Context: an optimization exercise on an open-source flow, tuned for small area and a short achievable clock period. The choices shown serve that exercise and are no tape-out recipe. The RTL was checked by simulation tests, not by an equivalence proof against the original design. Not every run is shown, and edits may drop behaviour that the tests do not exercise. Power is estimated from default activity; no workload was simulated.

run_1/ff_map.png
Scale bar: 200 µm. Other sequential cells in the stronger grey, the rest of the logic in the fainter grey.
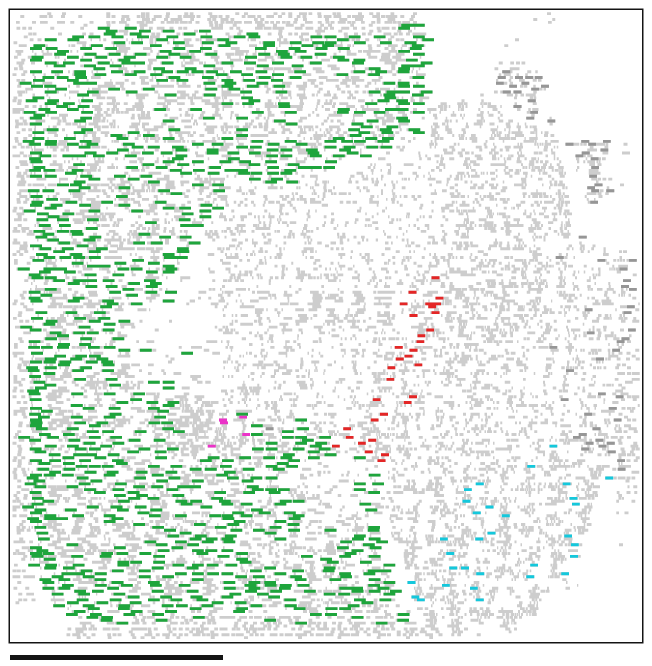
run_1/congestion_map.png
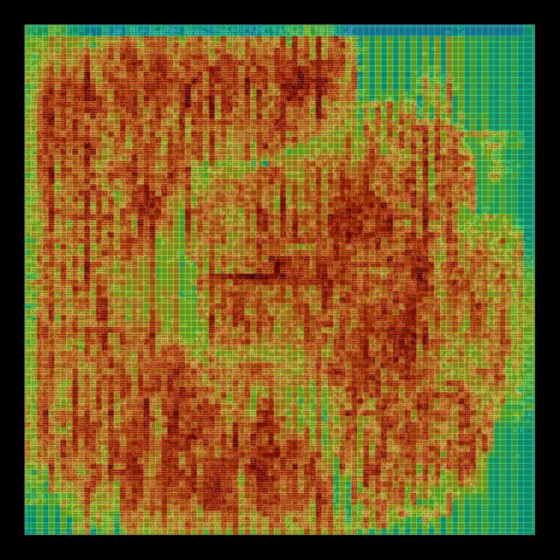
run_1/class_map.png
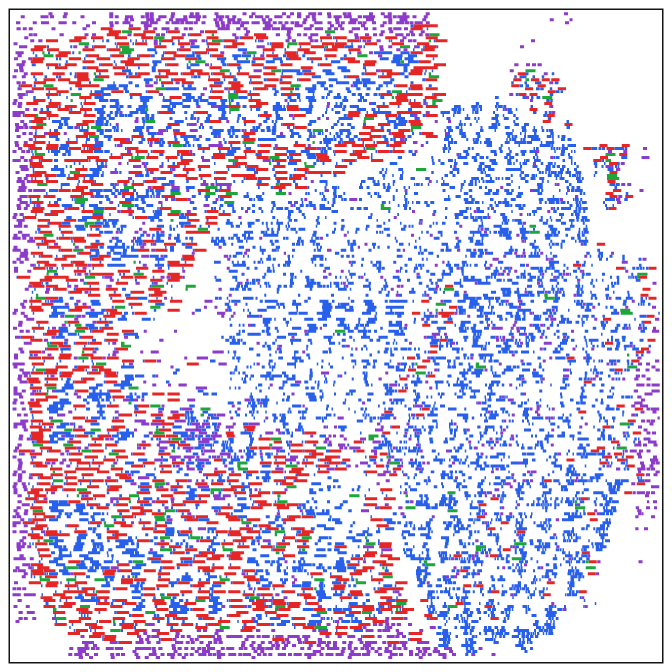
run_1/layers.png
Scale bar: 200 µm. Two of the layers only.
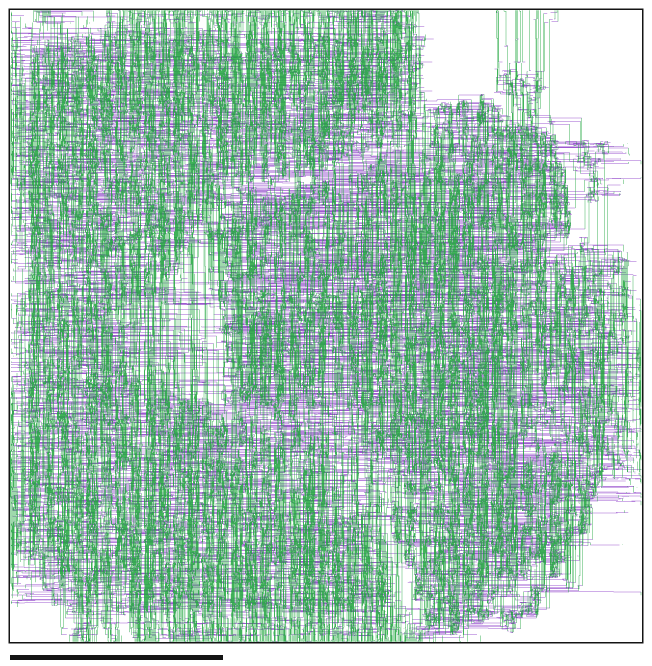
===== flow/constraint.sdc =====
create_clock -name core_clock -period 12.0 [get_ports {clk}]
set_input_delay 2.4000 -clock core_clock [delete_from_list [all_inputs] [get_ports {clk}]]
set_output_delay 2.4000 -clock core_clock [all_outputs]
set_load 0.01 [all_outputs]

===== flow/run.sh =====
#!/bin/bash
# synth_recipe.tcl (not shown) runs the flow's synth.tcl, then flattens the netlist and writes it again
# the make line also repeats each setting of config.mk as NAME=value (left out here)
make -C /OpenROAD-flow-scripts/flow DESIGN_CONFIG=/design/flow/config.mk WORK_HOME=/design/flow/orfs CLKGATE_MAP_FILE= SYNTH_SCRIPT=/design/flow/synth_recipe.tcl finish

===== flow/design.v =====
module cpu (
    input clk, 
    input reset,
    output reg [31:0] iaddr,
    input [31:0] idata,
    output reg [31:0] daddr,
    input [31:0] drdata,
    output reg [31:0] dwdata,
    output reg [3:0] dwe,
    output [32*32-1:0] registers
);
localparam case0 = 3'd0,
            case1 = 3'd1,
            case2 = 3'd2,
            case3 = 3'd3,
            case4 = 3'd4,
            case5 = 3'd5,
            case6 = 3'd6,
            case7 = 3'd7;
    reg [31:0] iaddr_b;
    reg [31:0] iaddr_q;
    reg [31:0] daddr_q;
    reg [31:0] dwdata_q;
    reg [3:0]  dwe_q;
    reg [31:0] gpr_data_in;
    reg [4:0] gpr_rd_add;
    reg [31:0] gpr_registers [0:31];
    reg [31:0] gpr_data_in_q;
    reg [4:0] gpr_rd_add_q;
    assign registers = {gpr_registers[31], gpr_registers[30], gpr_registers[29], gpr_registers[28], gpr_registers[27], gpr_registers[26], gpr_registers[25], gpr_registers[24], gpr_registers[23], gpr_registers[22], gpr_registers[21], gpr_registers[20], gpr_registers[19], gpr_registers[18], gpr_registers[17], gpr_registers[16], gpr_registers[15], gpr_registers[14], gpr_registers[13], gpr_registers[12], gpr_registers[11], gpr_registers[10], gpr_registers[9], gpr_registers[8], gpr_registers[7], gpr_registers[6], gpr_registers[5], gpr_registers[4], gpr_registers[3], gpr_registers[2], gpr_registers[1], gpr_registers[0]};
    integer i;
    reg we;
    reg we_q;
    reg flag_i;
    reg flag_r;
    reg flag_s;
    reg flag_b;
    reg flag_u;
    reg flag_i_q;
    reg flag_r_q;
    reg flag_s_q;
    reg flag_b_q;
    reg flag_u_q;
    always @(*) begin
        daddr = daddr_q;
        dwdata = dwdata_q;
        dwe = dwe_q;
        iaddr = iaddr_q;
        iaddr_b = iaddr_q;
        gpr_data_in = gpr_data_in_q;
        gpr_rd_add = gpr_rd_add_q;
        flag_i = flag_i_q;
        flag_r = flag_r_q;
        flag_s = flag_s_q;
        flag_b = flag_b_q;
        flag_u = flag_u_q;
        we = we_q;
        if (idata[6:0] == 7'b0000011 || ((idata[6:0] == 7'b0010011) && (idata[14:12] != 3'b001) && (idata[14:12] != 3'b101))) begin
            flag_i = 1;
            flag_r = 0;
            flag_s = 0;
            flag_b = 0;
            flag_u = 0;
        end
        else if (idata[6:4] == 3'b010) begin
            flag_s = 1;
            flag_i = 0;
            flag_r = 0;
            flag_b = 0;
            flag_u = 0;
        end
        else if (idata[6:0] == 7'b0010011 || idata[6:0] == 7'b0110011) begin
            flag_r = 1;
            flag_i = 0;
            flag_s = 0;
            flag_b = 0;
            flag_u = 0;
        end
        else if (idata[6:0] == 7'b1100011) begin
            flag_b = 1;
            flag_i = 0;
            flag_r = 0;
            flag_s = 0;
            flag_u = 0;
        end
        else if (idata[6:0] == 7'b0110111 || idata[6:0] == 7'b0010111) begin
            flag_b = 0;
            flag_i = 0;
            flag_r = 0;
            flag_s = 0;
            flag_u = 1;
        end
        else begin
            flag_b = 0;
            flag_i = 0;
            flag_r = 0;
            flag_s = 0;
            flag_u = 0;
        end
        if (flag_i == 1 && idata[6:4] == 3'b000) begin
            dwe = 0;
            case (idata[14:12])
                case0: begin
                    gpr_rd_add = idata[11:7];
                    daddr = gpr_registers[idata[19:15]] + {{20{idata[31]}}, idata[31:20]};
                    gpr_data_in = drdata >> {daddr[1:0], 3'b000};
                    gpr_data_in = {{24{gpr_data_in[7]}},gpr_data_in[7:0]};
                    we = 1;
                end
                case1: begin
                    gpr_rd_add = idata[11:7];
                    daddr = gpr_registers[idata[19:15]] + {{20{idata[31]}}, idata[31:20]};
                    gpr_data_in = drdata >> {daddr[1], 4'b0000};
                    gpr_data_in = {{16{gpr_data_in[15]}},gpr_data_in[15:0]};
                    we = 1;
                end
                case2: begin
                    gpr_rd_add = idata[11:7];
                    daddr = gpr_registers[idata[19:15]] + {{20{idata[31]}}, idata[31:20]};
                    gpr_data_in = drdata;
                    we = 1;
                end
                case4: begin
                    gpr_rd_add = idata[11:7];
                    daddr = gpr_registers[idata[19:15]] + {{20{idata[31]}}, idata[31:20]};
                    gpr_data_in = drdata >> {daddr[1:0], 3'b000};
                    gpr_data_in = {{24{1'b0}},gpr_data_in[7:0]};
                    we = 1;
                end
                case5: begin
                    gpr_rd_add = idata[11:7];
                    daddr = gpr_registers[idata[19:15]] + {{20{idata[31]}}, idata[31:20]};
                    gpr_data_in = drdata >> {daddr[1], 4'b0000};
                    gpr_data_in = {{16{1'b0}},gpr_data_in[15:0]};
                    we = 1;
                end
            endcase
        end
        else if (flag_i == 1 && idata[6:4] == 3'b001) begin
            dwe = 0;
            case (idata[14:12])
                case0: begin
                    gpr_rd_add = idata[11:7];
                    gpr_data_in = gpr_registers[idata[19:15]] + {{20{idata[31]}}, idata[31:20]};
                    we = 1;
                end
                case2: begin
                    gpr_rd_add = idata[11:7];
                    we = 1;
                    if(gpr_registers[idata[19:15]][31] == 0 && idata[31] == 0) begin
                        gpr_data_in = (gpr_registers[idata[19:15]] <  {{20{idata[31]}}, idata[31:20]}) ? 1 : 0;
                    end
                    else if(gpr_registers[idata[19:15]][31] == 0 && idata[31] == 1) begin
                        gpr_data_in = 0;
                    end
                    else if(gpr_registers[idata[19:15]][31] == 1 && idata[31] == 0) begin
                        gpr_data_in = 1;
                    end
                    else begin
                        gpr_data_in = (gpr_registers[idata[19:15]] <  {{20{idata[31]}}, idata[31:20]}) ? 1 : 0;
                    end
                end
                case3: begin
                    gpr_rd_add = idata[11:7];
                    we = 1;
                    gpr_data_in = (gpr_registers[idata[19:15]] <  {{20{idata[31]}}, idata[31:20]}) ? 1 : 0;
                end
                case4: begin
                    we = 1;
                    gpr_rd_add = idata[11:7];
                    gpr_data_in = (gpr_registers[idata[19:15]] ^  {{20{idata[31]}}, idata[31:20]});
                end
                case6: begin
                    we = 1;
                    gpr_rd_add = idata[11:7];
                    gpr_data_in = (gpr_registers[idata[19:15]] |  {{20{idata[31]}}, idata[31:20]});
                end
                case7: begin
                    we = 1;
                    gpr_rd_add = idata[11:7];
                    gpr_data_in = (gpr_registers[idata[19:15]] &  {{20{idata[31]}}, idata[31:20]});
                end
            endcase
        end
        else if (flag_s == 1) begin
            case(idata[14:12])
                case0: begin
                    we = 0;
                    daddr = gpr_registers[idata[19:15]] + {{20{idata[31]}}, idata[31:25], idata[11:7]};
                    dwdata = gpr_registers[idata[24:20]] << {daddr[1:0], 3'b000};
                    case(daddr[1:0])
                        0: dwe = 4'b0001;
                        1: dwe = 4'b0010;
                        2: dwe = 4'b0100;
                        3: dwe = 4'b1000;
                    endcase
                end
                case1: begin
                    we = 0;
                    daddr = gpr_registers[idata[19:15]] + {{20{idata[31]}}, idata[31:25], idata[11:7]};
                    dwdata = gpr_registers[idata[24:20]] << {daddr[1], 4'b0000};
                    dwe = 4'b0011;
                    case(daddr[1])
                        0: dwe = 4'b0011;
                        1: dwe = 4'b1100;
                    endcase
                end
                case2: begin
                    we = 0;
                    daddr = gpr_registers[idata[19:15]] + {{20{idata[31]}}, idata[31:25], idata[11:7]};
                    dwdata = gpr_registers[idata[24:20]];
                    dwe = 4'b1111;
                end
            endcase
        end
        else if (flag_r == 1) begin
            dwe = 0;
            if (idata[6:4] == 3'b001) begin
                case (idata[14:12])
                    case1: begin
                        gpr_rd_add = idata[11:7];
                        gpr_data_in = gpr_registers[idata[19:15]] << (idata[24:20]);
                        we = 1;
                    end
                    case5: begin
                        if(idata[30] == 0) begin
                            gpr_rd_add = idata[11:7];
                            gpr_data_in = gpr_registers[idata[19:15]] >> (idata[24:20]);
                            we = 1;
                        end
                        else begin
                            gpr_rd_add = idata[11:7];
                            gpr_data_in = $signed(gpr_registers[idata[19:15]]) >>> (idata[24:20]);
                            we = 1;
                        end
                    end
                endcase
            end
            else if(idata[6:4] == 3'b011) begin
                case(idata[14:12])
                    case0: begin
                        if(idata[30] == 0) begin
                            gpr_rd_add = idata[11:7];
                            gpr_data_in = gpr_registers[idata[19:15]] + gpr_registers[idata[24:20]];
                            we = 1;
                        end
                        else begin
                            gpr_rd_add = idata[11:7];
                            gpr_data_in = gpr_registers[idata[19:15]] - gpr_registers[idata[24:20]];
                            we = 1;
                        end
                    end
                    case1: begin
                        gpr_rd_add = idata[11:7];
                        gpr_data_in = gpr_registers[idata[19:15]] << (gpr_registers[idata[24:20]][4:0]);
                        we = 1;
                    end
                    case2: begin
                        we = 1;
                        gpr_rd_add = idata[11:7];
                        if(gpr_registers[idata[19:15]][31] == 0 && gpr_registers[idata[24:20]][31] == 0) begin
                            gpr_data_in = (gpr_registers[idata[19:15]] <  gpr_registers[idata[24:20]]) ? 1 : 0;
                        end
                        else if(gpr_registers[idata[19:15]][31] == 0 && gpr_registers[idata[24:20]][31] == 1) begin
                            gpr_data_in = 0;
                        end
                        else if(gpr_registers[idata[19:15]][31] == 1 && gpr_registers[idata[24:20]][31] == 0) begin
                            gpr_data_in = 1;
                        end
                        else begin
                            gpr_data_in = (gpr_registers[idata[19:15]] <  gpr_registers[idata[24:20]]) ? 1 : 0;
                        end
                    end
                    case3: begin
                        we = 1;
                        gpr_rd_add = idata[11:7];
                        gpr_data_in = (gpr_registers[idata[19:15]] <  gpr_registers[idata[24:20]]) ? 1 : 0;
                    end
                    case4: begin
                        we = 1;
                        gpr_rd_add = idata[11:7];
                        gpr_data_in = (gpr_registers[idata[19:15]] ^  gpr_registers[idata[24:20]]);
                    end
                    case5: begin
                        if(idata[30] == 0) begin
                            we = 1;
                            gpr_rd_add = idata[11:7];
                            gpr_data_in = gpr_registers[idata[19:15]] >>  (gpr_registers[idata[24:20]][4:0]);
                        end
                        else begin
                            we = 1;
                            gpr_rd_add = idata[11:7];
                            gpr_data_in = $signed(gpr_registers[idata[19:15]]) >>>  (gpr_registers[idata[24:20]][4:0]);
                        end
                    end
                    case6: begin
                        we = 1;
                        gpr_rd_add = idata[11:7];
                        gpr_data_in = (gpr_registers[idata[19:15]] |  gpr_registers[idata[24:20]]);
                    end
                    case7: begin
                        we = 1;
                        gpr_rd_add = idata[11:7];
                        gpr_data_in = (gpr_registers[idata[19:15]] & gpr_registers[idata[24:20]]);
                    end
                endcase
            end
        end
        else if (flag_b == 1) begin
            dwe = 0;
            case(idata[14:12])
                case0: begin
                    we = 0;
                    if(gpr_registers[idata[19:15]] == gpr_registers[idata[24:20]]) begin
                        iaddr_b = iaddr_q + {{20{idata[31]}}, idata[7], idata[30:25], idata[11:8], 1'b0};
                    end
                    else begin
                        iaddr_b = iaddr_q + 4;
                    end
                end
                case1: begin
                    we = 0;
                    if(gpr_registers[idata[19:15]] != gpr_registers[idata[24:20]]) begin
                        iaddr_b = iaddr_q + {{20{idata[31]}}, idata[7], idata[30:25], idata[11:8], 1'b0};
                    end
                    else begin
                        iaddr_b = iaddr_q + 4;
                    end
                end
                case4: begin
                    we = 0;
                    if(gpr_registers[idata[19:15]][31] == 0 && gpr_registers[idata[24:20]][31] == 0) begin
                        iaddr_b = (gpr_registers[idata[19:15]] <  gpr_registers[idata[24:20]]) ? (iaddr_q + {{20{idata[31]}}, idata[7], idata[30:25], idata[11:8], 1'b0}) : iaddr_q + 4;
                    end
                    else if(gpr_registers[idata[19:15]][31] == 1 && gpr_registers[idata[24:20]][31] == 0) begin
                        iaddr_b = iaddr_q + {{20{idata[31]}}, idata[7], idata[30:25], idata[11:8], 1'b0};
                    end
                    else if(gpr_registers[idata[19:15]][31] == 0 && gpr_registers[idata[24:20]][31] == 1) begin
                        iaddr_b = iaddr_q + 4;
                    end
                    else begin
                        iaddr_b = (gpr_registers[idata[19:15]] <  gpr_registers[idata[24:20]]) ? (iaddr_q + {{20{idata[31]}}, idata[7], idata[30:25], idata[11:8], 1'b0}) : iaddr_q + 4;
                    end
                end
                case5: begin
                    we = 0;
                    if(gpr_registers[idata[19:15]][31] == 0 && gpr_registers[idata[24:20]][31] == 0) begin
                        iaddr_b = (gpr_registers[idata[19:15]] >=  gpr_registers[idata[24:20]]) ? (iaddr_q + {{20{idata[31]}}, idata[7], idata[30:25], idata[11:8], 1'b0}) : iaddr_q + 4;
                    end
                    else if(gpr_registers[idata[19:15]][31] == 0 && gpr_registers[idata[24:20]][31] == 1) begin
                        iaddr_b = iaddr_q + {{20{idata[31]}}, idata[7], idata[30:25], idata[11:8], 1'b0};
                    end
                    else if(gpr_registers[idata[19:15]][31] == 1 && gpr_registers[idata[24:20]][31] == 0) begin
                        iaddr_b = iaddr_q + 4;
                    end
                    else begin
                        iaddr_b = (gpr_registers[idata[19:15]] >=  gpr_registers[idata[24:20]]) ? (iaddr_q + {{20{idata[31]}}, idata[7], idata[30:25], idata[11:8], 1'b0}) : iaddr_q + 4;
                    end
                end
                case6: begin
                    we = 0;
                    iaddr_b = (gpr_registers[idata[19:15]] <  gpr_registers[idata[24:20]]) ? (iaddr_q + {{20{idata[31]}}, idata[7], idata[30:25], idata[11:8], 1'b0}) : iaddr_q + 4;
                end
                case7: begin
                    we = 0;
                    iaddr_b = (gpr_registers[idata[19:15]] >=  gpr_registers[idata[24:20]]) ? (iaddr_q + {{20{idata[31]}}, idata[7], idata[30:25], idata[11:8], 1'b0}) : iaddr_q + 4;
                end
            endcase
        end
        else if (flag_u == 1) begin
            dwe = 0;
            if (idata[6:0] == 7'b0110111) begin
                gpr_rd_add = idata[11:7];
                gpr_data_in = {idata[31:12],{12{1'b0}}};
                we = 1;
            end
            else begin
                gpr_rd_add = idata[11:7];
                gpr_data_in = {idata[31:12],{12{1'b0}}} + iaddr_q;
                we = 1;
            end
        end
        else  if (idata[6:0] == 7'b1101111 || idata[6:0] == 7'b1100111) begin
            flag_b = 1;
            dwe = 0;
            if (idata[6:0] == 7'b1101111) begin
                gpr_rd_add = idata[11:7];
                gpr_data_in = iaddr_q + 4;
                iaddr_b = iaddr_q + ({{12{idata[31]}}, idata[19:12], idata[20], idata[30:21], 1'b0});
                we = 1;
            end
            else begin
                gpr_rd_add = idata[11:7];
                gpr_data_in = iaddr_q + 4;
                iaddr_b = (gpr_registers[idata[19:15]] + {{20{idata[31]}}, idata[31:20]})&(~(32'd1));
                we = 1;
            end
        end
    end
    always @(posedge clk) begin
        if (reset) begin
            daddr_q <= 0;
            dwdata_q <= 0;
            dwe_q <= 0;
            iaddr_q <= 0;
            gpr_data_in_q <= 0;
            gpr_rd_add_q <= 0;
            flag_i_q <= 0;
            flag_r_q <= 0;
            flag_s_q <= 0;
            flag_b_q <= 0;
            flag_u_q <= 0;
            we_q <= 0;
            for (i = 0; i < 32; i = i + 1) begin
                gpr_registers[i] <= 0;
            end
        end
        else begin
            if (flag_b == 0) begin
                iaddr_q <= iaddr + 4;
            end
            else begin
                iaddr_q <= iaddr_b;
            end
            if(gpr_rd_add == 0) begin
                gpr_registers[gpr_rd_add] <= 0;
            end
            else if (we) begin
                gpr_registers[gpr_rd_add] <= gpr_data_in;
            end
            else begin
            end           
            daddr_q <= daddr;
            dwdata_q <= dwdata;
            dwe_q <= dwe;
            gpr_data_in_q <= gpr_data_in;
            gpr_rd_add_q <= gpr_rd_add;
            flag_i_q <= flag_i;
            flag_r_q <= flag_r;
            flag_s_q <= flag_s;
            flag_b_q <= flag_b;
            flag_u_q <= flag_u;
            we_q <= we;
        end
    end
endmodule

===== flow/config.mk =====
export PLATFORM = sky130hd
export DESIGN_NAME = cpu
export DESIGN_NICKNAME = cpu
export VERILOG_FILES = /design/flow/design.v
export SDC_FILE = /design/flow/constraint.sdc
export NUM_CORES = 4
export LEC_CHECK = 0
export CAP_MARGIN = 40
export CORE_MARGIN = 2
export CORE_UTILIZATION = 25
export PLACE_DENSITY = 0.4
export SLEW_MARGIN = 20

==> results.toml, run 1 <==
[status]
outcome = "no timing/DRC/antenna violations"

[grt]
top_usage_layer = "met2"
grt_pass1_wl_um = 904800

[clock_network]
cts_tree = "built"
htreeDepth = 4
clk_pin_slew_worst_paths_ns = 0.06
cts_setup_buffers = 0
cts_root_buf = "clkbuf_16"
ctsResizeCount = 0
clk_path_buf_depth = 4

[power_and_ir_drop]
p_switching_w = 0.005918
pwr-share-comb_pct = 34.6
power.internal_w = 0.008828
leakagePower_nw = 40.45
p_seq_share_pct = 32.6
peakVddDrop_mv = 0.09685

[finish]
nNonClkInverters = 168
antenna_cells = 29
final-clk-cell-share_pct = 4.403
final_cell_count_no_fill = 14680
largest_cell_class = "multi-input combinational cells"
buffers = 1827
final_cell_mix = "nor2_1, clkdlybuf4s50_1, edfxtp_1"
n_fill_cell = 35610
drive_above_1_share_pct = 15.78
final_nets = 10310
multi_input_cells = 6644
largest-register = "gpr_registers"
seq_cells = 1161
clkbuf_count = 187
regArea_um2 = 33490

[floorplan]
die_w_um = 592.3
tapCellCount = 4578
die_h_um = 592.3

[critical_path]
path_depth = 20
crit_arrival_ns = 9.39
rrSetupSlack_ns = 4.33
r2r_cells = 21
crit_chain = "clkdlybuf4s50_1 -> buf_4 -> nor3b_2 -> buf_4 -> a22oi_1 -> nand4_1 -> buf_4 -> inv_1 -> ha_1 -> a21oi_1 -> o21ai_0 -> a21oi_1 -> inv_1 -> a31oi_1 -> buf_4 -> o21ai_0 -> xnor2_1 -> a221oi_1 -> buf_4 -> clkdlybuf4s50_1"
timing.critical_path.buf_inv = 9

[worst_hold_path]
hold_end = "daddr_q[1]$_SDFF_PP0_"
worstHoldStart = "daddr_q[1]$_SDFF_PP0_"
hp-class = "reg -> reg"

[run]
max_cap_viol_count = 0

[yosys]
syn_area_per_cell_um2 = 9.858
synth_fa_ha_area_share_pct = 4.196
synth_compound_area_share_pct = 18.00
synth_cell_type_count = 110
yosysMostFrequentCell = "nor2_1"
muxShareOfSynthArea_pct = 17.80

[routing]
first_pass_iters = 9
drc = 0
wirelength_met1_um = 271700
drt_wl_total_um = 707500
via_per_inst = 6.331
wl_met3_um = 79640

[timing]
hold_viol_final = 0
hold_ws_ns = 0.5091
Back to the opening pictures, ff_map.png:
colour	netlist name	flops
magenta	`gpr_rd_add_q`	5
green	`gpr_registers`	1024
cyan	`iaddr_q`	31
red	`gpr_data_in_q`	32
not coloured	69
Seq/total area: 29.80%
fin util: 32.54%

Back to the opening pictures, congestion_map.png:
GRT met1 Usage: 48.54%
grt met3 use: 12.04%
met2 GRT Util: 59.18%
GRT Total Usage: 38.77%

Back to the opening pictures, class_map.png:
colour	class	cells
purple	remaining buffers and delay cells	1827
blue	remaining logic cells	6812
red	registers	1161
green	clock drivers and dummy loads	277

Back to the opening pictures, layers.png:
colour	layer	wire length
green	M2	309 mm
purple	M1	272 mm
Vias: 92970
drt wl/cell: 48.18 µm

==> run 2: a larger rewrite; changed files in full <==
removed: flow/run.sh
==> flow/design.v <==
module cpu (
    input clk,
    input reset,
    output reg [31:0] iaddr,
    input [31:0] idata,
    output reg [31:0] daddr,
    input [31:0] drdata,
    output reg [31:0] dwdata,
    output reg [3:0] dwe,
    output [32*32-1:0] registers
);
    genvar r, c;
    reg  [31:0] pc;
    wire [31:0] x [0:31];        
    generate
        for (r = 0; r < 32; r = r + 1) begin : g_out
            assign registers[32*r +: 32] = x[r];
        end
    endgenerate
    wire [4:0] op  = idata[6:2];
    wire [2:0] f3  = idata[14:12];
    wire       f7b = idata[30];
    wire [4:0] rd  = idata[11:7];
    wire [4:0] ra  = idata[19:15];
    wire [4:0] rb  = idata[24:20];
    wire is_load   = ~op[4] & ~op[3] & ~op[2];
    wire is_store  = ~op[4] &  op[3] & ~op[2];
    wire is_branch =  op[4] & ~op[0];
    wire is_jal    =  op[4] &  op[1];
    wire is_jalr   =  op[4] &  op[0] & ~op[1];
    wire is_alu    = ~op[4] &  op[2] & ~op[0];    
    wire is_op     = is_alu & op[3];
    wire is_lui    = ~op[4] &  op[3] & op[2] & op[0];
    wire is_auipc  = ~op[4] & ~op[3] & op[2] & op[0];
    wire writes_rd = ~(is_store | is_branch);
    wire [31:0] imm_i = {{20{idata[31]}}, idata[31:20]};
    wire [31:0] imm_s = {{20{idata[31]}}, idata[31:25], idata[11:7]};
    wire [31:0] imm_b = {{20{idata[31]}}, idata[7], idata[30:25], idata[11:8], 1'b0};
    wire [31:0] imm_u = {idata[31:12], 12'b0};
    wire [31:0] imm_j = {{12{idata[31]}}, idata[19:12], idata[20], idata[30:21], 1'b0};
    wire [31:0] rs1, rs2;
    wire [31:1] sa, sb;          
    generate
        for (r = 1; r < 32; r = r + 1) begin : g_sel
            assign sa[r] = (ra == r);
            assign sb[r] = (rb == r);
        end
        for (r = 0; r < 32; r = r + 1) begin : g_rd
            wire [31:1] col;
            for (c = 1; c < 32; c = c + 1) begin : g_col
                assign col[c] = x[c][r];
            end
            wire [3:0] oa, ob;
            wire [1:0] ma, mb;
            for (c = 0; c < 3; c = c + 1) begin : g_oct
                rf_read_oct u_a (.d(col[8*c+8:8*c+1]), .s(sa[8*c+8:8*c+1]), .y(oa[c]));
                rf_read_oct u_b (.d(col[8*c+8:8*c+1]), .s(sb[8*c+8:8*c+1]), .y(ob[c]));
            end
            rf_read_oct7 u_a3 (.d(col[31:25]), .s(sa[31:25]), .y(oa[3]));
            rf_read_oct7 u_b3 (.d(col[31:25]), .s(sb[31:25]), .y(ob[3]));
            rf_read_nor u_ma0 (.a(oa[0]), .b(oa[1]), .y(ma[0]));
            rf_read_nor u_ma1 (.a(oa[2]), .b(oa[3]), .y(ma[1]));
            rf_read_nor u_mb0 (.a(ob[0]), .b(ob[1]), .y(mb[0]));
            rf_read_nor u_mb1 (.a(ob[2]), .b(ob[3]), .y(mb[1]));
            rf_read_nand u_ya (.a(ma[0]), .b(ma[1]), .y(rs1[r]));
            rf_read_nand u_yb (.a(mb[0]), .b(mb[1]), .y(rs2[r]));
        end
    endgenerate
    wire [11:0] imm_ls = is_store ? {idata[31:25], idata[11:7]} : idata[31:20];
    wire [31:0] addr;
    add_imm12 u_addr (.a(rs1), .imm(imm_ls), .s(addr));
    wire [1:0] alo = {rs1[1] ^ imm_ls[1] ^ (rs1[0] & imm_ls[0]), rs1[0] ^ imm_ls[0]};
    wire [31:0] b   = (is_op | is_branch) ? rs2 : imm_i;
    wire        sub = is_branch | (f3[2:1] == 2'b01) | (is_op & (f3 == 3'b000) & f7b);
    wire [31:0] sum, ap, ag;
    wire        cout;
    add_sklansky u_alu (.a(rs1), .b(b ^ {32{sub}}), .cin(sub),
                        .s(sum), .cout(cout), .p(ap), .g(ag));
    wire        ltu = ~cout;
    wire        lt  = (rs1[31] ^ b[31]) ? rs1[31] : ltu;
    wire        eq  = (rs1 == rs2);
    wire [4:0]  shamt = b[4:0];
    wire [31:0] rs1_rev, sh_rev;
    wire [31:0] sh_in  = f3[2] ? rs1 : rs1_rev;
    wire        sh_ext = f3[2] & f7b & rs1[31];
    wire [32:0] sh_full = $signed({sh_ext, sh_in}) >>> shamt;
    wire [31:0] sh_out = sh_full[31:0];
    generate
        for (c = 0; c < 32; c = c + 1) begin : g_rev
            assign rs1_rev[c] = rs1[31-c];
            assign sh_rev[c]  = sh_out[31-c];
        end
    endgenerate
    reg [31:0] alu;
    always @(*) begin
        case (f3)
            3'b000: alu = sum;
            3'b001: alu = sh_rev;
            3'b010: alu = {31'b0, lt};
            3'b011: alu = {31'b0, ltu};
            3'b100: alu = ap;
            3'b101: alu = sh_out;
            3'b110: alu = ap | ag;
            default: alu = ag;
        endcase
    end
    wire [15:0] half  = alo[1] ? drdata[31:16] : drdata[15:0];
    wire [7:0]  byte_ = alo[0] ? half[15:8] : half[7:0];
    reg  [31:0] ld;
    always @(*) begin
        if (f3[1])      ld = drdata;
        else if (f3[0]) ld = {{16{~f3[2] & half[15]}}, half};
        else            ld = {{24{~f3[2] & byte_[7]}}, byte_};
    end
    always @(*) begin
        daddr = addr;
        if (f3[1])      dwdata = rs2;
        else if (f3[0]) dwdata = {2{rs2[15:0]}};
        else            dwdata = {4{rs2[7:0]}};
        if (~is_store)  dwe = 4'b0000;
        else if (f3[1]) dwe = 4'b1111;
        else if (f3[0]) dwe = alo[1] ? 4'b1100 : 4'b0011;
        else            dwe = 4'b0001 << alo;
    end
    wire [31:0] pc4 = pc + 32'd4;
    wire [31:0] pc_imm;
    add_brent_kung u_pc (.a(pc), .b(is_auipc ? imm_u : is_jal ? imm_j : imm_b),
                         .s(pc_imm));
    wire        cond  = f3[2] ? (f3[1] ? ltu : lt) : eq;
    wire        taken = is_branch & (cond ^ f3[0]);
    reg [31:0] npc;
    always @(*) begin
        if (is_jalr)              npc = {addr[31:1], 1'b0};
        else if (is_jal | taken)  npc = pc_imm;
        else                      npc = pc4;
    end
    reg [31:0] wd;
    always @(*) begin
        if (is_load)        wd = ld;
        else if (is_alu)    wd = alu;
        else if (is_lui)    wd = imm_u;
        else if (is_auipc)  wd = pc_imm;
        else                wd = pc4;
    end
    always @(*) iaddr = pc;
    wire [31:0] wd_r = reset ? 32'b0 : wd;
    always @(posedge clk) begin
        if (reset) pc <= 32'b0;
        else       pc <= npc;
    end
    assign x[0] = 32'b0;
    generate
        for (r = 1; r < 32; r = r + 1) begin : g_rf
            reg  [31:0] q;
            wire [31:0] d;
            wire we_r   = reset | (writes_rd & (rd == r));
            wire hold_r = ~we_r;
            for (c = 0; c < 32; c = c + 1) begin : g_bit
                rf_write_bit u_w (.q(q[c]), .wd(wd_r[c]), .we(we_r), .hold(hold_r), .d(d[c]));
            end
            always @(posedge clk) q <= d;
            assign x[r] = q;
        end
    endgenerate
endmodule
module rf_read_oct (
    input  [7:0] d,
    input  [7:0] s,
    output       y
);
    assign y = |(d & s);
endmodule
module rf_read_oct7 (
    input  [6:0] d,
    input  [6:0] s,
    output       y
);
    assign y = |(d & s);
endmodule
module rf_read_nor (
    input  a,
    input  b,
    output y
);
    assign y = ~(a | b);
endmodule
module rf_read_nand (
    input  a,
    input  b,
    output y
);
    assign y = ~(a & b);
endmodule
module rf_write_bit (
    input  q,
    input  wd,
    input  we,
    input  hold,
    output d
);
    assign d = (wd & we) | (q & hold);
endmodule
module add_imm12 (
    input  [31:0] a,
    input  [11:0] imm,
    output [31:0] s
);
    wire [11:0] p, g, c;
    bit_xor #(12) u_p (.a(a[11:0]), .b(imm), .y(p));
    bit_and #(12) u_g (.a(a[11:0]), .b(imm), .y(g));
    prefix_sklansky #(12, 4) u_c (.p(p), .g(g), .cin(1'b0), .c(c));
    bit_xor #(12) u_s (.a(p), .b({c[10:0], 1'b0}), .y(s[11:0]));
    add_imm12_hi u_hi (.h(a[31:12]), .sgn(imm[11]), .c12(c[11]), .s(s[31:12]));
endmodule
module add_imm12_hi (
    input  [19:0] h,
    input         sgn,
    input         c12,
    output [19:0] s
);
    wire [19:0] ones, zeros;     
    genvar i;
    generate
        for (i = 0; i < 20; i = i + 1) begin : g_hi
            if (i == 0) begin : g_0
                assign ones[i]  = 1'b1;
                assign zeros[i] = 1'b1;
            end else begin : g_n
                assign ones[i]  = &h[i-1:0];
                assign zeros[i] = ~|h[i-1:0];
            end
        end
    endgenerate
    wire [19:0] inc = h ^ ones;
    wire [19:0] dec = h ^ zeros;
    wire [19:0] hi_c0 = sgn ? dec : h;
    wire [19:0] hi_c1 = sgn ? h : inc;
    assign s = c12 ? hi_c1 : hi_c0;
endmodule
module add_sklansky (
    input  [31:0] a,
    input  [31:0] b,
    input         cin,
    output [31:0] s,
    output        cout,
    output [31:0] p,
    output [31:0] g
);
    wire [31:0] c;
    bit_xor #(32) u_p (.a(a), .b(b), .y(p));
    bit_and #(32) u_g (.a(a), .b(b), .y(g));
    prefix_sklansky #(32, 5) u_c (.p(p), .g(g), .cin(cin), .c(c));
    bit_xor #(32) u_s (.a(p), .b({c[30:0], cin}), .y(s));
    assign cout = c[31];
endmodule
module add_brent_kung (
    input  [31:0] a,
    input  [31:0] b,
    output [31:0] s
);
    wire [31:0] p, g, c;
    bit_xor #(32) u_p (.a(a), .b(b), .y(p));
    bit_and #(32) u_g (.a(a), .b(b), .y(g));
    prefix_brent_kung u_c (.p(p), .g(g), .c(c));
    bit_xor #(32) u_s (.a(p), .b({c[30:0], 1'b0}), .y(s));
endmodule
module bit_xor #(parameter W = 32) (
    input  [W-1:0] a,
    input  [W-1:0] b,
    output [W-1:0] y
);
    assign y = a ^ b;
endmodule
module bit_and #(parameter W = 32) (
    input  [W-1:0] a,
    input  [W-1:0] b,
    output [W-1:0] y
);
    assign y = a & b;
endmodule
module prefix_sklansky #(parameter W = 32, parameter L = 5) (
    input  [W-1:0] p,
    input  [W-1:0] g,
    input          cin,
    output [W-1:0] c
);
    wire [W-1:0] gl [0:L];
    wire [W-1:0] pl [0:L];
    assign gl[0] = {g[W-1:1], g[0] | (p[0] & cin)};
    assign pl[0] = p;
    genvar l, i;
    generate
        for (l = 0; l < L; l = l + 1) begin : g_lvl
            for (i = 0; i < W; i = i + 1) begin : g_bit
                if ((i >> l) & 1) begin : g_op
                    localparam integer J = ((i >> l) << l) - 1;
                    assign gl[l+1][i] = gl[l][i] | (pl[l][i] & gl[l][J]);
                    assign pl[l+1][i] = pl[l][i] & pl[l][J];
                end else begin : g_pass
                    assign gl[l+1][i] = gl[l][i];
                    assign pl[l+1][i] = pl[l][i];
                end
            end
        end
    endgenerate
    assign c = gl[L];
endmodule
module prefix_brent_kung (
    input  [31:0] p,
    input  [31:0] g,
    output [31:0] c
);
    wire [31:0] gl [0:9];
    wire [31:0] pl [0:9];
    assign gl[0] = g;
    assign pl[0] = p;
    genvar l, i;
    generate
        for (l = 0; l < 5; l = l + 1) begin : g_up
            for (i = 0; i < 32; i = i + 1) begin : g_bit
                if ((i % (1 << (l + 1))) == (1 << (l + 1)) - 1) begin : g_op
                    assign gl[l+1][i] = gl[l][i] | (pl[l][i] & gl[l][i - (1 << l)]);
                    assign pl[l+1][i] = pl[l][i] & pl[l][i - (1 << l)];
                end else begin : g_pass
                    assign gl[l+1][i] = gl[l][i];
                    assign pl[l+1][i] = pl[l][i];
                end
            end
        end
        for (l = 3; l >= 0; l = l - 1) begin : g_dn
            for (i = 0; i < 32; i = i + 1) begin : g_bit
                if (i >= (3 << l) - 1 && (i % (1 << (l + 1))) == (1 << l) - 1) begin : g_op
                    assign gl[9-l][i] = gl[8-l][i] | (pl[8-l][i] & gl[8-l][i - (1 << l)]);
                    assign pl[9-l][i] = pl[8-l][i] & pl[8-l][i - (1 << l)];
                end else begin : g_pass
                    assign gl[9-l][i] = gl[8-l][i];
                    assign pl[9-l][i] = pl[8-l][i];
                end
            end
        end
    endgenerate
    assign c = gl[9];
endmodule
==> flow/flow/run.sh <==
#!/bin/bash
# Standard ORFS layout (standard.sh), with the port buffers made of
# the smallest buffer cell instead of the default choice.
set -euo pipefail
bash standard.sh BUFFER_PORTS_ARGS="-buffer_cell sky130_fd_sc_hd__buf_1" finish > make_finish.log 2>&1
==> flow/standard.sh <==
#!/bin/bash
# synth_recipe.tcl (not shown) runs the flow's synth.tcl, then flattens the netlist and writes it again
# the make line also repeats each setting of config.mk as NAME=value (left out here)
make -C /OpenROAD-flow-scripts/flow DESIGN_CONFIG=/design/flow/config.mk WORK_HOME=/design/flow/orfs CLKGATE_MAP_FILE= SYNTH_SCRIPT=/design/flow/synth_recipe.tcl "${@:-finish}"
==> flow/config.mk <==
export PLATFORM = sky130hd
export DESIGN_NAME = cpu
export DESIGN_NICKNAME = cpu
export VERILOG_FILES = /design/flow/design.v
export SDC_FILE = /design/flow/constraint.sdc
export NUM_CORES = 4
export LEC_CHECK = 0
export CAP_MARGIN = 40
export CORE_MARGIN = 2
export CORE_UTILIZATION = 32
export CTS_BUF_LIST = sky130_fd_sc_hd__clkbuf_8
export PLACE_DENSITY = 0.5
export SETUP_SLACK_MARGIN = 5
export SLEW_MARGIN = 20
export SYNTH_HIERARCHICAL = 1
export TNS_END_PERCENT = 5
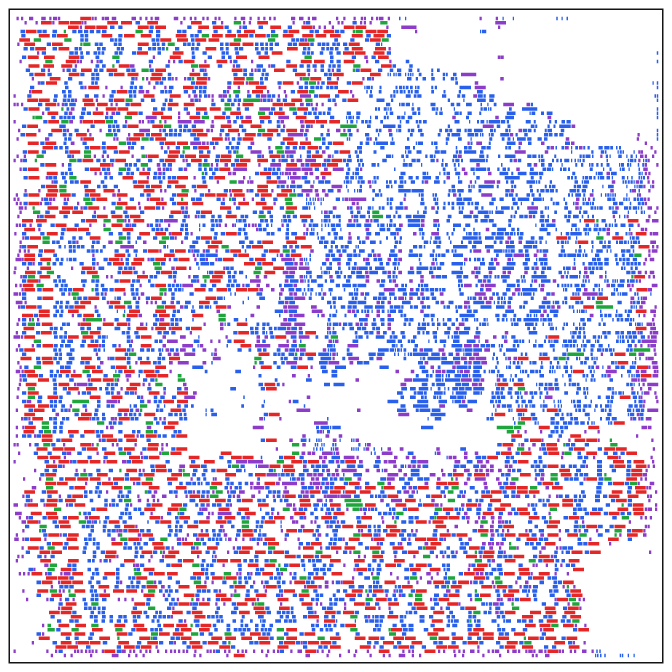
run_2/class_map.png
colour	class	cells
green	clock drivers and dummy loads	326
blue	remaining logic cells	4613
red	registers	1024
purple	remaining buffers and delay cells	1787
Placeable Area: 165200 µm²
Design Area, Final: 73140 µm²
Seq/total area: 28.03%
fin util: 44.28%

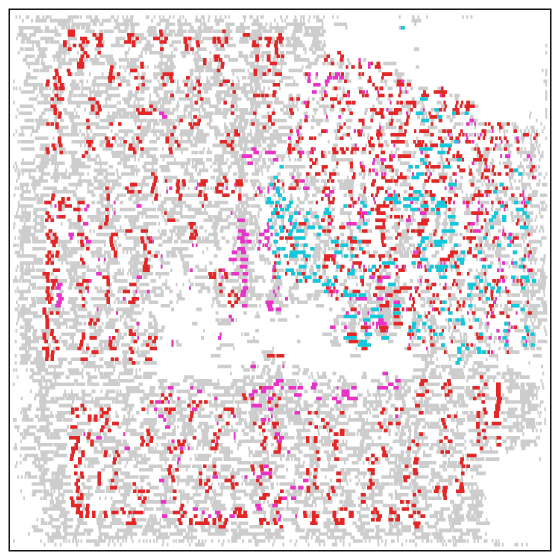
run_2/gates.png
colour	family	cells
magenta	nor cells	428
cyan	xor and xnor cells	260
red	aoi and oai cells	1597

==> run 2 against run 1 <==
Effect of this change: global-route usage is 8.1 points higher; highest routed layer unchanged; critical endpoint is now daddr[25]; sequential share of layout area is 1.8 points lower; flip-flop and latch count decreased by 137.
==> results.toml, run 2 <==
[status]
outcome = "no timing/DRC/antenna violations"

[power_and_ir_drop]
p_switching_w = 0.005187
power.internal_w = 0.007179
clkPwrFrac_pct = 29.1
total_power_w = 0.01237
p_seq_share_pct = 36.0
comb-power_w = 0.00431
peakVddDrop_mv = 0.1383
leakagePower_nw = 28.29
pwr-share-comb_pct = 34.9

[finish]
largest_reg_flops = 992
areaGrowthSynthToFinish_pct = 37.28
buffers = 1787
antenna_cells = 14
clkbuf_count = 228
nNonClkInverters = 88
final_nets = 7682
final_cell_mix = "buf_1, dfxtp_1, a22o_1"
largest_cell_class = "multi-input combinational cells"
seq_cells = 1024
largest-register = "g_rf.q"
multi_input_cells = 4525
final_cell_count_no_fill = 9953
drive_above_1_share_pct = 19.11
multi_input_area_um2 = 34800
n_fill_cell = 16760
final-clk-cell-share_pct = 5.330
regArea_um2 = 20500

[routing]
post_drt_wl_per_cell_um = 42.93
drt_wl_total_um = 427300
wl_met3_um = 67190
wirelength_met1_um = 147400
highest_layer = "met5"
first_pass_iters = 13
via_per_inst = 6.972
num_vias = 69390
drc = 0

[placed_design]
io_buffers = 1155
placed_area_um2 = 63720
dp_hpwl_um = 305700
dp.cells = 9291

[timing]
hold_viol_final = 0
hold_ws_ns = 0.5250
relSlewSlack_pct = 22.29

[critical_path]
crit_chain = "buf_16 -> buf_4 -> inv_2 -> or3_4 -> nor2_4 -> buf_4 -> a22oi_1 -> nand4_1 -> nor2_1 -> nand2_2 -> xor2_2 -> nand2_1 -> o31ai_4 -> o21ai_2 -> a32oi_2 -> nand2b_1 -> or4_4 -> o22ai_4 -> xor2_4 -> buf_6"
timing.critical_path.buf_inv = 5
crit_arrival_ns = 7.06
rrSetupSlack_ns = 5.49
cp_slowest_cell = "or4_4"
path_depth = 20
cp_max_fo = 6
setup.worst_path.end = "daddr[25]"
r2r_cells = 14
r2r-start = "g_rf[25].q[31]$_DFF_P_"
end_kind = "output pin"

[clock_network]
cts_inserted_buffers = 178
cts_root_buf = "clkbuf_8"
ctsResizeCount = 299
cts_setup_buffers = 173
clk_path_buf_depth = 3
clk_pin_slew_worst_paths_ns = 0.06
htreeDepth = 4
cts_tree = "built"

[worst_hold_path]
hp-class = "reg -> reg"
hold_depth = 1
worstHoldStart = "g_rf[8].q[13]$_DFF_P_"
hold_end = "g_rf[8].q[13]$_DFF_P_"

[floorplan]
tapCellCount = 2189
die_w_um = 412.0
die_h_um = 412.0

[yosys]
syn_inst = 5795
syn_area_per_cell_um2 = 9.194

[run]
max_cap_viol_count = 0

[grt]
grt_pass1_wl_um = 550600
met3_usage_pct = 20.87
antenna_found_initial = 20
grt_overflow = 0
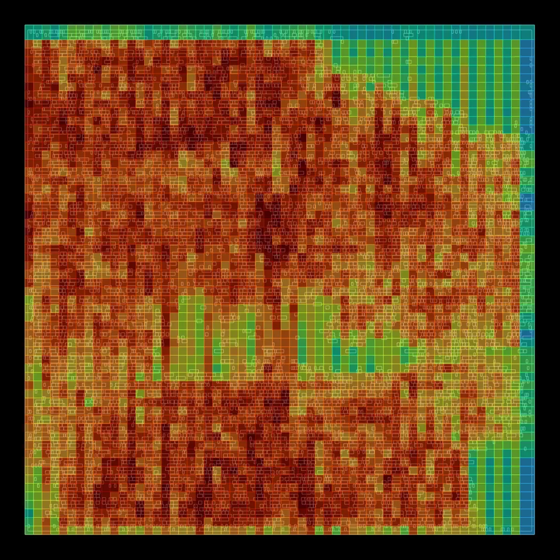
run_2/congestion_map.png
GRT Total Usage: 46.91%
GRT met1 Usage: 55.55%
grt peak-use layer: met2
met2 GRT Util: 65.31%

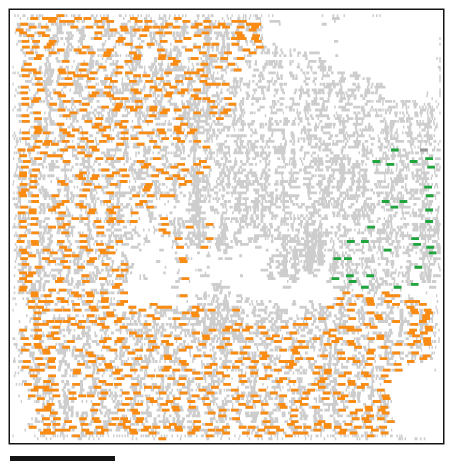
run_2/ff_map.png
Scale bar: 100 µm. Other sequential cells in the stronger grey, the rest of the logic in the fainter grey.
colour	netlist name	flops	where
green	`pc`	31	right middle
orange	`g_rf.q`	992	all over the die
not coloured	1

run_2/layers.png
Scale bar: 100 µm. Two of the layers only.
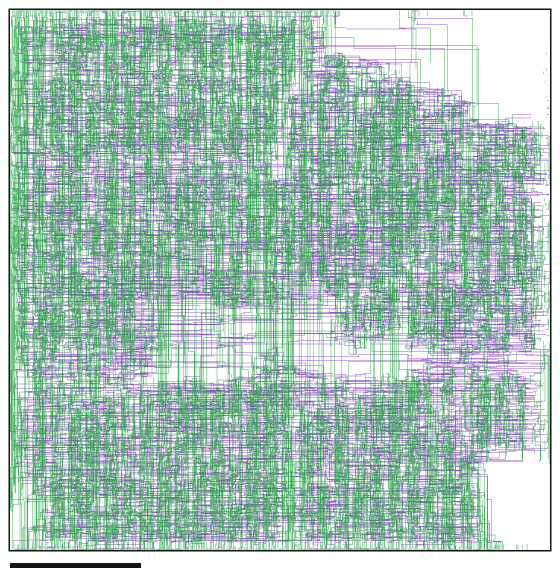

==> run 3: too many edits to list; what changed since run 2 <==
flow/design.v: 343 -> 868 lines; modules unchanged: 9
  cpu: edited, 165 -> 174 lines
  add_imm12: edited, 12 -> 11 lines
  add_imm12_hi: edited, 25 -> 14 lines
  prefix_and: new, 20 lines
  bit_mux: new, 8 lines
  wb_bit: new, 12 lines
  add_sklansky: edited, 16 -> 16 lines
  carry_sk12: new, 116 lines
  carry_sk32: new, 393 lines
  g_inv: new, 1 lines
  g_nand2: new, 1 lines
  g_nor2: new, 1 lines
  g_aoi21: new, 1 lines
  g_oai21: new, 1 lines
  g_maj3n: new, 1 lines
  removed: prefix_sklansky
==> module g_nand2 as of run 3 <==
module g_nand2 (input a, input b, output y);           assign y = ~(a & b);              endmodule
==> module g_oai21 as of run 3 <==
module g_oai21 (input a1, input a2, input b1, output y); assign y = ~((a1 | a2) & b1);  endmodule
==> module bit_mux as of run 3 <==
module bit_mux #(parameter W = 32) (
    input  [W-1:0] a,
    input  [W-1:0] b,
    input          s,
    output [W-1:0] y
);
    assign y = s ? b : a;
endmodule
==> module g_maj3n as of run 3 <==
module g_maj3n (input a, input b, input c, output y);  assign y = ~((a & b) | (c & (a | b))); endmodule
==> module add_imm12 as of run 3 <==
module add_imm12 (
    input  [31:0] a,
    input  [11:0] imm,
    output [31:0] s
);
    wire [11:0] p, c;
    bit_xor #(12) u_p (.a(a[11:0]), .b(imm), .y(p));
    carry_sk12 u_c (.a(a[11:0]), .b(imm), .c(c));
    bit_xor #(12) u_s (.a(p), .b({c[10:0], 1'b0}), .y(s[11:0]));
    add_imm12_hi u_hi (.h(a[31:12]), .sgn(imm[11]), .c12(c[11]), .s(s[31:12]));
endmodule
==> module g_aoi21 as of run 3 <==
module g_aoi21 (input a1, input a2, input b1, output y); assign y = ~((a1 & a2) | b1);  endmodule
==> module prefix_and as of run 3 <==
module prefix_and #(parameter W = 32, parameter L = 5) (
    input  [W-1:0] x,
    output [W-1:0] y
);
    wire [W-1:0] al [0:L];
    assign al[0] = x;
    genvar l, i;
    generate
        for (l = 0; l < L; l = l + 1) begin : g_lvl
            for (i = 0; i < W; i = i + 1) begin : g_bit
                if ((i >> l) & 1) begin : g_op
                    assign al[l+1][i] = al[l][i] & al[l][((i >> l) << l) - 1];
                end else begin : g_pass
                    assign al[l+1][i] = al[l][i];
                end
            end
        end
    endgenerate
    assign y = {al[L][W-2:0], 1'b1};
endmodule
==> module cpu as of run 3 <==
module cpu (
    input clk,
    input reset,
    output reg [31:0] iaddr,
    input [31:0] idata,
    output reg [31:0] daddr,
    input [31:0] drdata,
    output reg [31:0] dwdata,
    output reg [3:0] dwe,
    output [32*32-1:0] registers
);
    genvar r, c;
    reg  [31:0] pc;
    wire [31:0] x [0:31];        
    generate
        for (r = 0; r < 32; r = r + 1) begin : g_out
            assign registers[32*r +: 32] = x[r];
        end
    endgenerate
    wire [4:0] op  = idata[6:2];
    wire [2:0] f3  = idata[14:12];
    wire       f7b = idata[30];
    wire [4:0] rd  = idata[11:7];
    wire [4:0] ra  = idata[19:15];
    wire [4:0] rb  = idata[24:20];
    wire is_load   = ~op[4] & ~op[3] & ~op[2];
    wire is_store  = ~op[4] &  op[3] & ~op[2];
    wire is_branch =  op[4] & ~op[0];
    wire is_jal    =  op[4] &  op[1];
    wire is_jalr   =  op[4] &  op[0] & ~op[1];
    wire is_alu    = ~op[4] &  op[2] & ~op[0];    
    wire is_op     = is_alu & op[3];
    wire is_lui    = ~op[4] &  op[3] & op[2] & op[0];
    wire is_auipc  = ~op[4] & ~op[3] & op[2] & op[0];
    wire writes_rd = ~(is_store | is_branch);
    wire [31:0] imm_i = {{20{idata[31]}}, idata[31:20]};
    wire [31:0] imm_s = {{20{idata[31]}}, idata[31:25], idata[11:7]};
    wire [31:0] imm_b = {{20{idata[31]}}, idata[7], idata[30:25], idata[11:8], 1'b0};
    wire [31:0] imm_u = {idata[31:12], 12'b0};
    wire [31:0] imm_j = {{12{idata[31]}}, idata[19:12], idata[20], idata[30:21], 1'b0};
    wire [31:0] rs1, rs2;
    wire [31:1] sa, sb;          
    generate
        for (r = 1; r < 32; r = r + 1) begin : g_sel
            assign sa[r] = (ra == r);
            assign sb[r] = (rb == r);
        end
        for (r = 0; r < 32; r = r + 1) begin : g_rd
            wire [31:1] col;
            for (c = 1; c < 32; c = c + 1) begin : g_col
                assign col[c] = x[c][r];
            end
            wire [3:0] oa, ob;
            wire [1:0] ma, mb;
            for (c = 0; c < 3; c = c + 1) begin : g_oct
                rf_read_oct u_a (.d(col[8*c+8:8*c+1]), .s(sa[8*c+8:8*c+1]), .y(oa[c]));
                rf_read_oct u_b (.d(col[8*c+8:8*c+1]), .s(sb[8*c+8:8*c+1]), .y(ob[c]));
            end
            rf_read_oct7 u_a3 (.d(col[31:25]), .s(sa[31:25]), .y(oa[3]));
            rf_read_oct7 u_b3 (.d(col[31:25]), .s(sb[31:25]), .y(ob[3]));
            rf_read_nor u_ma0 (.a(oa[0]), .b(oa[1]), .y(ma[0]));
            rf_read_nor u_ma1 (.a(oa[2]), .b(oa[3]), .y(ma[1]));
            rf_read_nor u_mb0 (.a(ob[0]), .b(ob[1]), .y(mb[0]));
            rf_read_nor u_mb1 (.a(ob[2]), .b(ob[3]), .y(mb[1]));
            rf_read_nand u_ya (.a(ma[0]), .b(ma[1]), .y(rs1[r]));
            rf_read_nand u_yb (.a(mb[0]), .b(mb[1]), .y(rs2[r]));
        end
    endgenerate
    wire [11:0] imm_ls = is_store ? {idata[31:25], idata[11:7]} : idata[31:20];
    wire [31:0] addr;
    add_imm12 u_addr (.a(rs1), .imm(imm_ls), .s(addr));
    wire [1:0] alo = {rs1[1] ^ imm_ls[1] ^ (rs1[0] & imm_ls[0]), rs1[0] ^ imm_ls[0]};
    wire [31:0] b   = (is_op | is_branch) ? rs2 : imm_i;
    wire        sub = is_branch | (f3[2:1] == 2'b01) | (is_op & (f3 == 3'b000) & f7b);
    wire [31:0] sum, ap, ag;
    wire        cout;
    add_sklansky u_alu (.a(rs1), .b(b ^ {32{sub}}), .cin(sub),
                        .s(sum), .cout(cout), .p(ap), .g(ag));
    wire        ltu = ~cout;
    wire        lt  = (rs1[31] ^ b[31]) ? rs1[31] : ltu;
    wire        eq  = &ap;       
    wire [4:0]  shamt = b[4:0];
    wire [31:0] rs1_rev, sh_rev;
    wire [31:0] sh_in  = f3[2] ? rs1 : rs1_rev;
    wire        sh_ext = f3[2] & f7b & rs1[31];
    wire [32:0] sh_full = $signed({sh_ext, sh_in}) >>> shamt;
    wire [31:0] sh_out = sh_full[31:0];
    generate
        for (c = 0; c < 32; c = c + 1) begin : g_rev
            assign rs1_rev[c] = rs1[31-c];
            assign sh_rev[c]  = sh_out[31-c];
        end
    endgenerate
    wire [15:0] half  = alo[1] ? drdata[31:16] : drdata[15:0];
    wire [7:0]  byte_ = alo[0] ? half[15:8] : half[7:0];
    reg  [31:0] ld;
    always @(*) begin
        if (f3[1])      ld = drdata;
        else if (f3[0]) ld = {{16{~f3[2] & half[15]}}, half};
        else            ld = {{24{~f3[2] & byte_[7]}}, byte_};
    end
    always @(*) begin
        daddr = addr;
        if (f3[1])      dwdata = rs2;
        else if (f3[0]) dwdata = {2{rs2[15:0]}};
        else            dwdata = {4{rs2[7:0]}};
        if (~is_store)  dwe = 4'b0000;
        else if (f3[1]) dwe = 4'b1111;
        else if (f3[0]) dwe = alo[1] ? 4'b1100 : 4'b0011;
        else            dwe = 4'b0001 << alo;
    end
    wire [31:0] pc4;
    wire [29:0] pc_ones;
    prefix_and #(30, 5) u_pc4c (.x(pc[31:2]), .y(pc_ones));
    bit_xor #(30) u_pc4 (.a(pc[31:2]), .b(pc_ones), .y(pc4[31:2]));
    assign pc4[1:0] = pc[1:0];
    wire [31:0] pc_imm;
    add_brent_kung u_pc (.a(pc), .b(is_auipc ? imm_u : is_jal ? imm_j : imm_b),
                         .s(pc_imm));
    wire        cond  = f3[2] ? (f3[1] ? ltu : lt) : eq;
    wire        taken = is_branch & (cond ^ f3[0]);
    reg [31:0] npc;
    always @(*) begin
        if (is_jalr)              npc = {addr[31:1], 1'b0};
        else if (is_jal | taken)  npc = pc_imm;
        else                      npc = pc4;
    end
    wire s_sum = is_alu & (f3 == 3'b000);
    wire s_slt = is_alu & (f3[2:1] == 2'b01);
    wire s_shr = is_alu & (f3 == 3'b101);
    wire s_shl = is_alu & (f3 == 3'b001);
    reg [31:0] rest;
    always @(*) begin
        if (is_load)        rest = ld;
        else if (is_alu)    case (f3)
                                3'b100:  rest = ap;
                                3'b110:  rest = ap | ag;
                                3'b111:  rest = ag;
                                default: rest = 32'b0;
                            endcase
        else if (is_lui)    rest = imm_u;
        else if (is_auipc)  rest = pc_imm;
        else                rest = pc4;
    end
    wire [31:0] wsum = {sum[31:1], s_sum ? sum[0] : (f3[0] ? ltu : lt)};
    wire [31:0] wd;
    generate
        for (c = 0; c < 32; c = c + 1) begin : g_wb
            wb_bit u_wb (.a(wsum[c]), .sa(c == 0 ? (s_sum | s_slt) : s_sum),
                         .b(sh_out[c]), .sb(s_shr), .c(sh_rev[c]), .sc(s_shl),
                         .d(rest[c]), .y(wd[c]));
        end
    endgenerate
    always @(*) iaddr = pc;
    always @(posedge clk) begin
        if (reset) pc <= 32'b0;
        else       pc <= npc;
    end
    assign x[0] = 32'b0;
    generate
        for (r = 1; r < 32; r = r + 1) begin : g_rf
            reg  [31:0] q;
            wire [31:0] d;
            wire wr_r   = writes_rd & (rd == r);
            wire we_r   = ~reset & wr_r;
            wire hold_r = ~reset & ~wr_r;
            for (c = 0; c < 32; c = c + 1) begin : g_bit
                rf_write_bit u_w (.q(q[c]), .wd(wd[c]), .we(we_r), .hold(hold_r), .d(d[c]));
            end
            always @(posedge clk) q <= d;
            assign x[r] = q;
        end
    endgenerate
endmodule
==> module add_sklansky as of run 3 <==
module add_sklansky (
    input  [31:0] a,
    input  [31:0] b,
    input         cin,
    output [31:0] s,
    output        cout,
    output [31:0] p,
    output [31:0] g
);
    wire [31:0] c;
    bit_xor #(32) u_p (.a(a), .b(b), .y(p));
    bit_and #(32) u_g (.a(a), .b(b), .y(g));
    carry_sk32 u_c (.a(a), .b(b), .cin(cin), .c(c));
    bit_xor #(32) u_s (.a(p), .b({c[30:0], cin}), .y(s));
    assign cout = c[31];
endmodule
==> module g_inv as of run 3 <==
module g_inv   (input a, output y);                    assign y = ~a;                    endmodule
==> module wb_bit as of run 3 <==
module wb_bit (
    input  a,
    input  sa,
    input  b,
    input  sb,
    input  c,
    input  sc,
    input  d,
    output y
);
    assign y = (a & sa) | (b & sb) | (c & sc) | d;
endmodule
==> module carry_sk12 as of run 3 <==
module carry_sk12 (
    input  [11:0] a,
    input  [11:0] b,
    output [11:0] c
);
    wire g0_0, t0_0;
    g_nand2 u_g0_0 (.a(a[0]), .b(b[0]), .y(g0_0));
    g_nor2  u_t0_0 (.a(a[0]), .b(b[0]), .y(t0_0));
    wire g0_1, t0_1;
    g_nand2 u_g0_1 (.a(a[1]), .b(b[1]), .y(g0_1));
    g_nor2  u_t0_1 (.a(a[1]), .b(b[1]), .y(t0_1));
    wire g0_2, t0_2;
    g_nand2 u_g0_2 (.a(a[2]), .b(b[2]), .y(g0_2));
    g_nor2  u_t0_2 (.a(a[2]), .b(b[2]), .y(t0_2));
    wire g0_3, t0_3;
    g_nand2 u_g0_3 (.a(a[3]), .b(b[3]), .y(g0_3));
    g_nor2  u_t0_3 (.a(a[3]), .b(b[3]), .y(t0_3));
    wire g0_4, t0_4;
    g_nand2 u_g0_4 (.a(a[4]), .b(b[4]), .y(g0_4));
    g_nor2  u_t0_4 (.a(a[4]), .b(b[4]), .y(t0_4));
    wire g0_5, t0_5;
    g_nand2 u_g0_5 (.a(a[5]), .b(b[5]), .y(g0_5));
    g_nor2  u_t0_5 (.a(a[5]), .b(b[5]), .y(t0_5));
    wire g0_6, t0_6;
    g_nand2 u_g0_6 (.a(a[6]), .b(b[6]), .y(g0_6));
    g_nor2  u_t0_6 (.a(a[6]), .b(b[6]), .y(t0_6));
    wire g0_7, t0_7;
    g_nand2 u_g0_7 (.a(a[7]), .b(b[7]), .y(g0_7));
    g_nor2  u_t0_7 (.a(a[7]), .b(b[7]), .y(t0_7));
    wire g0_8, t0_8;
    g_nand2 u_g0_8 (.a(a[8]), .b(b[8]), .y(g0_8));
    g_nor2  u_t0_8 (.a(a[8]), .b(b[8]), .y(t0_8));
    wire g0_9, t0_9;
    g_nand2 u_g0_9 (.a(a[9]), .b(b[9]), .y(g0_9));
    g_nor2  u_t0_9 (.a(a[9]), .b(b[9]), .y(t0_9));
    wire g0_10, t0_10;
    g_nand2 u_g0_10 (.a(a[10]), .b(b[10]), .y(g0_10));
    g_nor2  u_t0_10 (.a(a[10]), .b(b[10]), .y(t0_10));
    wire g0_11, t0_11;
    g_nand2 u_g0_11 (.a(a[11]), .b(b[11]), .y(g0_11));
    g_nor2  u_t0_11 (.a(a[11]), .b(b[11]), .y(t0_11));
    wire g1_1, t1_1;
    g_oai21 u_g1_1 (.a1(t0_1), .a2(g0_0), .b1(g0_1), .y(g1_1));
    wire g1_3, t1_3;
    g_oai21 u_g1_3 (.a1(t0_3), .a2(g0_2), .b1(g0_3), .y(g1_3));
    g_nor2  u_t1_3 (.a(t0_3), .b(t0_2), .y(t1_3));
    wire g1_5, t1_5;
    g_oai21 u_g1_5 (.a1(t0_5), .a2(g0_4), .b1(g0_5), .y(g1_5));
    g_nor2  u_t1_5 (.a(t0_5), .b(t0_4), .y(t1_5));
    wire g1_7, t1_7;
    g_oai21 u_g1_7 (.a1(t0_7), .a2(g0_6), .b1(g0_7), .y(g1_7));
    g_nor2  u_t1_7 (.a(t0_7), .b(t0_6), .y(t1_7));
    wire g1_9, t1_9;
    g_oai21 u_g1_9 (.a1(t0_9), .a2(g0_8), .b1(g0_9), .y(g1_9));
    g_nor2  u_t1_9 (.a(t0_9), .b(t0_8), .y(t1_9));
    wire g1_11, t1_11;
    g_oai21 u_g1_11 (.a1(t0_11), .a2(g0_10), .b1(g0_11), .y(g1_11));
    g_nor2  u_t1_11 (.a(t0_11), .b(t0_10), .y(t1_11));
    wire n_g1_1;
    g_inv   u_n_g1_1 (.a(g1_1), .y(n_g1_1));
    wire g2_2, t2_2;
    g_oai21 u_g2_2 (.a1(t0_2), .a2(n_g1_1), .b1(g0_2), .y(g2_2));
    wire g2_3, t2_3;
    g_aoi21 u_g2_3 (.a1(t1_3), .a2(g1_1), .b1(g1_3), .y(g2_3));
    wire n_g1_5;
    g_inv   u_n_g1_5 (.a(g1_5), .y(n_g1_5));
    wire g2_6, t2_6;
    g_oai21 u_g2_6 (.a1(t0_6), .a2(n_g1_5), .b1(g0_6), .y(g2_6));
    wire n_t1_5;
    g_inv   u_n_t1_5 (.a(t1_5), .y(n_t1_5));
    g_nor2  u_t2_6 (.a(t0_6), .b(n_t1_5), .y(t2_6));
    wire g2_7, t2_7;
    g_aoi21 u_g2_7 (.a1(t1_7), .a2(g1_5), .b1(g1_7), .y(g2_7));
    g_nand2 u_t2_7 (.a(t1_7), .b(t1_5), .y(t2_7));
    wire n_g1_9;
    g_inv   u_n_g1_9 (.a(g1_9), .y(n_g1_9));
    wire g2_10, t2_10;
    g_oai21 u_g2_10 (.a1(t0_10), .a2(n_g1_9), .b1(g0_10), .y(g2_10));
    wire n_t1_9;
    g_inv   u_n_t1_9 (.a(t1_9), .y(n_t1_9));
    g_nor2  u_t2_10 (.a(t0_10), .b(n_t1_9), .y(t2_10));
    wire g2_11, t2_11;
    g_aoi21 u_g2_11 (.a1(t1_11), .a2(g1_9), .b1(g1_11), .y(g2_11));
    g_nand2 u_t2_11 (.a(t1_11), .b(t1_9), .y(t2_11));
    wire g3_4, t3_4;
    g_oai21 u_g3_4 (.a1(t0_4), .a2(g2_3), .b1(g0_4), .y(g3_4));
    wire n_g2_3;
    g_inv   u_n_g2_3 (.a(g2_3), .y(n_g2_3));
    wire g3_5, t3_5;
    g_aoi21 u_g3_5 (.a1(t1_5), .a2(n_g2_3), .b1(g1_5), .y(g3_5));
    wire g3_6, t3_6;
    g_aoi21 u_g3_6 (.a1(t2_6), .a2(n_g2_3), .b1(g2_6), .y(g3_6));
    wire g3_7, t3_7;
    g_oai21 u_g3_7 (.a1(t2_7), .a2(g2_3), .b1(g2_7), .y(g3_7));
    wire n_g3_7;
    g_inv   u_n_g3_7 (.a(g3_7), .y(n_g3_7));
    wire g4_8, t4_8;
    g_oai21 u_g4_8 (.a1(t0_8), .a2(n_g3_7), .b1(g0_8), .y(g4_8));
    wire g4_9, t4_9;
    g_aoi21 u_g4_9 (.a1(t1_9), .a2(g3_7), .b1(g1_9), .y(g4_9));
    wire g4_10, t4_10;
    g_aoi21 u_g4_10 (.a1(t2_10), .a2(g3_7), .b1(g2_10), .y(g4_10));
    wire g4_11, t4_11;
    g_oai21 u_g4_11 (.a1(t2_11), .a2(n_g3_7), .b1(g2_11), .y(g4_11));
    wire n_g4_10;
    g_inv   u_n_g4_10 (.a(g4_10), .y(n_g4_10));
    wire n_g4_9;
    g_inv   u_n_g4_9 (.a(g4_9), .y(n_g4_9));
    wire n_g3_6;
    g_inv   u_n_g3_6 (.a(g3_6), .y(n_g3_6));
    wire n_g3_5;
    g_inv   u_n_g3_5 (.a(g3_5), .y(n_g3_5));
    wire n_g0_0;
    g_inv   u_n_g0_0 (.a(g0_0), .y(n_g0_0));
    assign c = {g4_11, n_g4_10, n_g4_9, g4_8, g3_7, n_g3_6, n_g3_5, g3_4, n_g2_3, g2_2, g1_1, n_g0_0};
endmodule
==> module g_nor2 as of run 3 <==
module g_nor2  (input a, input b, output y);           assign y = ~(a | b);              endmodule
==> module add_imm12_hi as of run 3 <==
module add_imm12_hi (
    input  [19:0] h,
    input         sgn,
    input         c12,
    output [19:0] s
);
    wire [19:0] ones, zeros;     
    prefix_and #(20, 5) u_o (.x(h), .y(ones));
    prefix_and #(20, 5) u_z (.x(~h), .y(zeros));
    wire [19:0] hi_c0, hi_c1;
    bit_xor #(20) u_x0 (.a(h), .b(zeros & {20{sgn}}), .y(hi_c0));
    bit_xor #(20) u_x1 (.a(h), .b(ones & {20{~sgn}}), .y(hi_c1));
    bit_mux #(20) u_m (.a(hi_c0), .b(hi_c1), .s(c12), .y(s));
endmodule
==> flow/flow/run.sh (replaced) <==
#!/bin/bash
# Standard ORFS layout (standard.sh) with two changes: the port
# buffers use the smallest buffer cell, and global routing reserves more of
# met1/met2 (flow/fastroute.tcl) so that detailed routing converges sooner.
set -euo pipefail
HERE=$(pwd)
bash standard.sh BUFFER_PORTS_ARGS="-buffer_cell sky130_fd_sc_hd__buf_1" \
    FASTROUTE_TCL="$HERE/flow/fastroute.tcl" finish > make_finish.log 2>&1
==> flow/flow/fastroute.tcl (new file) <==
# Global routing resources: leave more of met1 and met2 free than the
# platform default, so that more wiring goes to the upper layers.
set_global_routing_layer_adjustment met1 0.5
set_global_routing_layer_adjustment met2 0.3
set_global_routing_layer_adjustment met3-$::env(MAX_ROUTING_LAYER) 0.15

set_routing_layers -clock $::env(MIN_CLK_ROUTING_LAYER)-$::env(MAX_ROUTING_LAYER)
set_routing_layers -signal $::env(MIN_ROUTING_LAYER)-$::env(MAX_ROUTING_LAYER)
--- a/flow/config.mk
+++ b/flow/config.mk
@@ -8,9 +8,9 @@
 export CAP_MARGIN = 40
 export CORE_MARGIN = 2
-export CORE_UTILIZATION = 32
+export CORE_UTILIZATION = 30
 export CTS_BUF_LIST = sky130_fd_sc_hd__clkbuf_8
 export PLACE_DENSITY = 0.5
-export SETUP_SLACK_MARGIN = 5
+export SETUP_SLACK_MARGIN = 4.5
 export SLEW_MARGIN = 20
 export SYNTH_HIERARCHICAL = 1
-export TNS_END_PERCENT = 5
+export TNS_END_PERCENT = 10
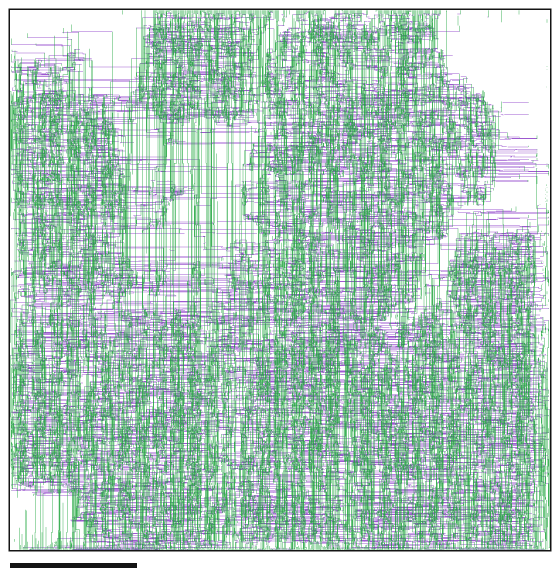
run_3/layers.png
Scale bar: 100 µm. Two of the layers only.
colour	layer	wire length
purple	M1	128 mm
green	M2	161 mm

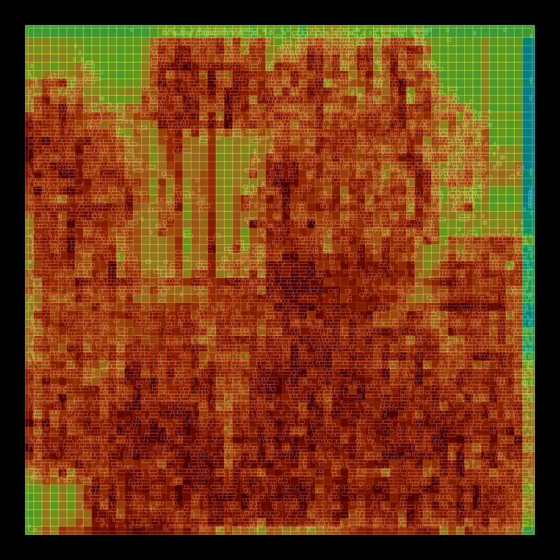
run_3/congestion_map.png
grt met3 use: 36.24%
GRT met1 Usage: 62.07%
fin util: 41.31%

==> run 3 against run 2 <==
Effect of this change: synthesized cell count shrank 2.7%; still clean; sequential share of layout area is 0.21 points higher; global-route usage up 5.8 points; critical path type unchanged; hold slack better by 0.0024 ns.
==> results.toml, run 3 <==
[status]
outcome = "no timing/DRC/antenna violations"

[routing]
post_drt_wl_per_cell_um = 42.79
first_pass_iters = 9
via_per_inst = 6.539
num_vias = 64320
wirelength_met1_um = 127700
drc = 0
highest_layer = "met5"
drt_wl_total_um = 420900
wl_met3_um = 75120

[timing]
hold_ws_ns = 0.5273
skew_ns = 0.09145
final.min_clock_period_ns = 8.541
relSlewSlack_pct = 36.51
hold_viol_final = 0
drv_slew = 0
fin_ws_ns = 3.459
post-route-period-util_pct = 71.17

[clock_network]
clk_pin_slew_worst_paths_ns = 0.06
cts_setup_buffers = 189
ctsResizeCount = 561
htreeDepth = 4
cts_inserted_buffers = 187
cts_root_buf = "clkbuf_8"
clk_path_buf_depth = 3
cts_tree = "built"

[grt]
track_usage_pct = 52.75
grt_util_met2_pct = 69.34
grt_pass1_wl_um = 552400
grt_overflow = 0
antenna_found_initial = 12
top_usage_layer = "met2"

[critical_path]
crit_arrival_ns = 6.14
r2r-start = "g_rf[6].q[2]$_DFF_P_"
cp_max_fo = 32
setup.worst_path.end = "daddr[16]"
rrSetupSlack_ns = 6.07
crit_chain = "buf_4 -> buf_12 -> nand2b_4 -> buf_4 -> nor2_2 -> buf_8 -> a22oi_1 -> nand4_1 -> nor2_4 -> nand2_8 -> nor2_2 -> nor2_1 -> a21oi_2 -> o21ai_4 -> inv_2 -> o21ai_4 -> buf_12 -> buf_12 -> mux2_4 -> buf_6"
end_kind = "output pin"
cp_slowest_cell = "nand4_1"
timing.critical_path.buf_inv = 8
r2r_cells = 21

[power_and_ir_drop]
power.internal_w = 0.005879
peakVddDrop_mv = 0.08447
comb-power_w = 0.00165
total_power_w = 0.008851
clkPwrFrac_pct = 41.6
pwr-share-comb_pct = 18.6
p_switching_w = 0.002972
switching_share_pct = 33.58
leakagePower_nw = 27.57
p_seq_share_pct = 39.7

[run]
max_cap_viol_count = 0

[finish]
multi_input_cells = 4346
final_cell_mix = "buf_1, dfxtp_1, a22o_1"
antenna_cells = 12
seq_cells = 1024
largest-register = "g_rf.q"
final-clk-cell-share_pct = 5.564
largest_cell_class = "multi-input combinational cells"
largest_reg_flops = 992
buffers = 1689
final_nets = 7404
nNonClkInverters = 89
n_fill_cell = 17810
drive_above_1_share_pct = 19.75
multi_input_area_um2 = 34080
final_cell_count_no_fill = 9836
areaGrowthSynthToFinish_pct = 37.22

[floorplan]
tapCellCount = 2340
die_h_um = 423.9
dieArea_um2 = 179700
io_pins = 1190
die_w_um = 423.9

[placed_design]
dp.cells = 9202
io_buffers = 1155
dp_hpwl_um = 291900
placed_area_um2 = 62860

[worst_hold_path]
worstHoldStart = "g_rf[12].q[16]$_DFF_P_"
hp-class = "reg -> reg"
hold_end = "g_rf[12].q[16]$_DFF_P_"
hold_depth = 1

[yosys]
netlist_area_um2 = 52900
syn_area_per_cell_um2 = 9.383
syn_inst = 5638
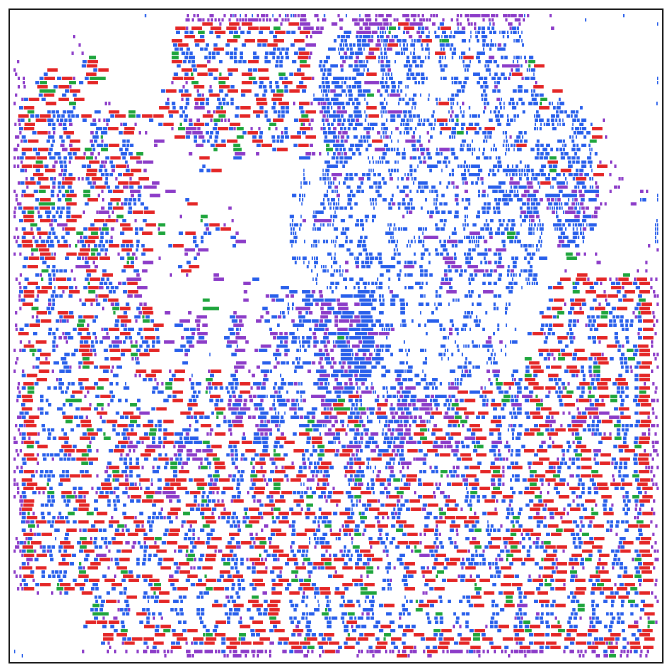
run_3/class_map.png
colour	class	cells
red	registers	1024
purple	remaining buffers and delay cells	1689
green	clock drivers and dummy loads	336
blue	remaining logic cells	4435
Placeable Area: 175700 µm²
Design Area, Final: 72590 µm²
Site Rows: 154

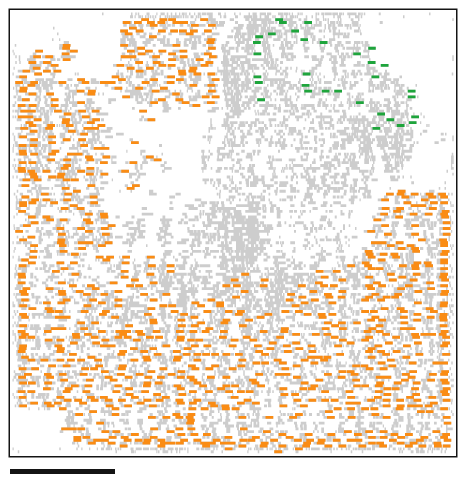
run_3/ff_map.png
Scale bar: 100 µm. Other cells in grey.
colour	netlist name	flops
orange	`g_rf.q`	992
green	`pc`	32
Seq. pwr: 0.00351 W
Storage cell area: 20500 µm²
Seq/total area: 28.24%

--- run 4: outline of the changes from run 3 ---
flow/design.v: 868 -> 1340 lines; modules unchanged: 20
  cpu: edited, 174 -> 188 lines
  rf_predecode: new, 20 lines
  add_imm12_hi: edited, 14 -> 14 lines
  late_sel: new, 9 lines
  bit_muxi: new, 8 lines
  bit_xnor: new, 7 lines
  pfx_and20: new, 118 lines
  pfx_nor20: new, 120 lines
  pfx_and30: new, 202 lines
  g_nor2_hi: new, 1 lines
  g_nand3: new, 1 lines
  removed: prefix_and, bit_mux
==> module g_nand3 as of run 4 <==
module g_nand3 (input a, input b, input c, output y);  assign y = ~(a & b & c);          endmodule
==> module rf_predecode as of run 4 <==
module rf_predecode (
    input  [4:0] r,
    output [7:0] hi_n,
    output [3:0] lo_n
);
    wire [4:0] rn;
    genvar k;
    generate
        for (k = 0; k < 5; k = k + 1) begin : g_inv
            g_inv u_i (.a(r[k]), .y(rn[k]));
        end
        for (k = 0; k < 8; k = k + 1) begin : g_hi
            g_nand3 u_h (.a(k & 4 ? r[4] : rn[4]), .b(k & 2 ? r[3] : rn[3]),
                         .c(k & 1 ? r[2] : rn[2]), .y(hi_n[k]));
        end
        for (k = 0; k < 4; k = k + 1) begin : g_lo
            g_nand2 u_l (.a(k & 2 ? r[1] : rn[1]), .b(k & 1 ? r[0] : rn[0]), .y(lo_n[k]));
        end
    endgenerate
endmodule
==> module pfx_and20 as of run 4 <==
module pfx_and20 (
    input  [19:0] x,
    output [19:0] y
);
    wire a1_1;
    g_nand2 u_a1_1 (.a(x[1]), .b(x[0]), .y(a1_1));
    wire a1_3;
    g_nand2 u_a1_3 (.a(x[3]), .b(x[2]), .y(a1_3));
    wire a1_5;
    g_nand2 u_a1_5 (.a(x[5]), .b(x[4]), .y(a1_5));
    wire a1_7;
    g_nand2 u_a1_7 (.a(x[7]), .b(x[6]), .y(a1_7));
    wire a1_9;
    g_nand2 u_a1_9 (.a(x[9]), .b(x[8]), .y(a1_9));
    wire a1_11;
    g_nand2 u_a1_11 (.a(x[11]), .b(x[10]), .y(a1_11));
    wire a1_13;
    g_nand2 u_a1_13 (.a(x[13]), .b(x[12]), .y(a1_13));
    wire a1_15;
    g_nand2 u_a1_15 (.a(x[15]), .b(x[14]), .y(a1_15));
    wire a1_17;
    g_nand2 u_a1_17 (.a(x[17]), .b(x[16]), .y(a1_17));
    wire a1_19;
    g_nand2 u_a1_19 (.a(x[19]), .b(x[18]), .y(a1_19));
    wire n_a1_1;
    g_inv   u_n_a1_1 (.a(a1_1), .y(n_a1_1));
    wire a2_2;
    g_nand2 u_a2_2 (.a(x[2]), .b(n_a1_1), .y(a2_2));
    wire a2_3;
    g_nor2  u_a2_3 (.a(a1_3), .b(a1_1), .y(a2_3));
    wire n_a1_5;
    g_inv   u_n_a1_5 (.a(a1_5), .y(n_a1_5));
    wire a2_6;
    g_nand2 u_a2_6 (.a(x[6]), .b(n_a1_5), .y(a2_6));
    wire a2_7;
    g_nor2  u_a2_7 (.a(a1_7), .b(a1_5), .y(a2_7));
    wire n_a1_9;
    g_inv   u_n_a1_9 (.a(a1_9), .y(n_a1_9));
    wire a2_10;
    g_nand2 u_a2_10 (.a(x[10]), .b(n_a1_9), .y(a2_10));
    wire a2_11;
    g_nor2  u_a2_11 (.a(a1_11), .b(a1_9), .y(a2_11));
    wire n_a1_13;
    g_inv   u_n_a1_13 (.a(a1_13), .y(n_a1_13));
    wire a2_14;
    g_nand2 u_a2_14 (.a(x[14]), .b(n_a1_13), .y(a2_14));
    wire a2_15;
    g_nor2  u_a2_15 (.a(a1_15), .b(a1_13), .y(a2_15));
    wire n_a1_17;
    g_inv   u_n_a1_17 (.a(a1_17), .y(n_a1_17));
    wire a2_18;
    g_nand2 u_a2_18 (.a(x[18]), .b(n_a1_17), .y(a2_18));
    wire a2_19;
    g_nor2  u_a2_19 (.a(a1_19), .b(a1_17), .y(a2_19));
    wire a3_4;
    g_nand2 u_a3_4 (.a(x[4]), .b(a2_3), .y(a3_4));
    wire n_a2_3;
    g_inv   u_n_a2_3 (.a(a2_3), .y(n_a2_3));
    wire a3_5;
    g_nor2  u_a3_5 (.a(a1_5), .b(n_a2_3), .y(a3_5));
    wire a3_6;
    g_nor2  u_a3_6 (.a(a2_6), .b(n_a2_3), .y(a3_6));
    wire a3_7;
    g_nand2 u_a3_7 (.a(a2_7), .b(a2_3), .y(a3_7));
    wire a3_12;
    g_nand2 u_a3_12 (.a(x[12]), .b(a2_11), .y(a3_12));
    wire n_a2_11;
    g_inv   u_n_a2_11 (.a(a2_11), .y(n_a2_11));
    wire a3_13;
    g_nor2  u_a3_13 (.a(a1_13), .b(n_a2_11), .y(a3_13));
    wire a3_14;
    g_nor2  u_a3_14 (.a(a2_14), .b(n_a2_11), .y(a3_14));
    wire a3_15;
    g_nand2 u_a3_15 (.a(a2_15), .b(a2_11), .y(a3_15));
    wire n_a3_7;
    g_inv   u_n_a3_7 (.a(a3_7), .y(n_a3_7));
    wire a4_8;
    g_nand2 u_a4_8 (.a(x[8]), .b(n_a3_7), .y(a4_8));
    wire a4_9;
    g_nor2  u_a4_9 (.a(a1_9), .b(a3_7), .y(a4_9));
    wire a4_10;
    g_nor2  u_a4_10 (.a(a2_10), .b(a3_7), .y(a4_10));
    wire a4_11;
    g_nand2 u_a4_11 (.a(a2_11), .b(n_a3_7), .y(a4_11));
    wire a4_12;
    g_nor2  u_a4_12 (.a(a3_12), .b(a3_7), .y(a4_12));
    wire a4_13;
    g_nand2 u_a4_13 (.a(a3_13), .b(n_a3_7), .y(a4_13));
    wire a4_14;
    g_nand2 u_a4_14 (.a(a3_14), .b(n_a3_7), .y(a4_14));
    wire a4_15;
    g_nor2  u_a4_15 (.a(a3_15), .b(a3_7), .y(a4_15));
    wire a5_16;
    g_nand2 u_a5_16 (.a(x[16]), .b(a4_15), .y(a5_16));
    wire n_a4_15;
    g_inv   u_n_a4_15 (.a(a4_15), .y(n_a4_15));
    wire a5_17;
    g_nor2  u_a5_17 (.a(a1_17), .b(n_a4_15), .y(a5_17));
    wire a5_18;
    g_nor2  u_a5_18 (.a(a2_18), .b(n_a4_15), .y(a5_18));
    wire a5_19;
    g_nand2 u_a5_19 (.a(a2_19), .b(a4_15), .y(a5_19));
    wire n_a5_16;
    g_inv   u_n_a5_16 (.a(a5_16), .y(n_a5_16));
    wire n_a4_14;
    g_inv   u_n_a4_14 (.a(a4_14), .y(n_a4_14));
    wire n_a4_13;
    g_inv   u_n_a4_13 (.a(a4_13), .y(n_a4_13));
    wire n_a4_11;
    g_inv   u_n_a4_11 (.a(a4_11), .y(n_a4_11));
    wire n_a4_8;
    g_inv   u_n_a4_8 (.a(a4_8), .y(n_a4_8));
    wire n_a3_4;
    g_inv   u_n_a3_4 (.a(a3_4), .y(n_a3_4));
    wire n_a2_2;
    g_inv   u_n_a2_2 (.a(a2_2), .y(n_a2_2));
    assign y = {a5_18, a5_17, n_a5_16, a4_15, n_a4_14, n_a4_13, a4_12, n_a4_11, a4_10, a4_9, n_a4_8, n_a3_7, a3_6, a3_5, n_a3_4, a2_3, n_a2_2, n_a1_1, x[0], 1'b1};
endmodule
==> module late_sel as of run 4 <==
module late_sel (
    input  c_n,
    input  sel,
    input  inv,
    input  e,
    output y
);
    assign y = (sel & (c_n ~^ inv)) | e;
endmodule
==> module add_imm12_hi as of run 4 <==
module add_imm12_hi (
    input  [19:0] h,
    input         sgn,
    input         c12,
    output [19:0] s
);
    wire [19:0] ones, zeros;     
    pfx_and20 u_o (.x(h), .y(ones));
    pfx_nor20 u_z (.x(h), .y(zeros));
    wire [19:0] hi_c0_n, hi_c1_n;
    bit_xnor #(20) u_x0 (.a(h), .b(zeros & {20{sgn}}), .y(hi_c0_n));
    bit_xnor #(20) u_x1 (.a(h), .b(ones & {20{~sgn}}), .y(hi_c1_n));
    bit_muxi #(20) u_m (.a(hi_c0_n), .b(hi_c1_n), .s(c12), .y(s));
endmodule
==> module bit_muxi as of run 4 <==
module bit_muxi #(parameter W = 32) (
    input  [W-1:0] a,
    input  [W-1:0] b,
    input          s,
    output [W-1:0] y
);
    assign y = ~(s ? b : a);
endmodule
==> module bit_xnor as of run 4 <==
module bit_xnor #(parameter W = 32) (
    input  [W-1:0] a,
    input  [W-1:0] b,
    output [W-1:0] y
);
    assign y = ~(a ^ b);
endmodule
==> module g_nor2_hi as of run 4 <==
module g_nor2_hi (input a, input b, output y);         assign y = ~(a | b);              endmodule
==> flow/flow/run.sh (replaced) <==
#!/bin/bash
# Standard ORFS layout (standard.sh) with four changes: the port
# buffers use the smallest buffer cell, global routing reserves more of
# met1/met2 (flow/fastroute.tcl) so that detailed routing converges sooner,
# clock tree synthesis adds no dummy loads, and timing repair may resize
# cells to other footprints at every stage (the platform allows that only
# after global routing).
set -euo pipefail
HERE=$(pwd)
bash standard.sh BUFFER_PORTS_ARGS="-buffer_cell sky130_fd_sc_hd__buf_1" \
    FASTROUTE_TCL="$HERE/flow/fastroute.tcl" \
    CTS_ARGS="-sink_clustering_enable -repair_clock_nets -dont_use_dummy_load -buf_list sky130_fd_sc_hd__clkbuf_8 -sink_clustering_size 16 -sink_clustering_max_diameter 50" \
    MATCH_CELL_FOOTPRINT=0 \
    finish > make_finish.log 2>&1
--- a/flow/config.mk
+++ b/flow/config.mk
@@ -10,4 +10,6 @@
 export CORE_UTILIZATION = 30
 export CTS_BUF_LIST = sky130_fd_sc_hd__clkbuf_8
+export CTS_CLUSTER_DIAMETER = 50
+export CTS_CLUSTER_SIZE = 16
 export PLACE_DENSITY = 0.5
 export SETUP_SLACK_MARGIN = 4.5
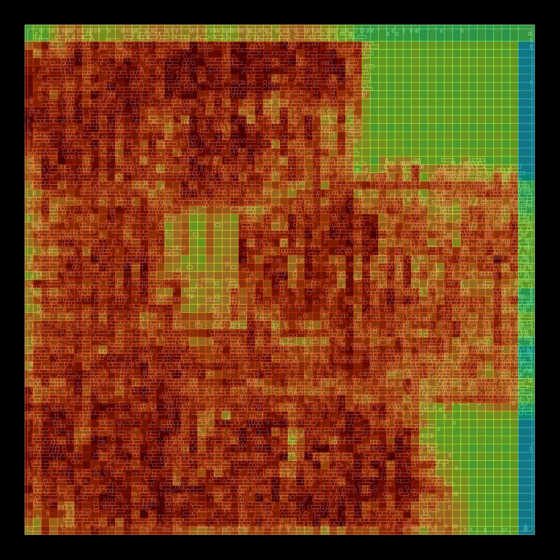
run_4/congestion_map.png
grt met3 use: 33.48%
fin util: 39.05%
drt wl/cell: 41.47 µm

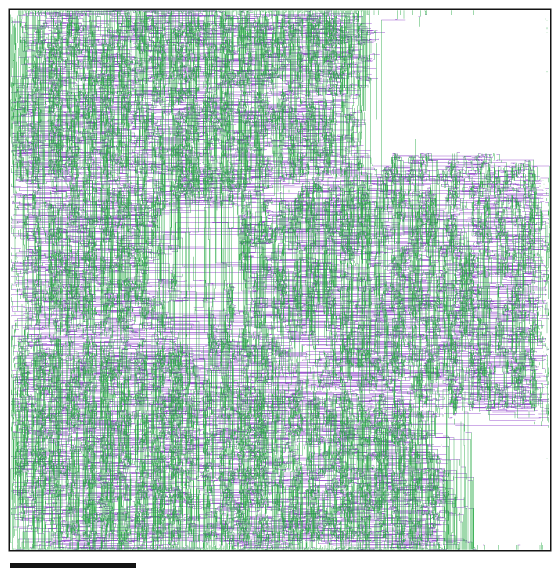
run_4/layers.png
Scale bar: 100 µm. Two of the layers only.
colour	layer	wire length
green	M2	153 mm
purple	M1	130 mm

==> run 4 against run 3 <==
Effect of this change: largest power group is now sequential cells; hold slack worse by 0.0030 ns; non-clock buffer count fell by 38; area after synthesis is 1.8% higher; total power is 15% lower; maximum frequency grew 3.1%; critical endpoint is now daddr[22]; routed wire length fell by 3.1%; global-route usage decreased by 2.1 points; sequential share of layout area increased by 1.2 points.
==> results.toml, run 4 <==
[grt]
grt_overflow = 0
antenna_found_initial = 9
grt_pass1_wl_um = 543400
grt_use_met1_pct = 63.73
grt_util_met2_pct = 64.48
grt_max_degree = 60
top_usage_layer = "met2"
track_usage_pct = 50.66
grt_pass1_vias = 63750

[power_and_ir_drop]
pwr_density_cell_nw_per_um2 = 108.2
peakVddDrop_mv = 0.09784
leakagePower_nw = 25.88
clkPwrFrac_pct = 30.5
p_seq_share_pct = 46.6
pg_seq_w = 0.00352
p_switching_w = 0.002662
maxPowerGroup = "sequential cells"
total_power_w = 0.007540
switching_share_pct = 35.31
comb-power_w = 0.00172
power.internal_w = 0.004878
pwr-share-comb_pct = 22.8

[timing]
hold_ws_ns = 0.5243
skew_ns = 0.2214
rsz0062_at_grt = "true"
relSlewSlack_pct = 38.40
fin_ws_ns = 3.714
drv_slew = 0
setup-tns-final_ns = 0
final.min_clock_period_ns = 8.286
hold_viol_final = 0
worstMarginPinSlew_ns = 0.9207
post-route-period-util_pct = 69.05
fmax_mhz = 120.7

[routing]
drt_wl_total_um = 407900
first_pass_iters = 12
wl_met3_um = 70230
drt_iter0_markers = 6139
wirelength_met1_um = 129800
drc = 0
highest_layer = "met5"
ant_nets = 0
via_per_inst = 6.573
num_vias = 64640

[placed_design]
io_buffers = 1155
gp_congestion = 1.058
dp_hpwl_um = 296500
dp.cells = 9524
placed_area_um2 = 63370
pre_cts_ws_ns = 1.726

[critical_path]
cp_max_fo = 9
end_kind = "output pin"
r2r_cells = 20
r2r-start = "g_rf[28].q[4]$_DFF_P_"
cpMostUsedCell = "buf_12"
crit_arrival_ns = 5.89
cp_slowest_cell = "nand4_1"
slowest_delay_ns = 0.44
crit_type = "in -> out"
setup.worst_path.end = "daddr[22]"
crit_chain = "buf_8 -> buf_12 -> clkinvlp_4 -> nand3_2 -> buf_12 -> nor2_4 -> buf_12 -> buf_12 -> a22oi_2 -> nand4_1 -> nor2_2 -> nand2_4 -> nor2_4 -> nand2_4 -> nor2_4 -> buf_4 -> nand2_1 -> inv_1 -> and2_1 -> xnor2_1 -> mux2i_4 -> buf_2"
rrSetupSlack_ns = 6.42
timing.critical_path.buf_inv = 9

[finish]
regArea_um2 = 20500
nNonClkInverters = 127
clkbuf_count = 130
final-clk-cell-share_pct = 2.568
n_fill_cell = 18380
buffers = 1651
largest_reg_flops = 992
multi_input_cells = 4538
seq_cells = 1024
drive_above_1_share_pct = 16.68
antenna_cells = 9
final_cell_count_no_fill = 9834
multi_input_area_share_pct = 49.27
final_nets = 7539
largest_cell_class = "multi-input combinational cells"
areaGrowthSynthToFinish_pct = 29.40
multi_input_area_um2 = 34330
final_cell_mix = "buf_1, dfxtp_1, a22o_1"
largest-register = "g_rf.q"

[clock_network]
clk_pin_slew_worst_paths_ns = 0.06
hold_buffers = 0
cts_setup_buffers = 125
htreeDepth = 4
ctsResizeCount = 528
cts_tree = "built"
cts_inserted_buffers = 130
cts_root_buf = "clkbuf_8"
clk_path_buf_depth = 3
clock_latency_ns = 1.03

[worst_hold_path]
hp-class = "reg -> reg"
worstHoldStart = "g_rf[29].q[3]$_DFF_P_"
hold_end = "g_rf[29].q[3]$_DFF_P_"
hold_depth = 1

[yosys]
syn_inst = 5941
syn_area_per_cell_um2 = 9.063
netlist_area_um2 = 53840

[floorplan]
io_pins = 1190
dieArea_um2 = 182900
tapCellCount = 2355
die_w_um = 427.6
initial_utilization_pct = 30.18
die_h_um = 427.6

[run]
max_cap_viol_count = 0

[status]
outcome = "no timing/DRC/antenna violations"
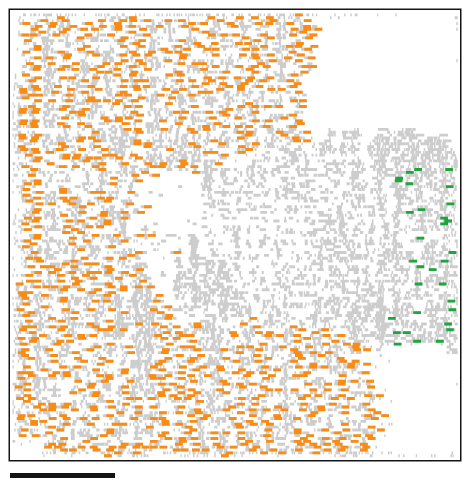
run_4/ff_map.png
Scale bar: 100 µm. Other cells in grey.
colour	netlist name	flops
green	`pc`	32
orange	`g_rf.q`	992

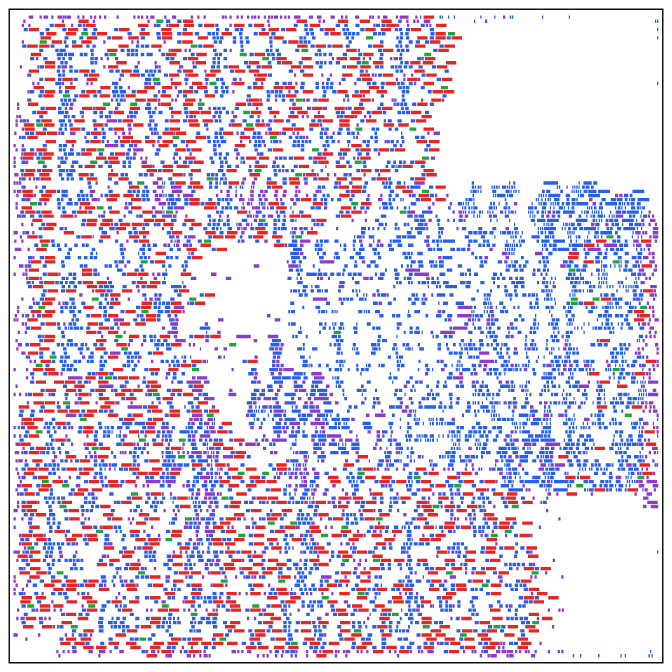
run_4/class_map.png
colour	class	cells
red	registers	1024
blue	remaining logic cells	4665
purple	remaining buffers and delay cells	1651
green	clock-net drivers	130
Placeable Area: 178400 µm²
Seq/total area: 29.42%
Site Rows: 155
Design Area, Final: 69670 µm²

==> inputs of run 5 (changes only) <==
--- a/flow/config.mk
+++ b/flow/config.mk
@@ -5,7 +5,7 @@
 export SDC_FILE = /design/flow/constraint.sdc
 export NUM_CORES = 4
 export LEC_CHECK = 0
-export CAP_MARGIN = 40
+export CAP_MARGIN = 20
 export CORE_MARGIN = 2
 export CORE_UTILIZATION = 30
 export CTS_BUF_LIST = sky130_fd_sc_hd__clkbuf_8
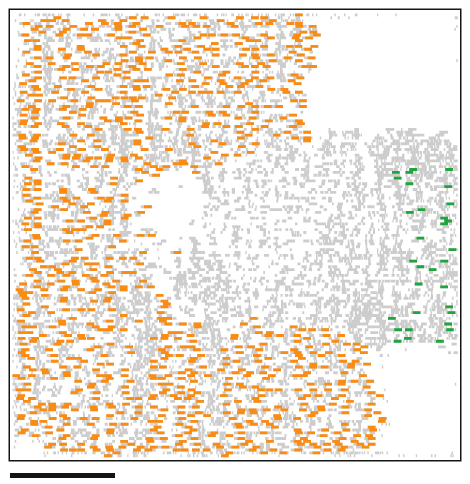
run_5/ff_map.png
Scale bar: 100 µm. Other cells in grey.
colour	netlist name	flops
orange	`g_rf.q`	992
green	`pc`	32

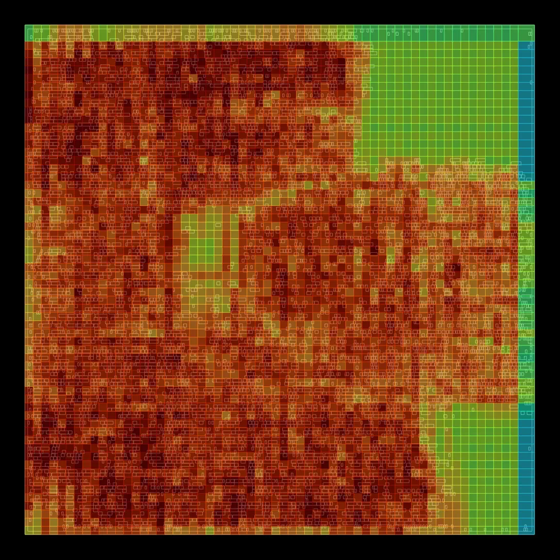
run_5/congestion_map.png
drt wl/cell: 41.90 µm
fin util: 38.54%
GRT met1 Usage: 63.15%

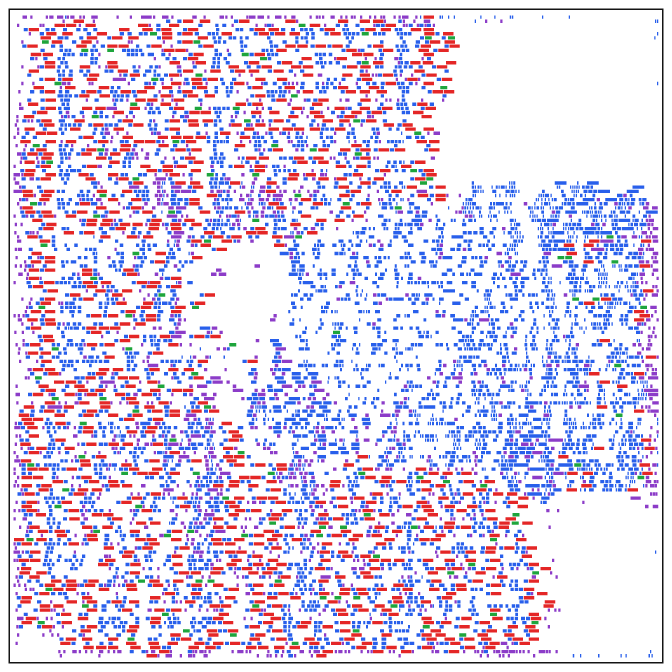
run_5/class_map.png
colour	class	cells
red	registers	1024
green	clock-net drivers	132
purple	remaining buffers and delay cells	1594
blue	remaining logic cells	4669
Design Area, Final: 68760 µm²
Seq/total area: 29.81%

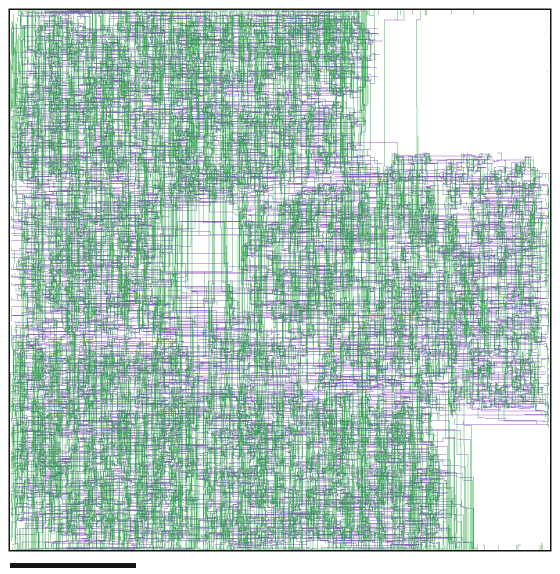
run_5/layers.png
Scale bar: 100 µm. Two of the layers only.
colour	layer	wire length
purple	M1	130 mm
green	M2	154 mm

==> run 5 against run 4 <==
Effect of this change: sequential share of layout area rose by 0.39 points; utilization down 0.51 points; clock power about the same; routed wire length rose by 0.49%; cell count decreased by 0.54%; critical path type unchanged.
==> results.toml, run 5 <==
[routing]
num_vias = 64360
first_pass_iters = 8
wl_met3_um = 71760
via_per_inst = 6.580
drt_iter0_markers = 6016
drc = 0
drt_wl_total_um = 409800
ant_nets = 0
highest_layer = "met5"

[timing]
setup-tns-final_ns = 0
skew_ns = 0.1712
drv_slew = 0
final.min_clock_period_ns = 8.413
hold_ws_ns = 0.5295
worstMarginPinSlew_ns = 1.156
fmax_mhz = 118.9
relSlewSlack_pct = 22.66
rsz0062_at_grt = "true"

[worst_hold_path]
hold_end = "g_rf[16].q[22]$_DFF_P_"
worstHoldStart = "g_rf[16].q[22]$_DFF_P_"

[critical_path]
crit_type = "in -> out"
end_kind = "output pin"
rrSetupSlack_ns = 6.27
cp_slowest_cell = "nand4_1"
timing.critical_path.buf_inv = 9
crit_arrival_ns = 6.01
r2r-start = "g_rf[17].q[1]$_DFF_P_"
r2r_cells = 17

[yosys]
netlist_area_um2 = 53840
syn_area_per_cell_um2 = 9.063
syn_inst = 5941

[placed_design]
dp_hpwl_um = 293900
pre_cts_ws_ns = 1.700
placed_area_um2 = 62560
gp_congestion = 1.058
dp.cells = 9482
io_buffers = 1155

[power_and_ir_drop]
peakVddDrop_mv = 0.09583
comb-power_w = 0.00166
maxPowerGroup = "sequential cells"
switching_share_pct = 35.68
clkPwrFrac_pct = 31.1
p_switching_w = 0.002677
leakagePower_nw = 25.42
total_power_w = 0.007504

[grt]
grt_pass1_wl_um = 541500
top_usage_layer = "met2"
grt_overflow = 0

[finish]
final_nets = 7488
buffers = 1594
antenna_cells = 7
seq_cells = 1024
drive_above_1_share_pct = 15.68
multi_input_cells = 4542
final-clk-cell-share_pct = 2.642
n_fill_cell = 18390
largest_cell_class = "multi-input combinational cells"
largest_reg_flops = 992
multi_input_area_um2 = 34240
nNonClkInverters = 127
final_cell_mix = "buf_1, dfxtp_1, a22o_1"
areaGrowthSynthToFinish_pct = 27.71
multi_input_area_share_pct = 49.79

[status]
outcome = "no timing/DRC/antenna violations"

[clock_network]
cts_setup_buffers = 126
cts_tree = "built"
clk_path_buf_depth = 3
cts_inserted_buffers = 132
hold_buffers = 0
clock_latency_ns = 1.02
clk_pin_slew_worst_paths_ns = 0.04
ctsResizeCount = 548
cts_root_buf = "clkbuf_8"

[floorplan]
core_um2 = 178400
die_h_um = 427.6
initial_utilization_pct = 30.18
dieArea_um2 = 182900
io_pins = 1190
tapCellCount = 2355

[run]
max_cap_viol_count = 0
==> inputs of run 6 (changes only) <==
==> flow/config.mk (replaced) <==
export PLATFORM = sky130hd
export DESIGN_NAME = cpu
export DESIGN_NICKNAME = cpu
export VERILOG_FILES = /design/flow/design.v
export SDC_FILE = /design/flow/constraint.sdc
export NUM_CORES = 4
export LEC_CHECK = 0
export CAP_MARGIN = 40
export CORE_MARGIN = 2
export CORE_UTILIZATION = 36
export CTS_BUF_LIST = sky130_fd_sc_hd__clkbuf_8
export CTS_CLUSTER_DIAMETER = 50
export CTS_CLUSTER_SIZE = 16
export PLACE_DENSITY = 0.6
export SETUP_SLACK_MARGIN = 4.5
export SLEW_MARGIN = 20
export SYNTH_HIERARCHICAL = 1
export TNS_END_PERCENT = 10
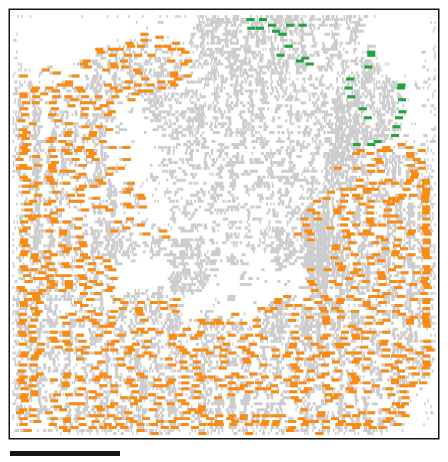
run_6/ff_map.png
Scale bar: 100 µm. Other cells in grey.
colour	netlist name	flops	where
green	`pc`	32	top right
orange	`g_rf.q`	992	all over the die

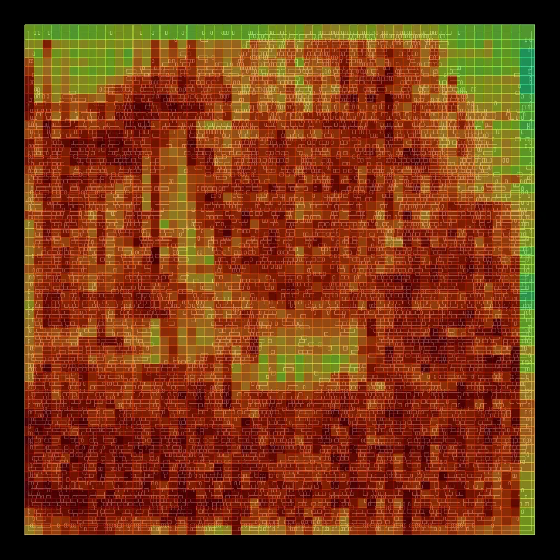
run_6/congestion_map.png
GRT met1 Usage: 68.76%
grt met3 use: 41.73%
fin util: 46.58%

==> run 6 against run 5 <==
Effect of this change: still clean on timing, DRC and antenna; first-iteration DRC count up 10%; routed wire length is 5.9% lower; area after synthesis stayed put; maximum frequency grew 0.78%; total power decreased by 2.8%; critical path depth unchanged; combinational power barely moved; hold slack got worse by 0.0015 ns; register-to-register slack improved by 0.04 ns; global-route usage increased by 6.5 points; count of clock-buffer cells in the layout shrank 18; synthesized cell count unchanged; largest cell class unchanged; largest power group unchanged; highest routed layer unchanged.
==> results.toml, run 6 <==
[timing]
fmax_mhz = 119.8
worstMarginPinSlew_ns = 0.8893
setup-tns-final_ns = 0
hold_ws_ns = 0.5280
skew_ns = 0.2231

[finish]
buffers = 1654
final_cell_mix = "buf_1, dfxtp_1, a22o_1"
final_area_um2 = 69030
areaGrowthSynthToFinish_pct = 28.20
largest_cell_class = "multi-input combinational cells"
antenna_cells = 11
multi_input_area_um2 = 34520
largest_reg_flops = 992
seq_cells = 1024
n_fill_cell = 14620
sh_seq_area_pct = 29.70

[routing]
via_per_inst = 6.947
first_pass_iters = 10
ant_nets = 0
drt_wl_total_um = 385800
wl_met3_um = 75470
highest_layer = "met5"
num_vias = 65280

[floorplan]
io_pins = 1190
tapCellCount = 1930
initial_utilization_pct = 36.33
die_h_um = 390.7
core_um2 = 148200
dieArea_um2 = 152700

[power_and_ir_drop]
leakagePower_nw = 25.84
switching_share_pct = 35.19
clkPwrFrac_pct = 28.6
peakVddDrop_mv = 0.09915
p_switching_w = 0.002567
comb-power_w = 0.00169
maxPowerGroup = "sequential cells"
total_power_w = 0.007295

[clock_network]
hold_buffers = 0
cts_root_buf = "clkbuf_8"
ctsResizeCount = 588
clk_pin_slew_worst_paths_ns = 0.05
cts_inserted_buffers = 114
clock_latency_ns = 0.99
cts_setup_buffers = 126
clk_path_buf_depth = 3

[critical_path]
timing.critical_path.buf_inv = 8
cp_slowest_cell = "nand4_1"
r2r_cells = 21
r2r-start = "g_rf[17].q[0]$_DFF_P_"
crit_type = "in -> out"
rrSetupSlack_ns = 6.31
crit_arrival_ns = 5.95

[worst_hold_path]
hold_end = "g_rf[25].q[12]$_DFF_P_"
worstHoldStart = "g_rf[25].q[12]$_DFF_P_"

[yosys]
syn_inst = 5941
syn_area_per_cell_um2 = 9.063
netlist_area_um2 = 53840

[placed_design]
placed_area_um2 = 62610
io_buffers = 1155
pre_cts_ws_ns = 1.219
dp.cells = 9089
dp_hpwl_um = 279700
gp_congestion = 1.081

[grt]
grt_overflow = 0

[run]
max_cap_viol_count = 0

[status]
outcome = "no timing/DRC/antenna violations"
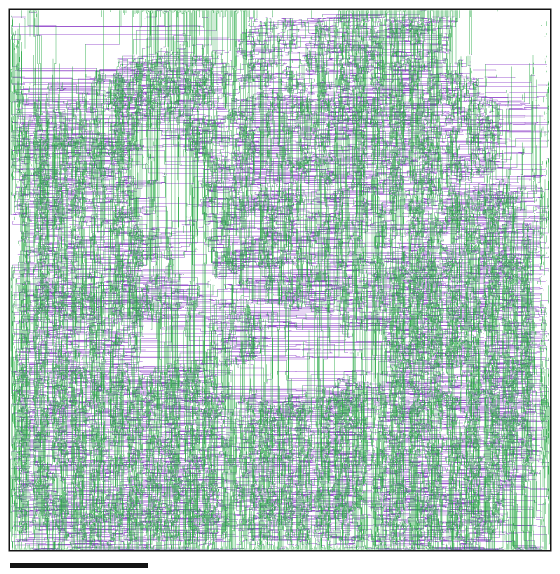
run_6/layers.png
Scale bar: 100 µm. Two of the layers only.
colour	layer	wire length
purple	M1	119 mm
green	M2	142 mm

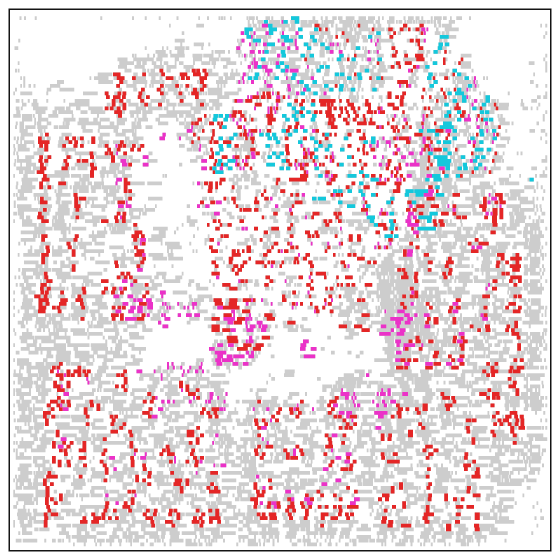
run_6/gates.png
colour	family	cells
red	aoi and oai cells	1561
magenta	nor cells	560
cyan	xor and xnor cells	259

run_6/class_map.png
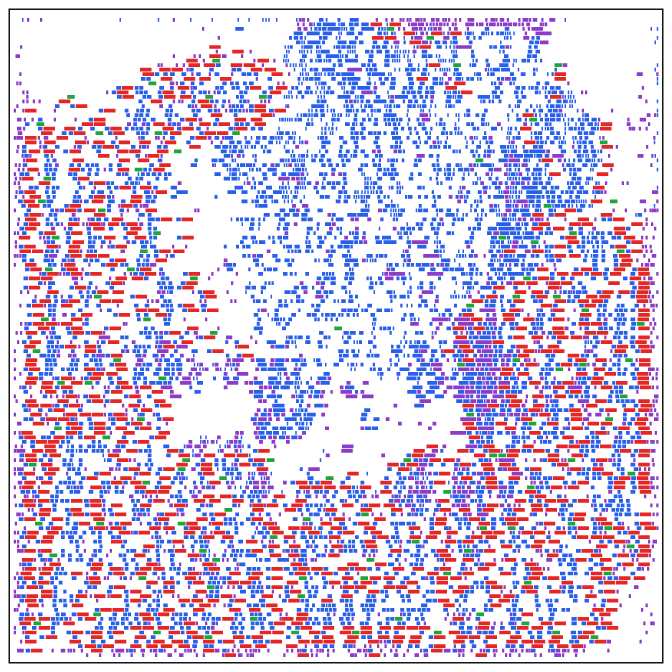

==> inputs of run 7 (changes only) <==
--- a/flow/config.mk
+++ b/flow/config.mk
@@ -7,11 +7,12 @@
 export LEC_CHECK = 0
 export CAP_MARGIN = 40
 export CORE_MARGIN = 2
-export CORE_UTILIZATION = 36
+export CORE_UTILIZATION = 30
 export CTS_BUF_LIST = sky130_fd_sc_hd__clkbuf_8
 export CTS_CLUSTER_DIAMETER = 50
 export CTS_CLUSTER_SIZE = 16
-export PLACE_DENSITY = 0.6
+export GPL_ROUTABILITY_DRIVEN = 0
+export PLACE_DENSITY = 0.55
 export SETUP_SLACK_MARGIN = 4.5
 export SLEW_MARGIN = 20
 export SYNTH_HIERARCHICAL = 1
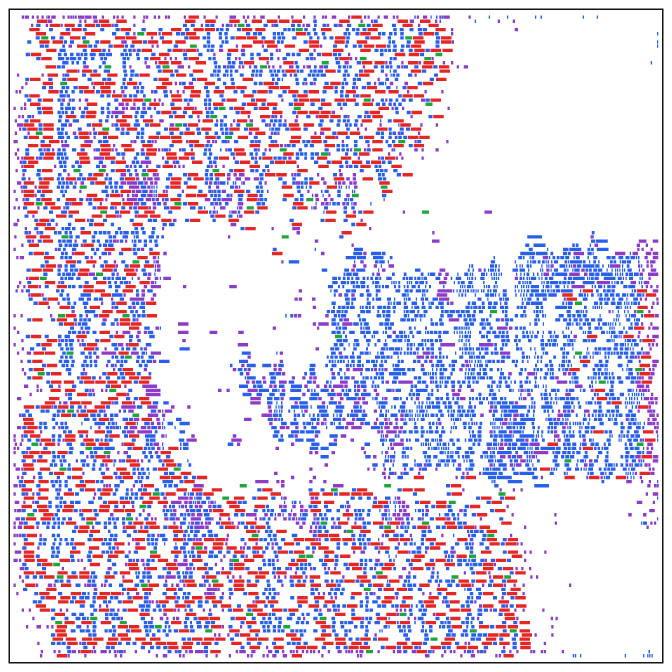
run_7/class_map.png
colour	class	cells
red	registers	1024
green	clock-net drivers	115
purple	remaining buffers and delay cells	1690
blue	remaining logic cells	4668

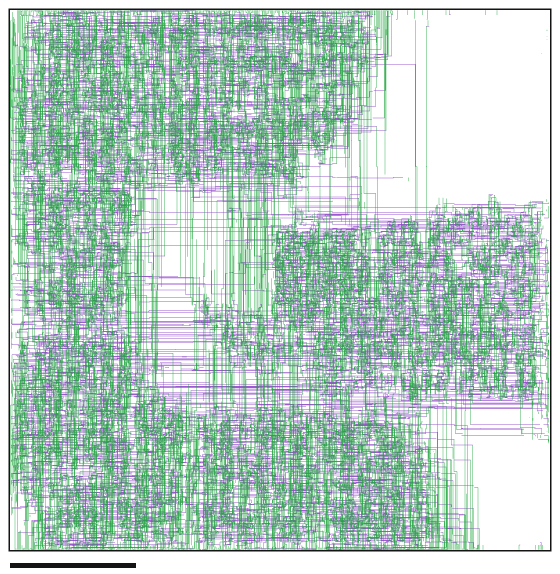
run_7/layers.png
Scale bar: 100 µm. Two of the layers only.
colour	layer	wire length
green	M2	145 mm
purple	M1	119 mm

==> run 7 against run 6 <==
Effect of this change: critical path depth up 3; maximum frequency down 1.1%; non-clock buffer count up 36; global-route usage down 8.9 points; clock power up 2%; largest cell class unchanged; highest routed layer unchanged.
==> results.toml, run 7 <==
[timing]
skew_ns = 0.2353
setup-tns-final_ns = 0
hold_ws_ns = 0.5270
worstMarginPinSlew_ns = 0.9410

[critical_path]
crit_arrival_ns = 6.04
cp_slowest_cell = "a222oi_1"
r2r-start = "g_rf[1].q[1]$_DFF_P_"
rrSetupSlack_ns = 6.41
timing.critical_path.buf_inv = 9

[clock_network]
hold_buffers = 0
ctsResizeCount = 570
cts_setup_buffers = 121
clk_pin_slew_worst_paths_ns = 0.06
cts_inserted_buffers = 115
clock_latency_ns = 1.03
clk_path_buf_depth = 3
cts_root_buf = "clkbuf_8"

[placed_design]
pre_cts_ws_ns = 1.666
dp_hpwl_um = 276400
dp.cells = 9512
io_buffers = 1155
placed_area_um2 = 63200

[routing]
num_vias = 65420
ant_nets = 0
first_pass_iters = 8
drt_wl_total_um = 389700
via_per_inst = 6.632
wl_met3_um = 74470

[finish]
antenna_cells = 12
n_fill_cell = 18400
final_cell_mix = "buf_1, dfxtp_1, a22o_1"
sh_seq_area_pct = 29.30
largest_reg_flops = 992
buffers = 1690

[floorplan]
die_h_um = 427.6
core_um2 = 178400
initial_utilization_pct = 30.18
dieArea_um2 = 182900

[status]
outcome = "no timing/DRC/antenna violations"

[grt]
grt_overflow = 0

[power_and_ir_drop]
leakagePower_nw = 26.06
p_switching_w = 0.002617
comb-power_w = 0.00173
total_power_w = 0.007380
peakVddDrop_mv = 0.08938

[worst_hold_path]
worstHoldStart = "g_rf[29].q[4]$_DFF_P_"
hold_end = "g_rf[29].q[4]$_DFF_P_"

[yosys]
syn_area_per_cell_um2 = 9.063
netlist_area_um2 = 53840
syn_inst = 5941

[run]
max_cap_viol_count = 0
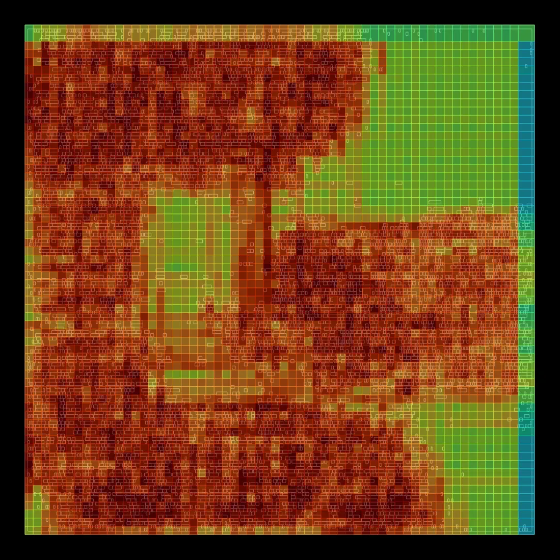
run_7/congestion_map.png
GRT Total Usage: 48.17%
fin util: 39.22%
GRT met1 Usage: 57.55%

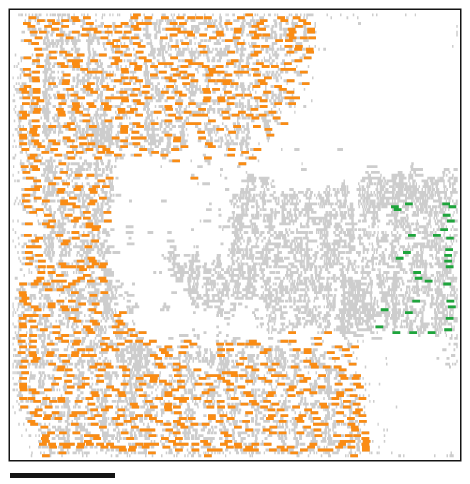
run_7/ff_map.png
Scale bar: 100 µm. Other cells in grey.
colour	netlist name	flops
orange	`g_rf.q`	992
green	`pc`	32

==> inputs of run 8 (changes only) <==
--- a/flow/config.mk
+++ b/flow/config.mk
@@ -7,12 +7,11 @@
 export LEC_CHECK = 0
 export CAP_MARGIN = 40
 export CORE_MARGIN = 2
-export CORE_UTILIZATION = 30
+export CORE_UTILIZATION = 26
 export CTS_BUF_LIST = sky130_fd_sc_hd__clkbuf_8
 export CTS_CLUSTER_DIAMETER = 50
 export CTS_CLUSTER_SIZE = 16
-export GPL_ROUTABILITY_DRIVEN = 0
-export PLACE_DENSITY = 0.55
+export PLACE_DENSITY = 0.5
 export SETUP_SLACK_MARGIN = 4.5
 export SLEW_MARGIN = 20
 export SYNTH_HIERARCHICAL = 1
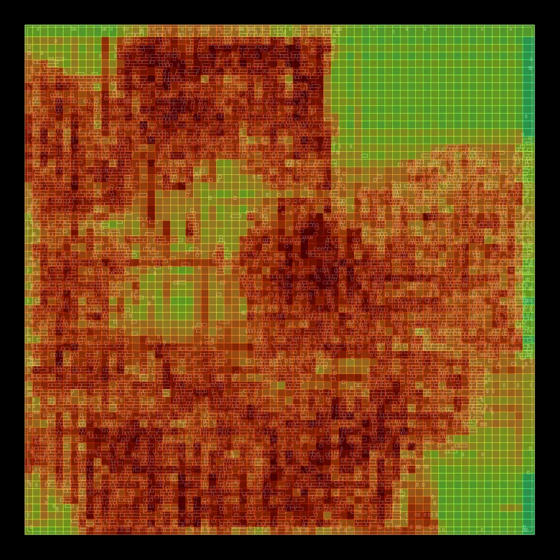
run_8/congestion_map.png
fin util: 34.28%
drt wl/cell: 42.37 µm
GRT met1 Usage: 58.90%

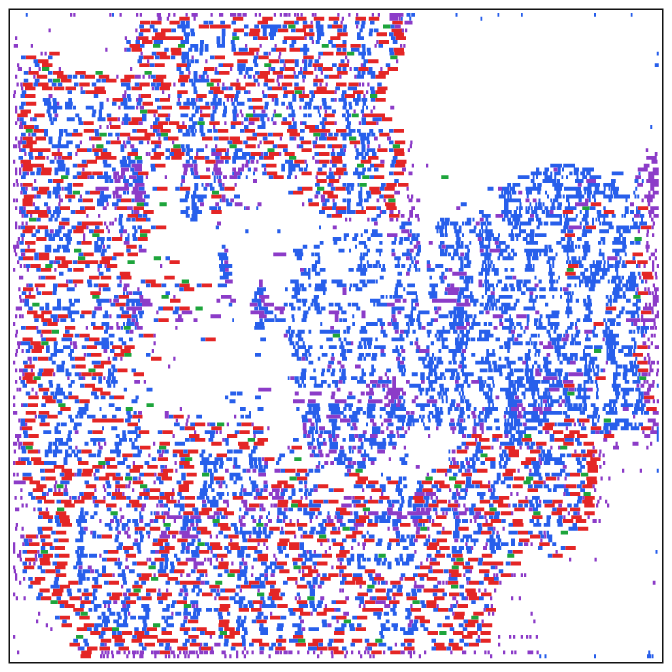
run_8/class_map.png
colour	class	cells
purple	remaining buffers and delay cells	1712
blue	remaining logic cells	4668
red	registers	1024
green	clock-net drivers	140

==> run 8 against run 7 <==
Effect of this change: die area increased by 15%; first-iteration DRC count about the same; area after synthesis unchanged; global-route usage down 1.4 points; synthesized cell count stayed put; clock skew shrank 0.057 ns; critical path depth fell by 5; design area rose by 1.1%; worst setup slack got worse by 0.098 ns; via count shrank 0.96%; clock power rose by 13%; hold slack improved by 0.0026 ns; critical path type unchanged; critical endpoint is now daddr[28].
==> results.toml, run 8 <==
[status]
outcome = "no timing/DRC/antenna violations"

[finish]
sh_seq_area_pct = 28.97
multi_input_area_um2 = 34400
seq_cells = 1024
largest_reg_flops = 992
n_fill_cell = 21750
final_nets = 7613
buffers = 1712
multi_input_area_share_pct = 48.61
final_common_cell = "buf_1"
multi_input_cells = 4541
largest_cell_class = "multi-input combinational cells"
final_cell_mix = "buf_1, dfxtp_1, a22o_1"
nNonClkInverters = 127
antenna_cells = 4
buffer_area_share_pct = 14.18
clkbuf_count = 140
drive_above_1_share_pct = 17.62
regArea_um2 = 20500
final_area_um2 = 70770
reg_top3 = "g_rf.q: 992 flops, pc: 32 flops"
areaGrowthSynthToFinish_pct = 31.44

[grt]
grt_overflow = 0
antenna_found_initial = 12
track_usage_pct = 46.82
top_usage_layer = "met1"
grt_pass1_vias = 64020
grt_pass1_wl_um = 571800

[critical_path]
r2r-start = "g_rf[25].q[1]$_DFF_P_"
cp_max_fo = 7
r2r_cells = 22
setup.worst_path.start_class = "input pin"
rrSetupSlack_ns = 6.11
reg2reg_to = "g_rf[20].q[24]$_DFF_P_"
timing.critical_path.buf_inv = 6
crit_arrival_ns = 6.14
cp_top_family = "simple AND/OR/NAND/NOR gates"
cp_slowest_cell = "a222oi_1"
cp-startpoint = "idata[15]"
crit_type = "in -> out"

[clock_network]
cts_inserted_buffers = 140
clk_path_buf_depth = 3
ctsResizeCount = 746
cts_setup_buffers = 181
clk_pin_slew_worst_paths_ns = 0.05
cts_root_buf = "clkbuf_8"
clock_latency_ns = 1.04
cts.sinks = 1024
hold_buffers = 0

[placed_design]
dp.cells = 9884
placed_area_um2 = 63590
gp_congestion = 1.094
pre_cts_ws_ns = 1.342
dp_hpwl_um = 316400
io_buffers = 1155

[floorplan]
core_um2 = 206400
tapCellCount = 2704
io_pins = 1190
die_h_um = 459.1
die_w_um = 459.1
dieArea_um2 = 210700
initial_utilization_pct = 26.08
core.rowCount = 167

[timing]
final.min_clock_period_ns = 8.539
fmax_mhz = 117.1
setup-tns-final_ns = 0
setup_viol = 0
hold_viol_final = 0
post-route-period-util_pct = 71.16
fin_ws_ns = 3.461
worstMarginPinSlew_ns = 1.047
hold_ws_ns = 0.5296
skew_ns = 0.1784

[power_and_ir_drop]
p_clk_w = 0.00241
p_seq_share_pct = 45.7
clkPwrFrac_pct = 31.2
power.internal_w = 0.004928
total_power_w = 0.007699
comb-power_w = 0.00177
maxPowerGroup = "sequential cells"
pwr-share-comb_pct = 23.1
pg_seq_w = 0.00352
leakagePower_nw = 26.39
peakVddDrop_mv = 0.1203
p_switching_w = 0.002771
pwr_density_cell_nw_per_um2 = 108.8
switching_share_pct = 35.99

[routing]
via_per_inst = 6.320
drt_iter0_markers = 6180
route.met2.wl_um = 158200
ant_nets = 0
wl_met3_um = 82200
drt_wl_total_um = 434300
first_pass_iters = 10
highest_layer = "met5"
wirelength_met1_um = 139700
num_vias = 64790

[worst_hold_path]
worstHoldStart = "g_rf[1].q[18]$_DFF_P_"
hold_end = "g_rf[1].q[18]$_DFF_P_"

[run]
max_cap_viol_count = 0

[yosys]
syn_area_per_cell_um2 = 9.063
netlist_area_um2 = 53840
syn_inst = 5941
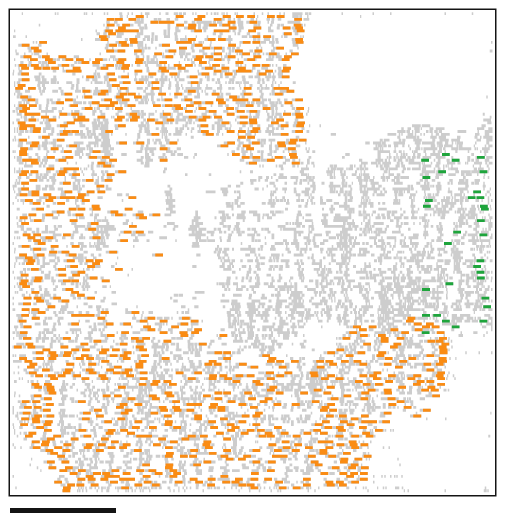
run_8/ff_map.png
Scale bar: 100 µm. Other cells in grey.
colour	netlist name	flops	where
orange	`g_rf.q`	992	all over the die
green	`pc`	32	right middle

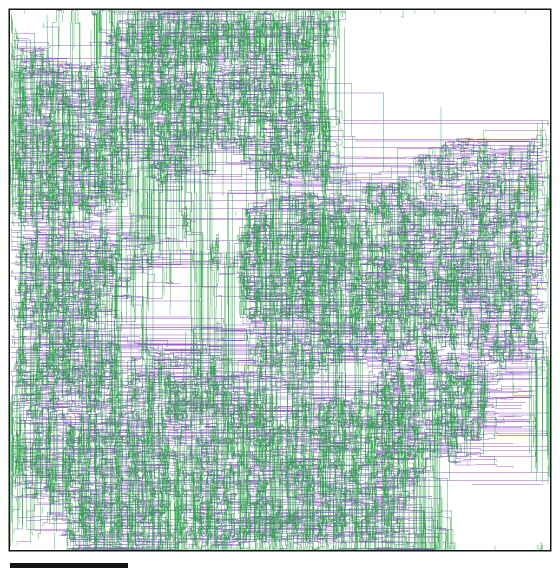
run_8/layers.png
Scale bar: 100 µm. Two of the layers only.
colour	layer	wire length
purple	M1	140 mm
green	M2	158 mm

## what the ideal ports hide
The results above use ideal ports. As a check the final layouts listed here were re-extracted and re-timed, cells and wires unchanged.
Step 1 sets driving cells, clkbuf_16 on the clock port and buf_2 on the other inputs (assumed; they add their load-dependent delay and slew).
Step 2, shift: input delay + t, output delay - t, t = (earliest + latest rising clock arrival at the registers) / 2. This alone moves slack from input paths to output paths.
a / b / c = ideal / step 1 / step 2; a / b = the first two.
| run | shift t [ns] | setup slack, ns | latest minus earliest clock arrival (ns) | pins driven straight from the clock port |
|---|---|---|---|---|
| run 1 | 0.976 | 0.211 / 0.185 / 0.185 | 0.099 / 0.099 | 1 |
| run 2 | 1.085 | 2.543 / 2.462 / 2.354 | 0.075 / 0.075 | 1 |
| run 3 | 1.058 | 3.459 / 3.413 / 2.883 | 0.092 / 0.091 | 1 |
| run 4 | 1.018 | 3.714 / 3.659 / 3.373 | 0.221 / 0.221 | 1 |
| run 5 | 1.022 | 3.587 / 3.521 / 3.287 | 0.171 / 0.171 | 1 |
| run 6 | 0.961 | 3.652 / 3.579 / 3.399 | 0.223 / 0.223 | 1 |
| run 7 | 0.995 | 3.558 / 3.531 / 3.366 | 0.235 / 0.235 | 1 |
| run 8 | 1.054 | 3.461 / 3.390 / 3.241 | 0.178 / 0.179 | 1 |
After both steps every run listed still meets setup and hold. For run 3, which loses most, drivers alone change the setup slack by -0.046 ns; drivers and shift together by -0.576 ns.
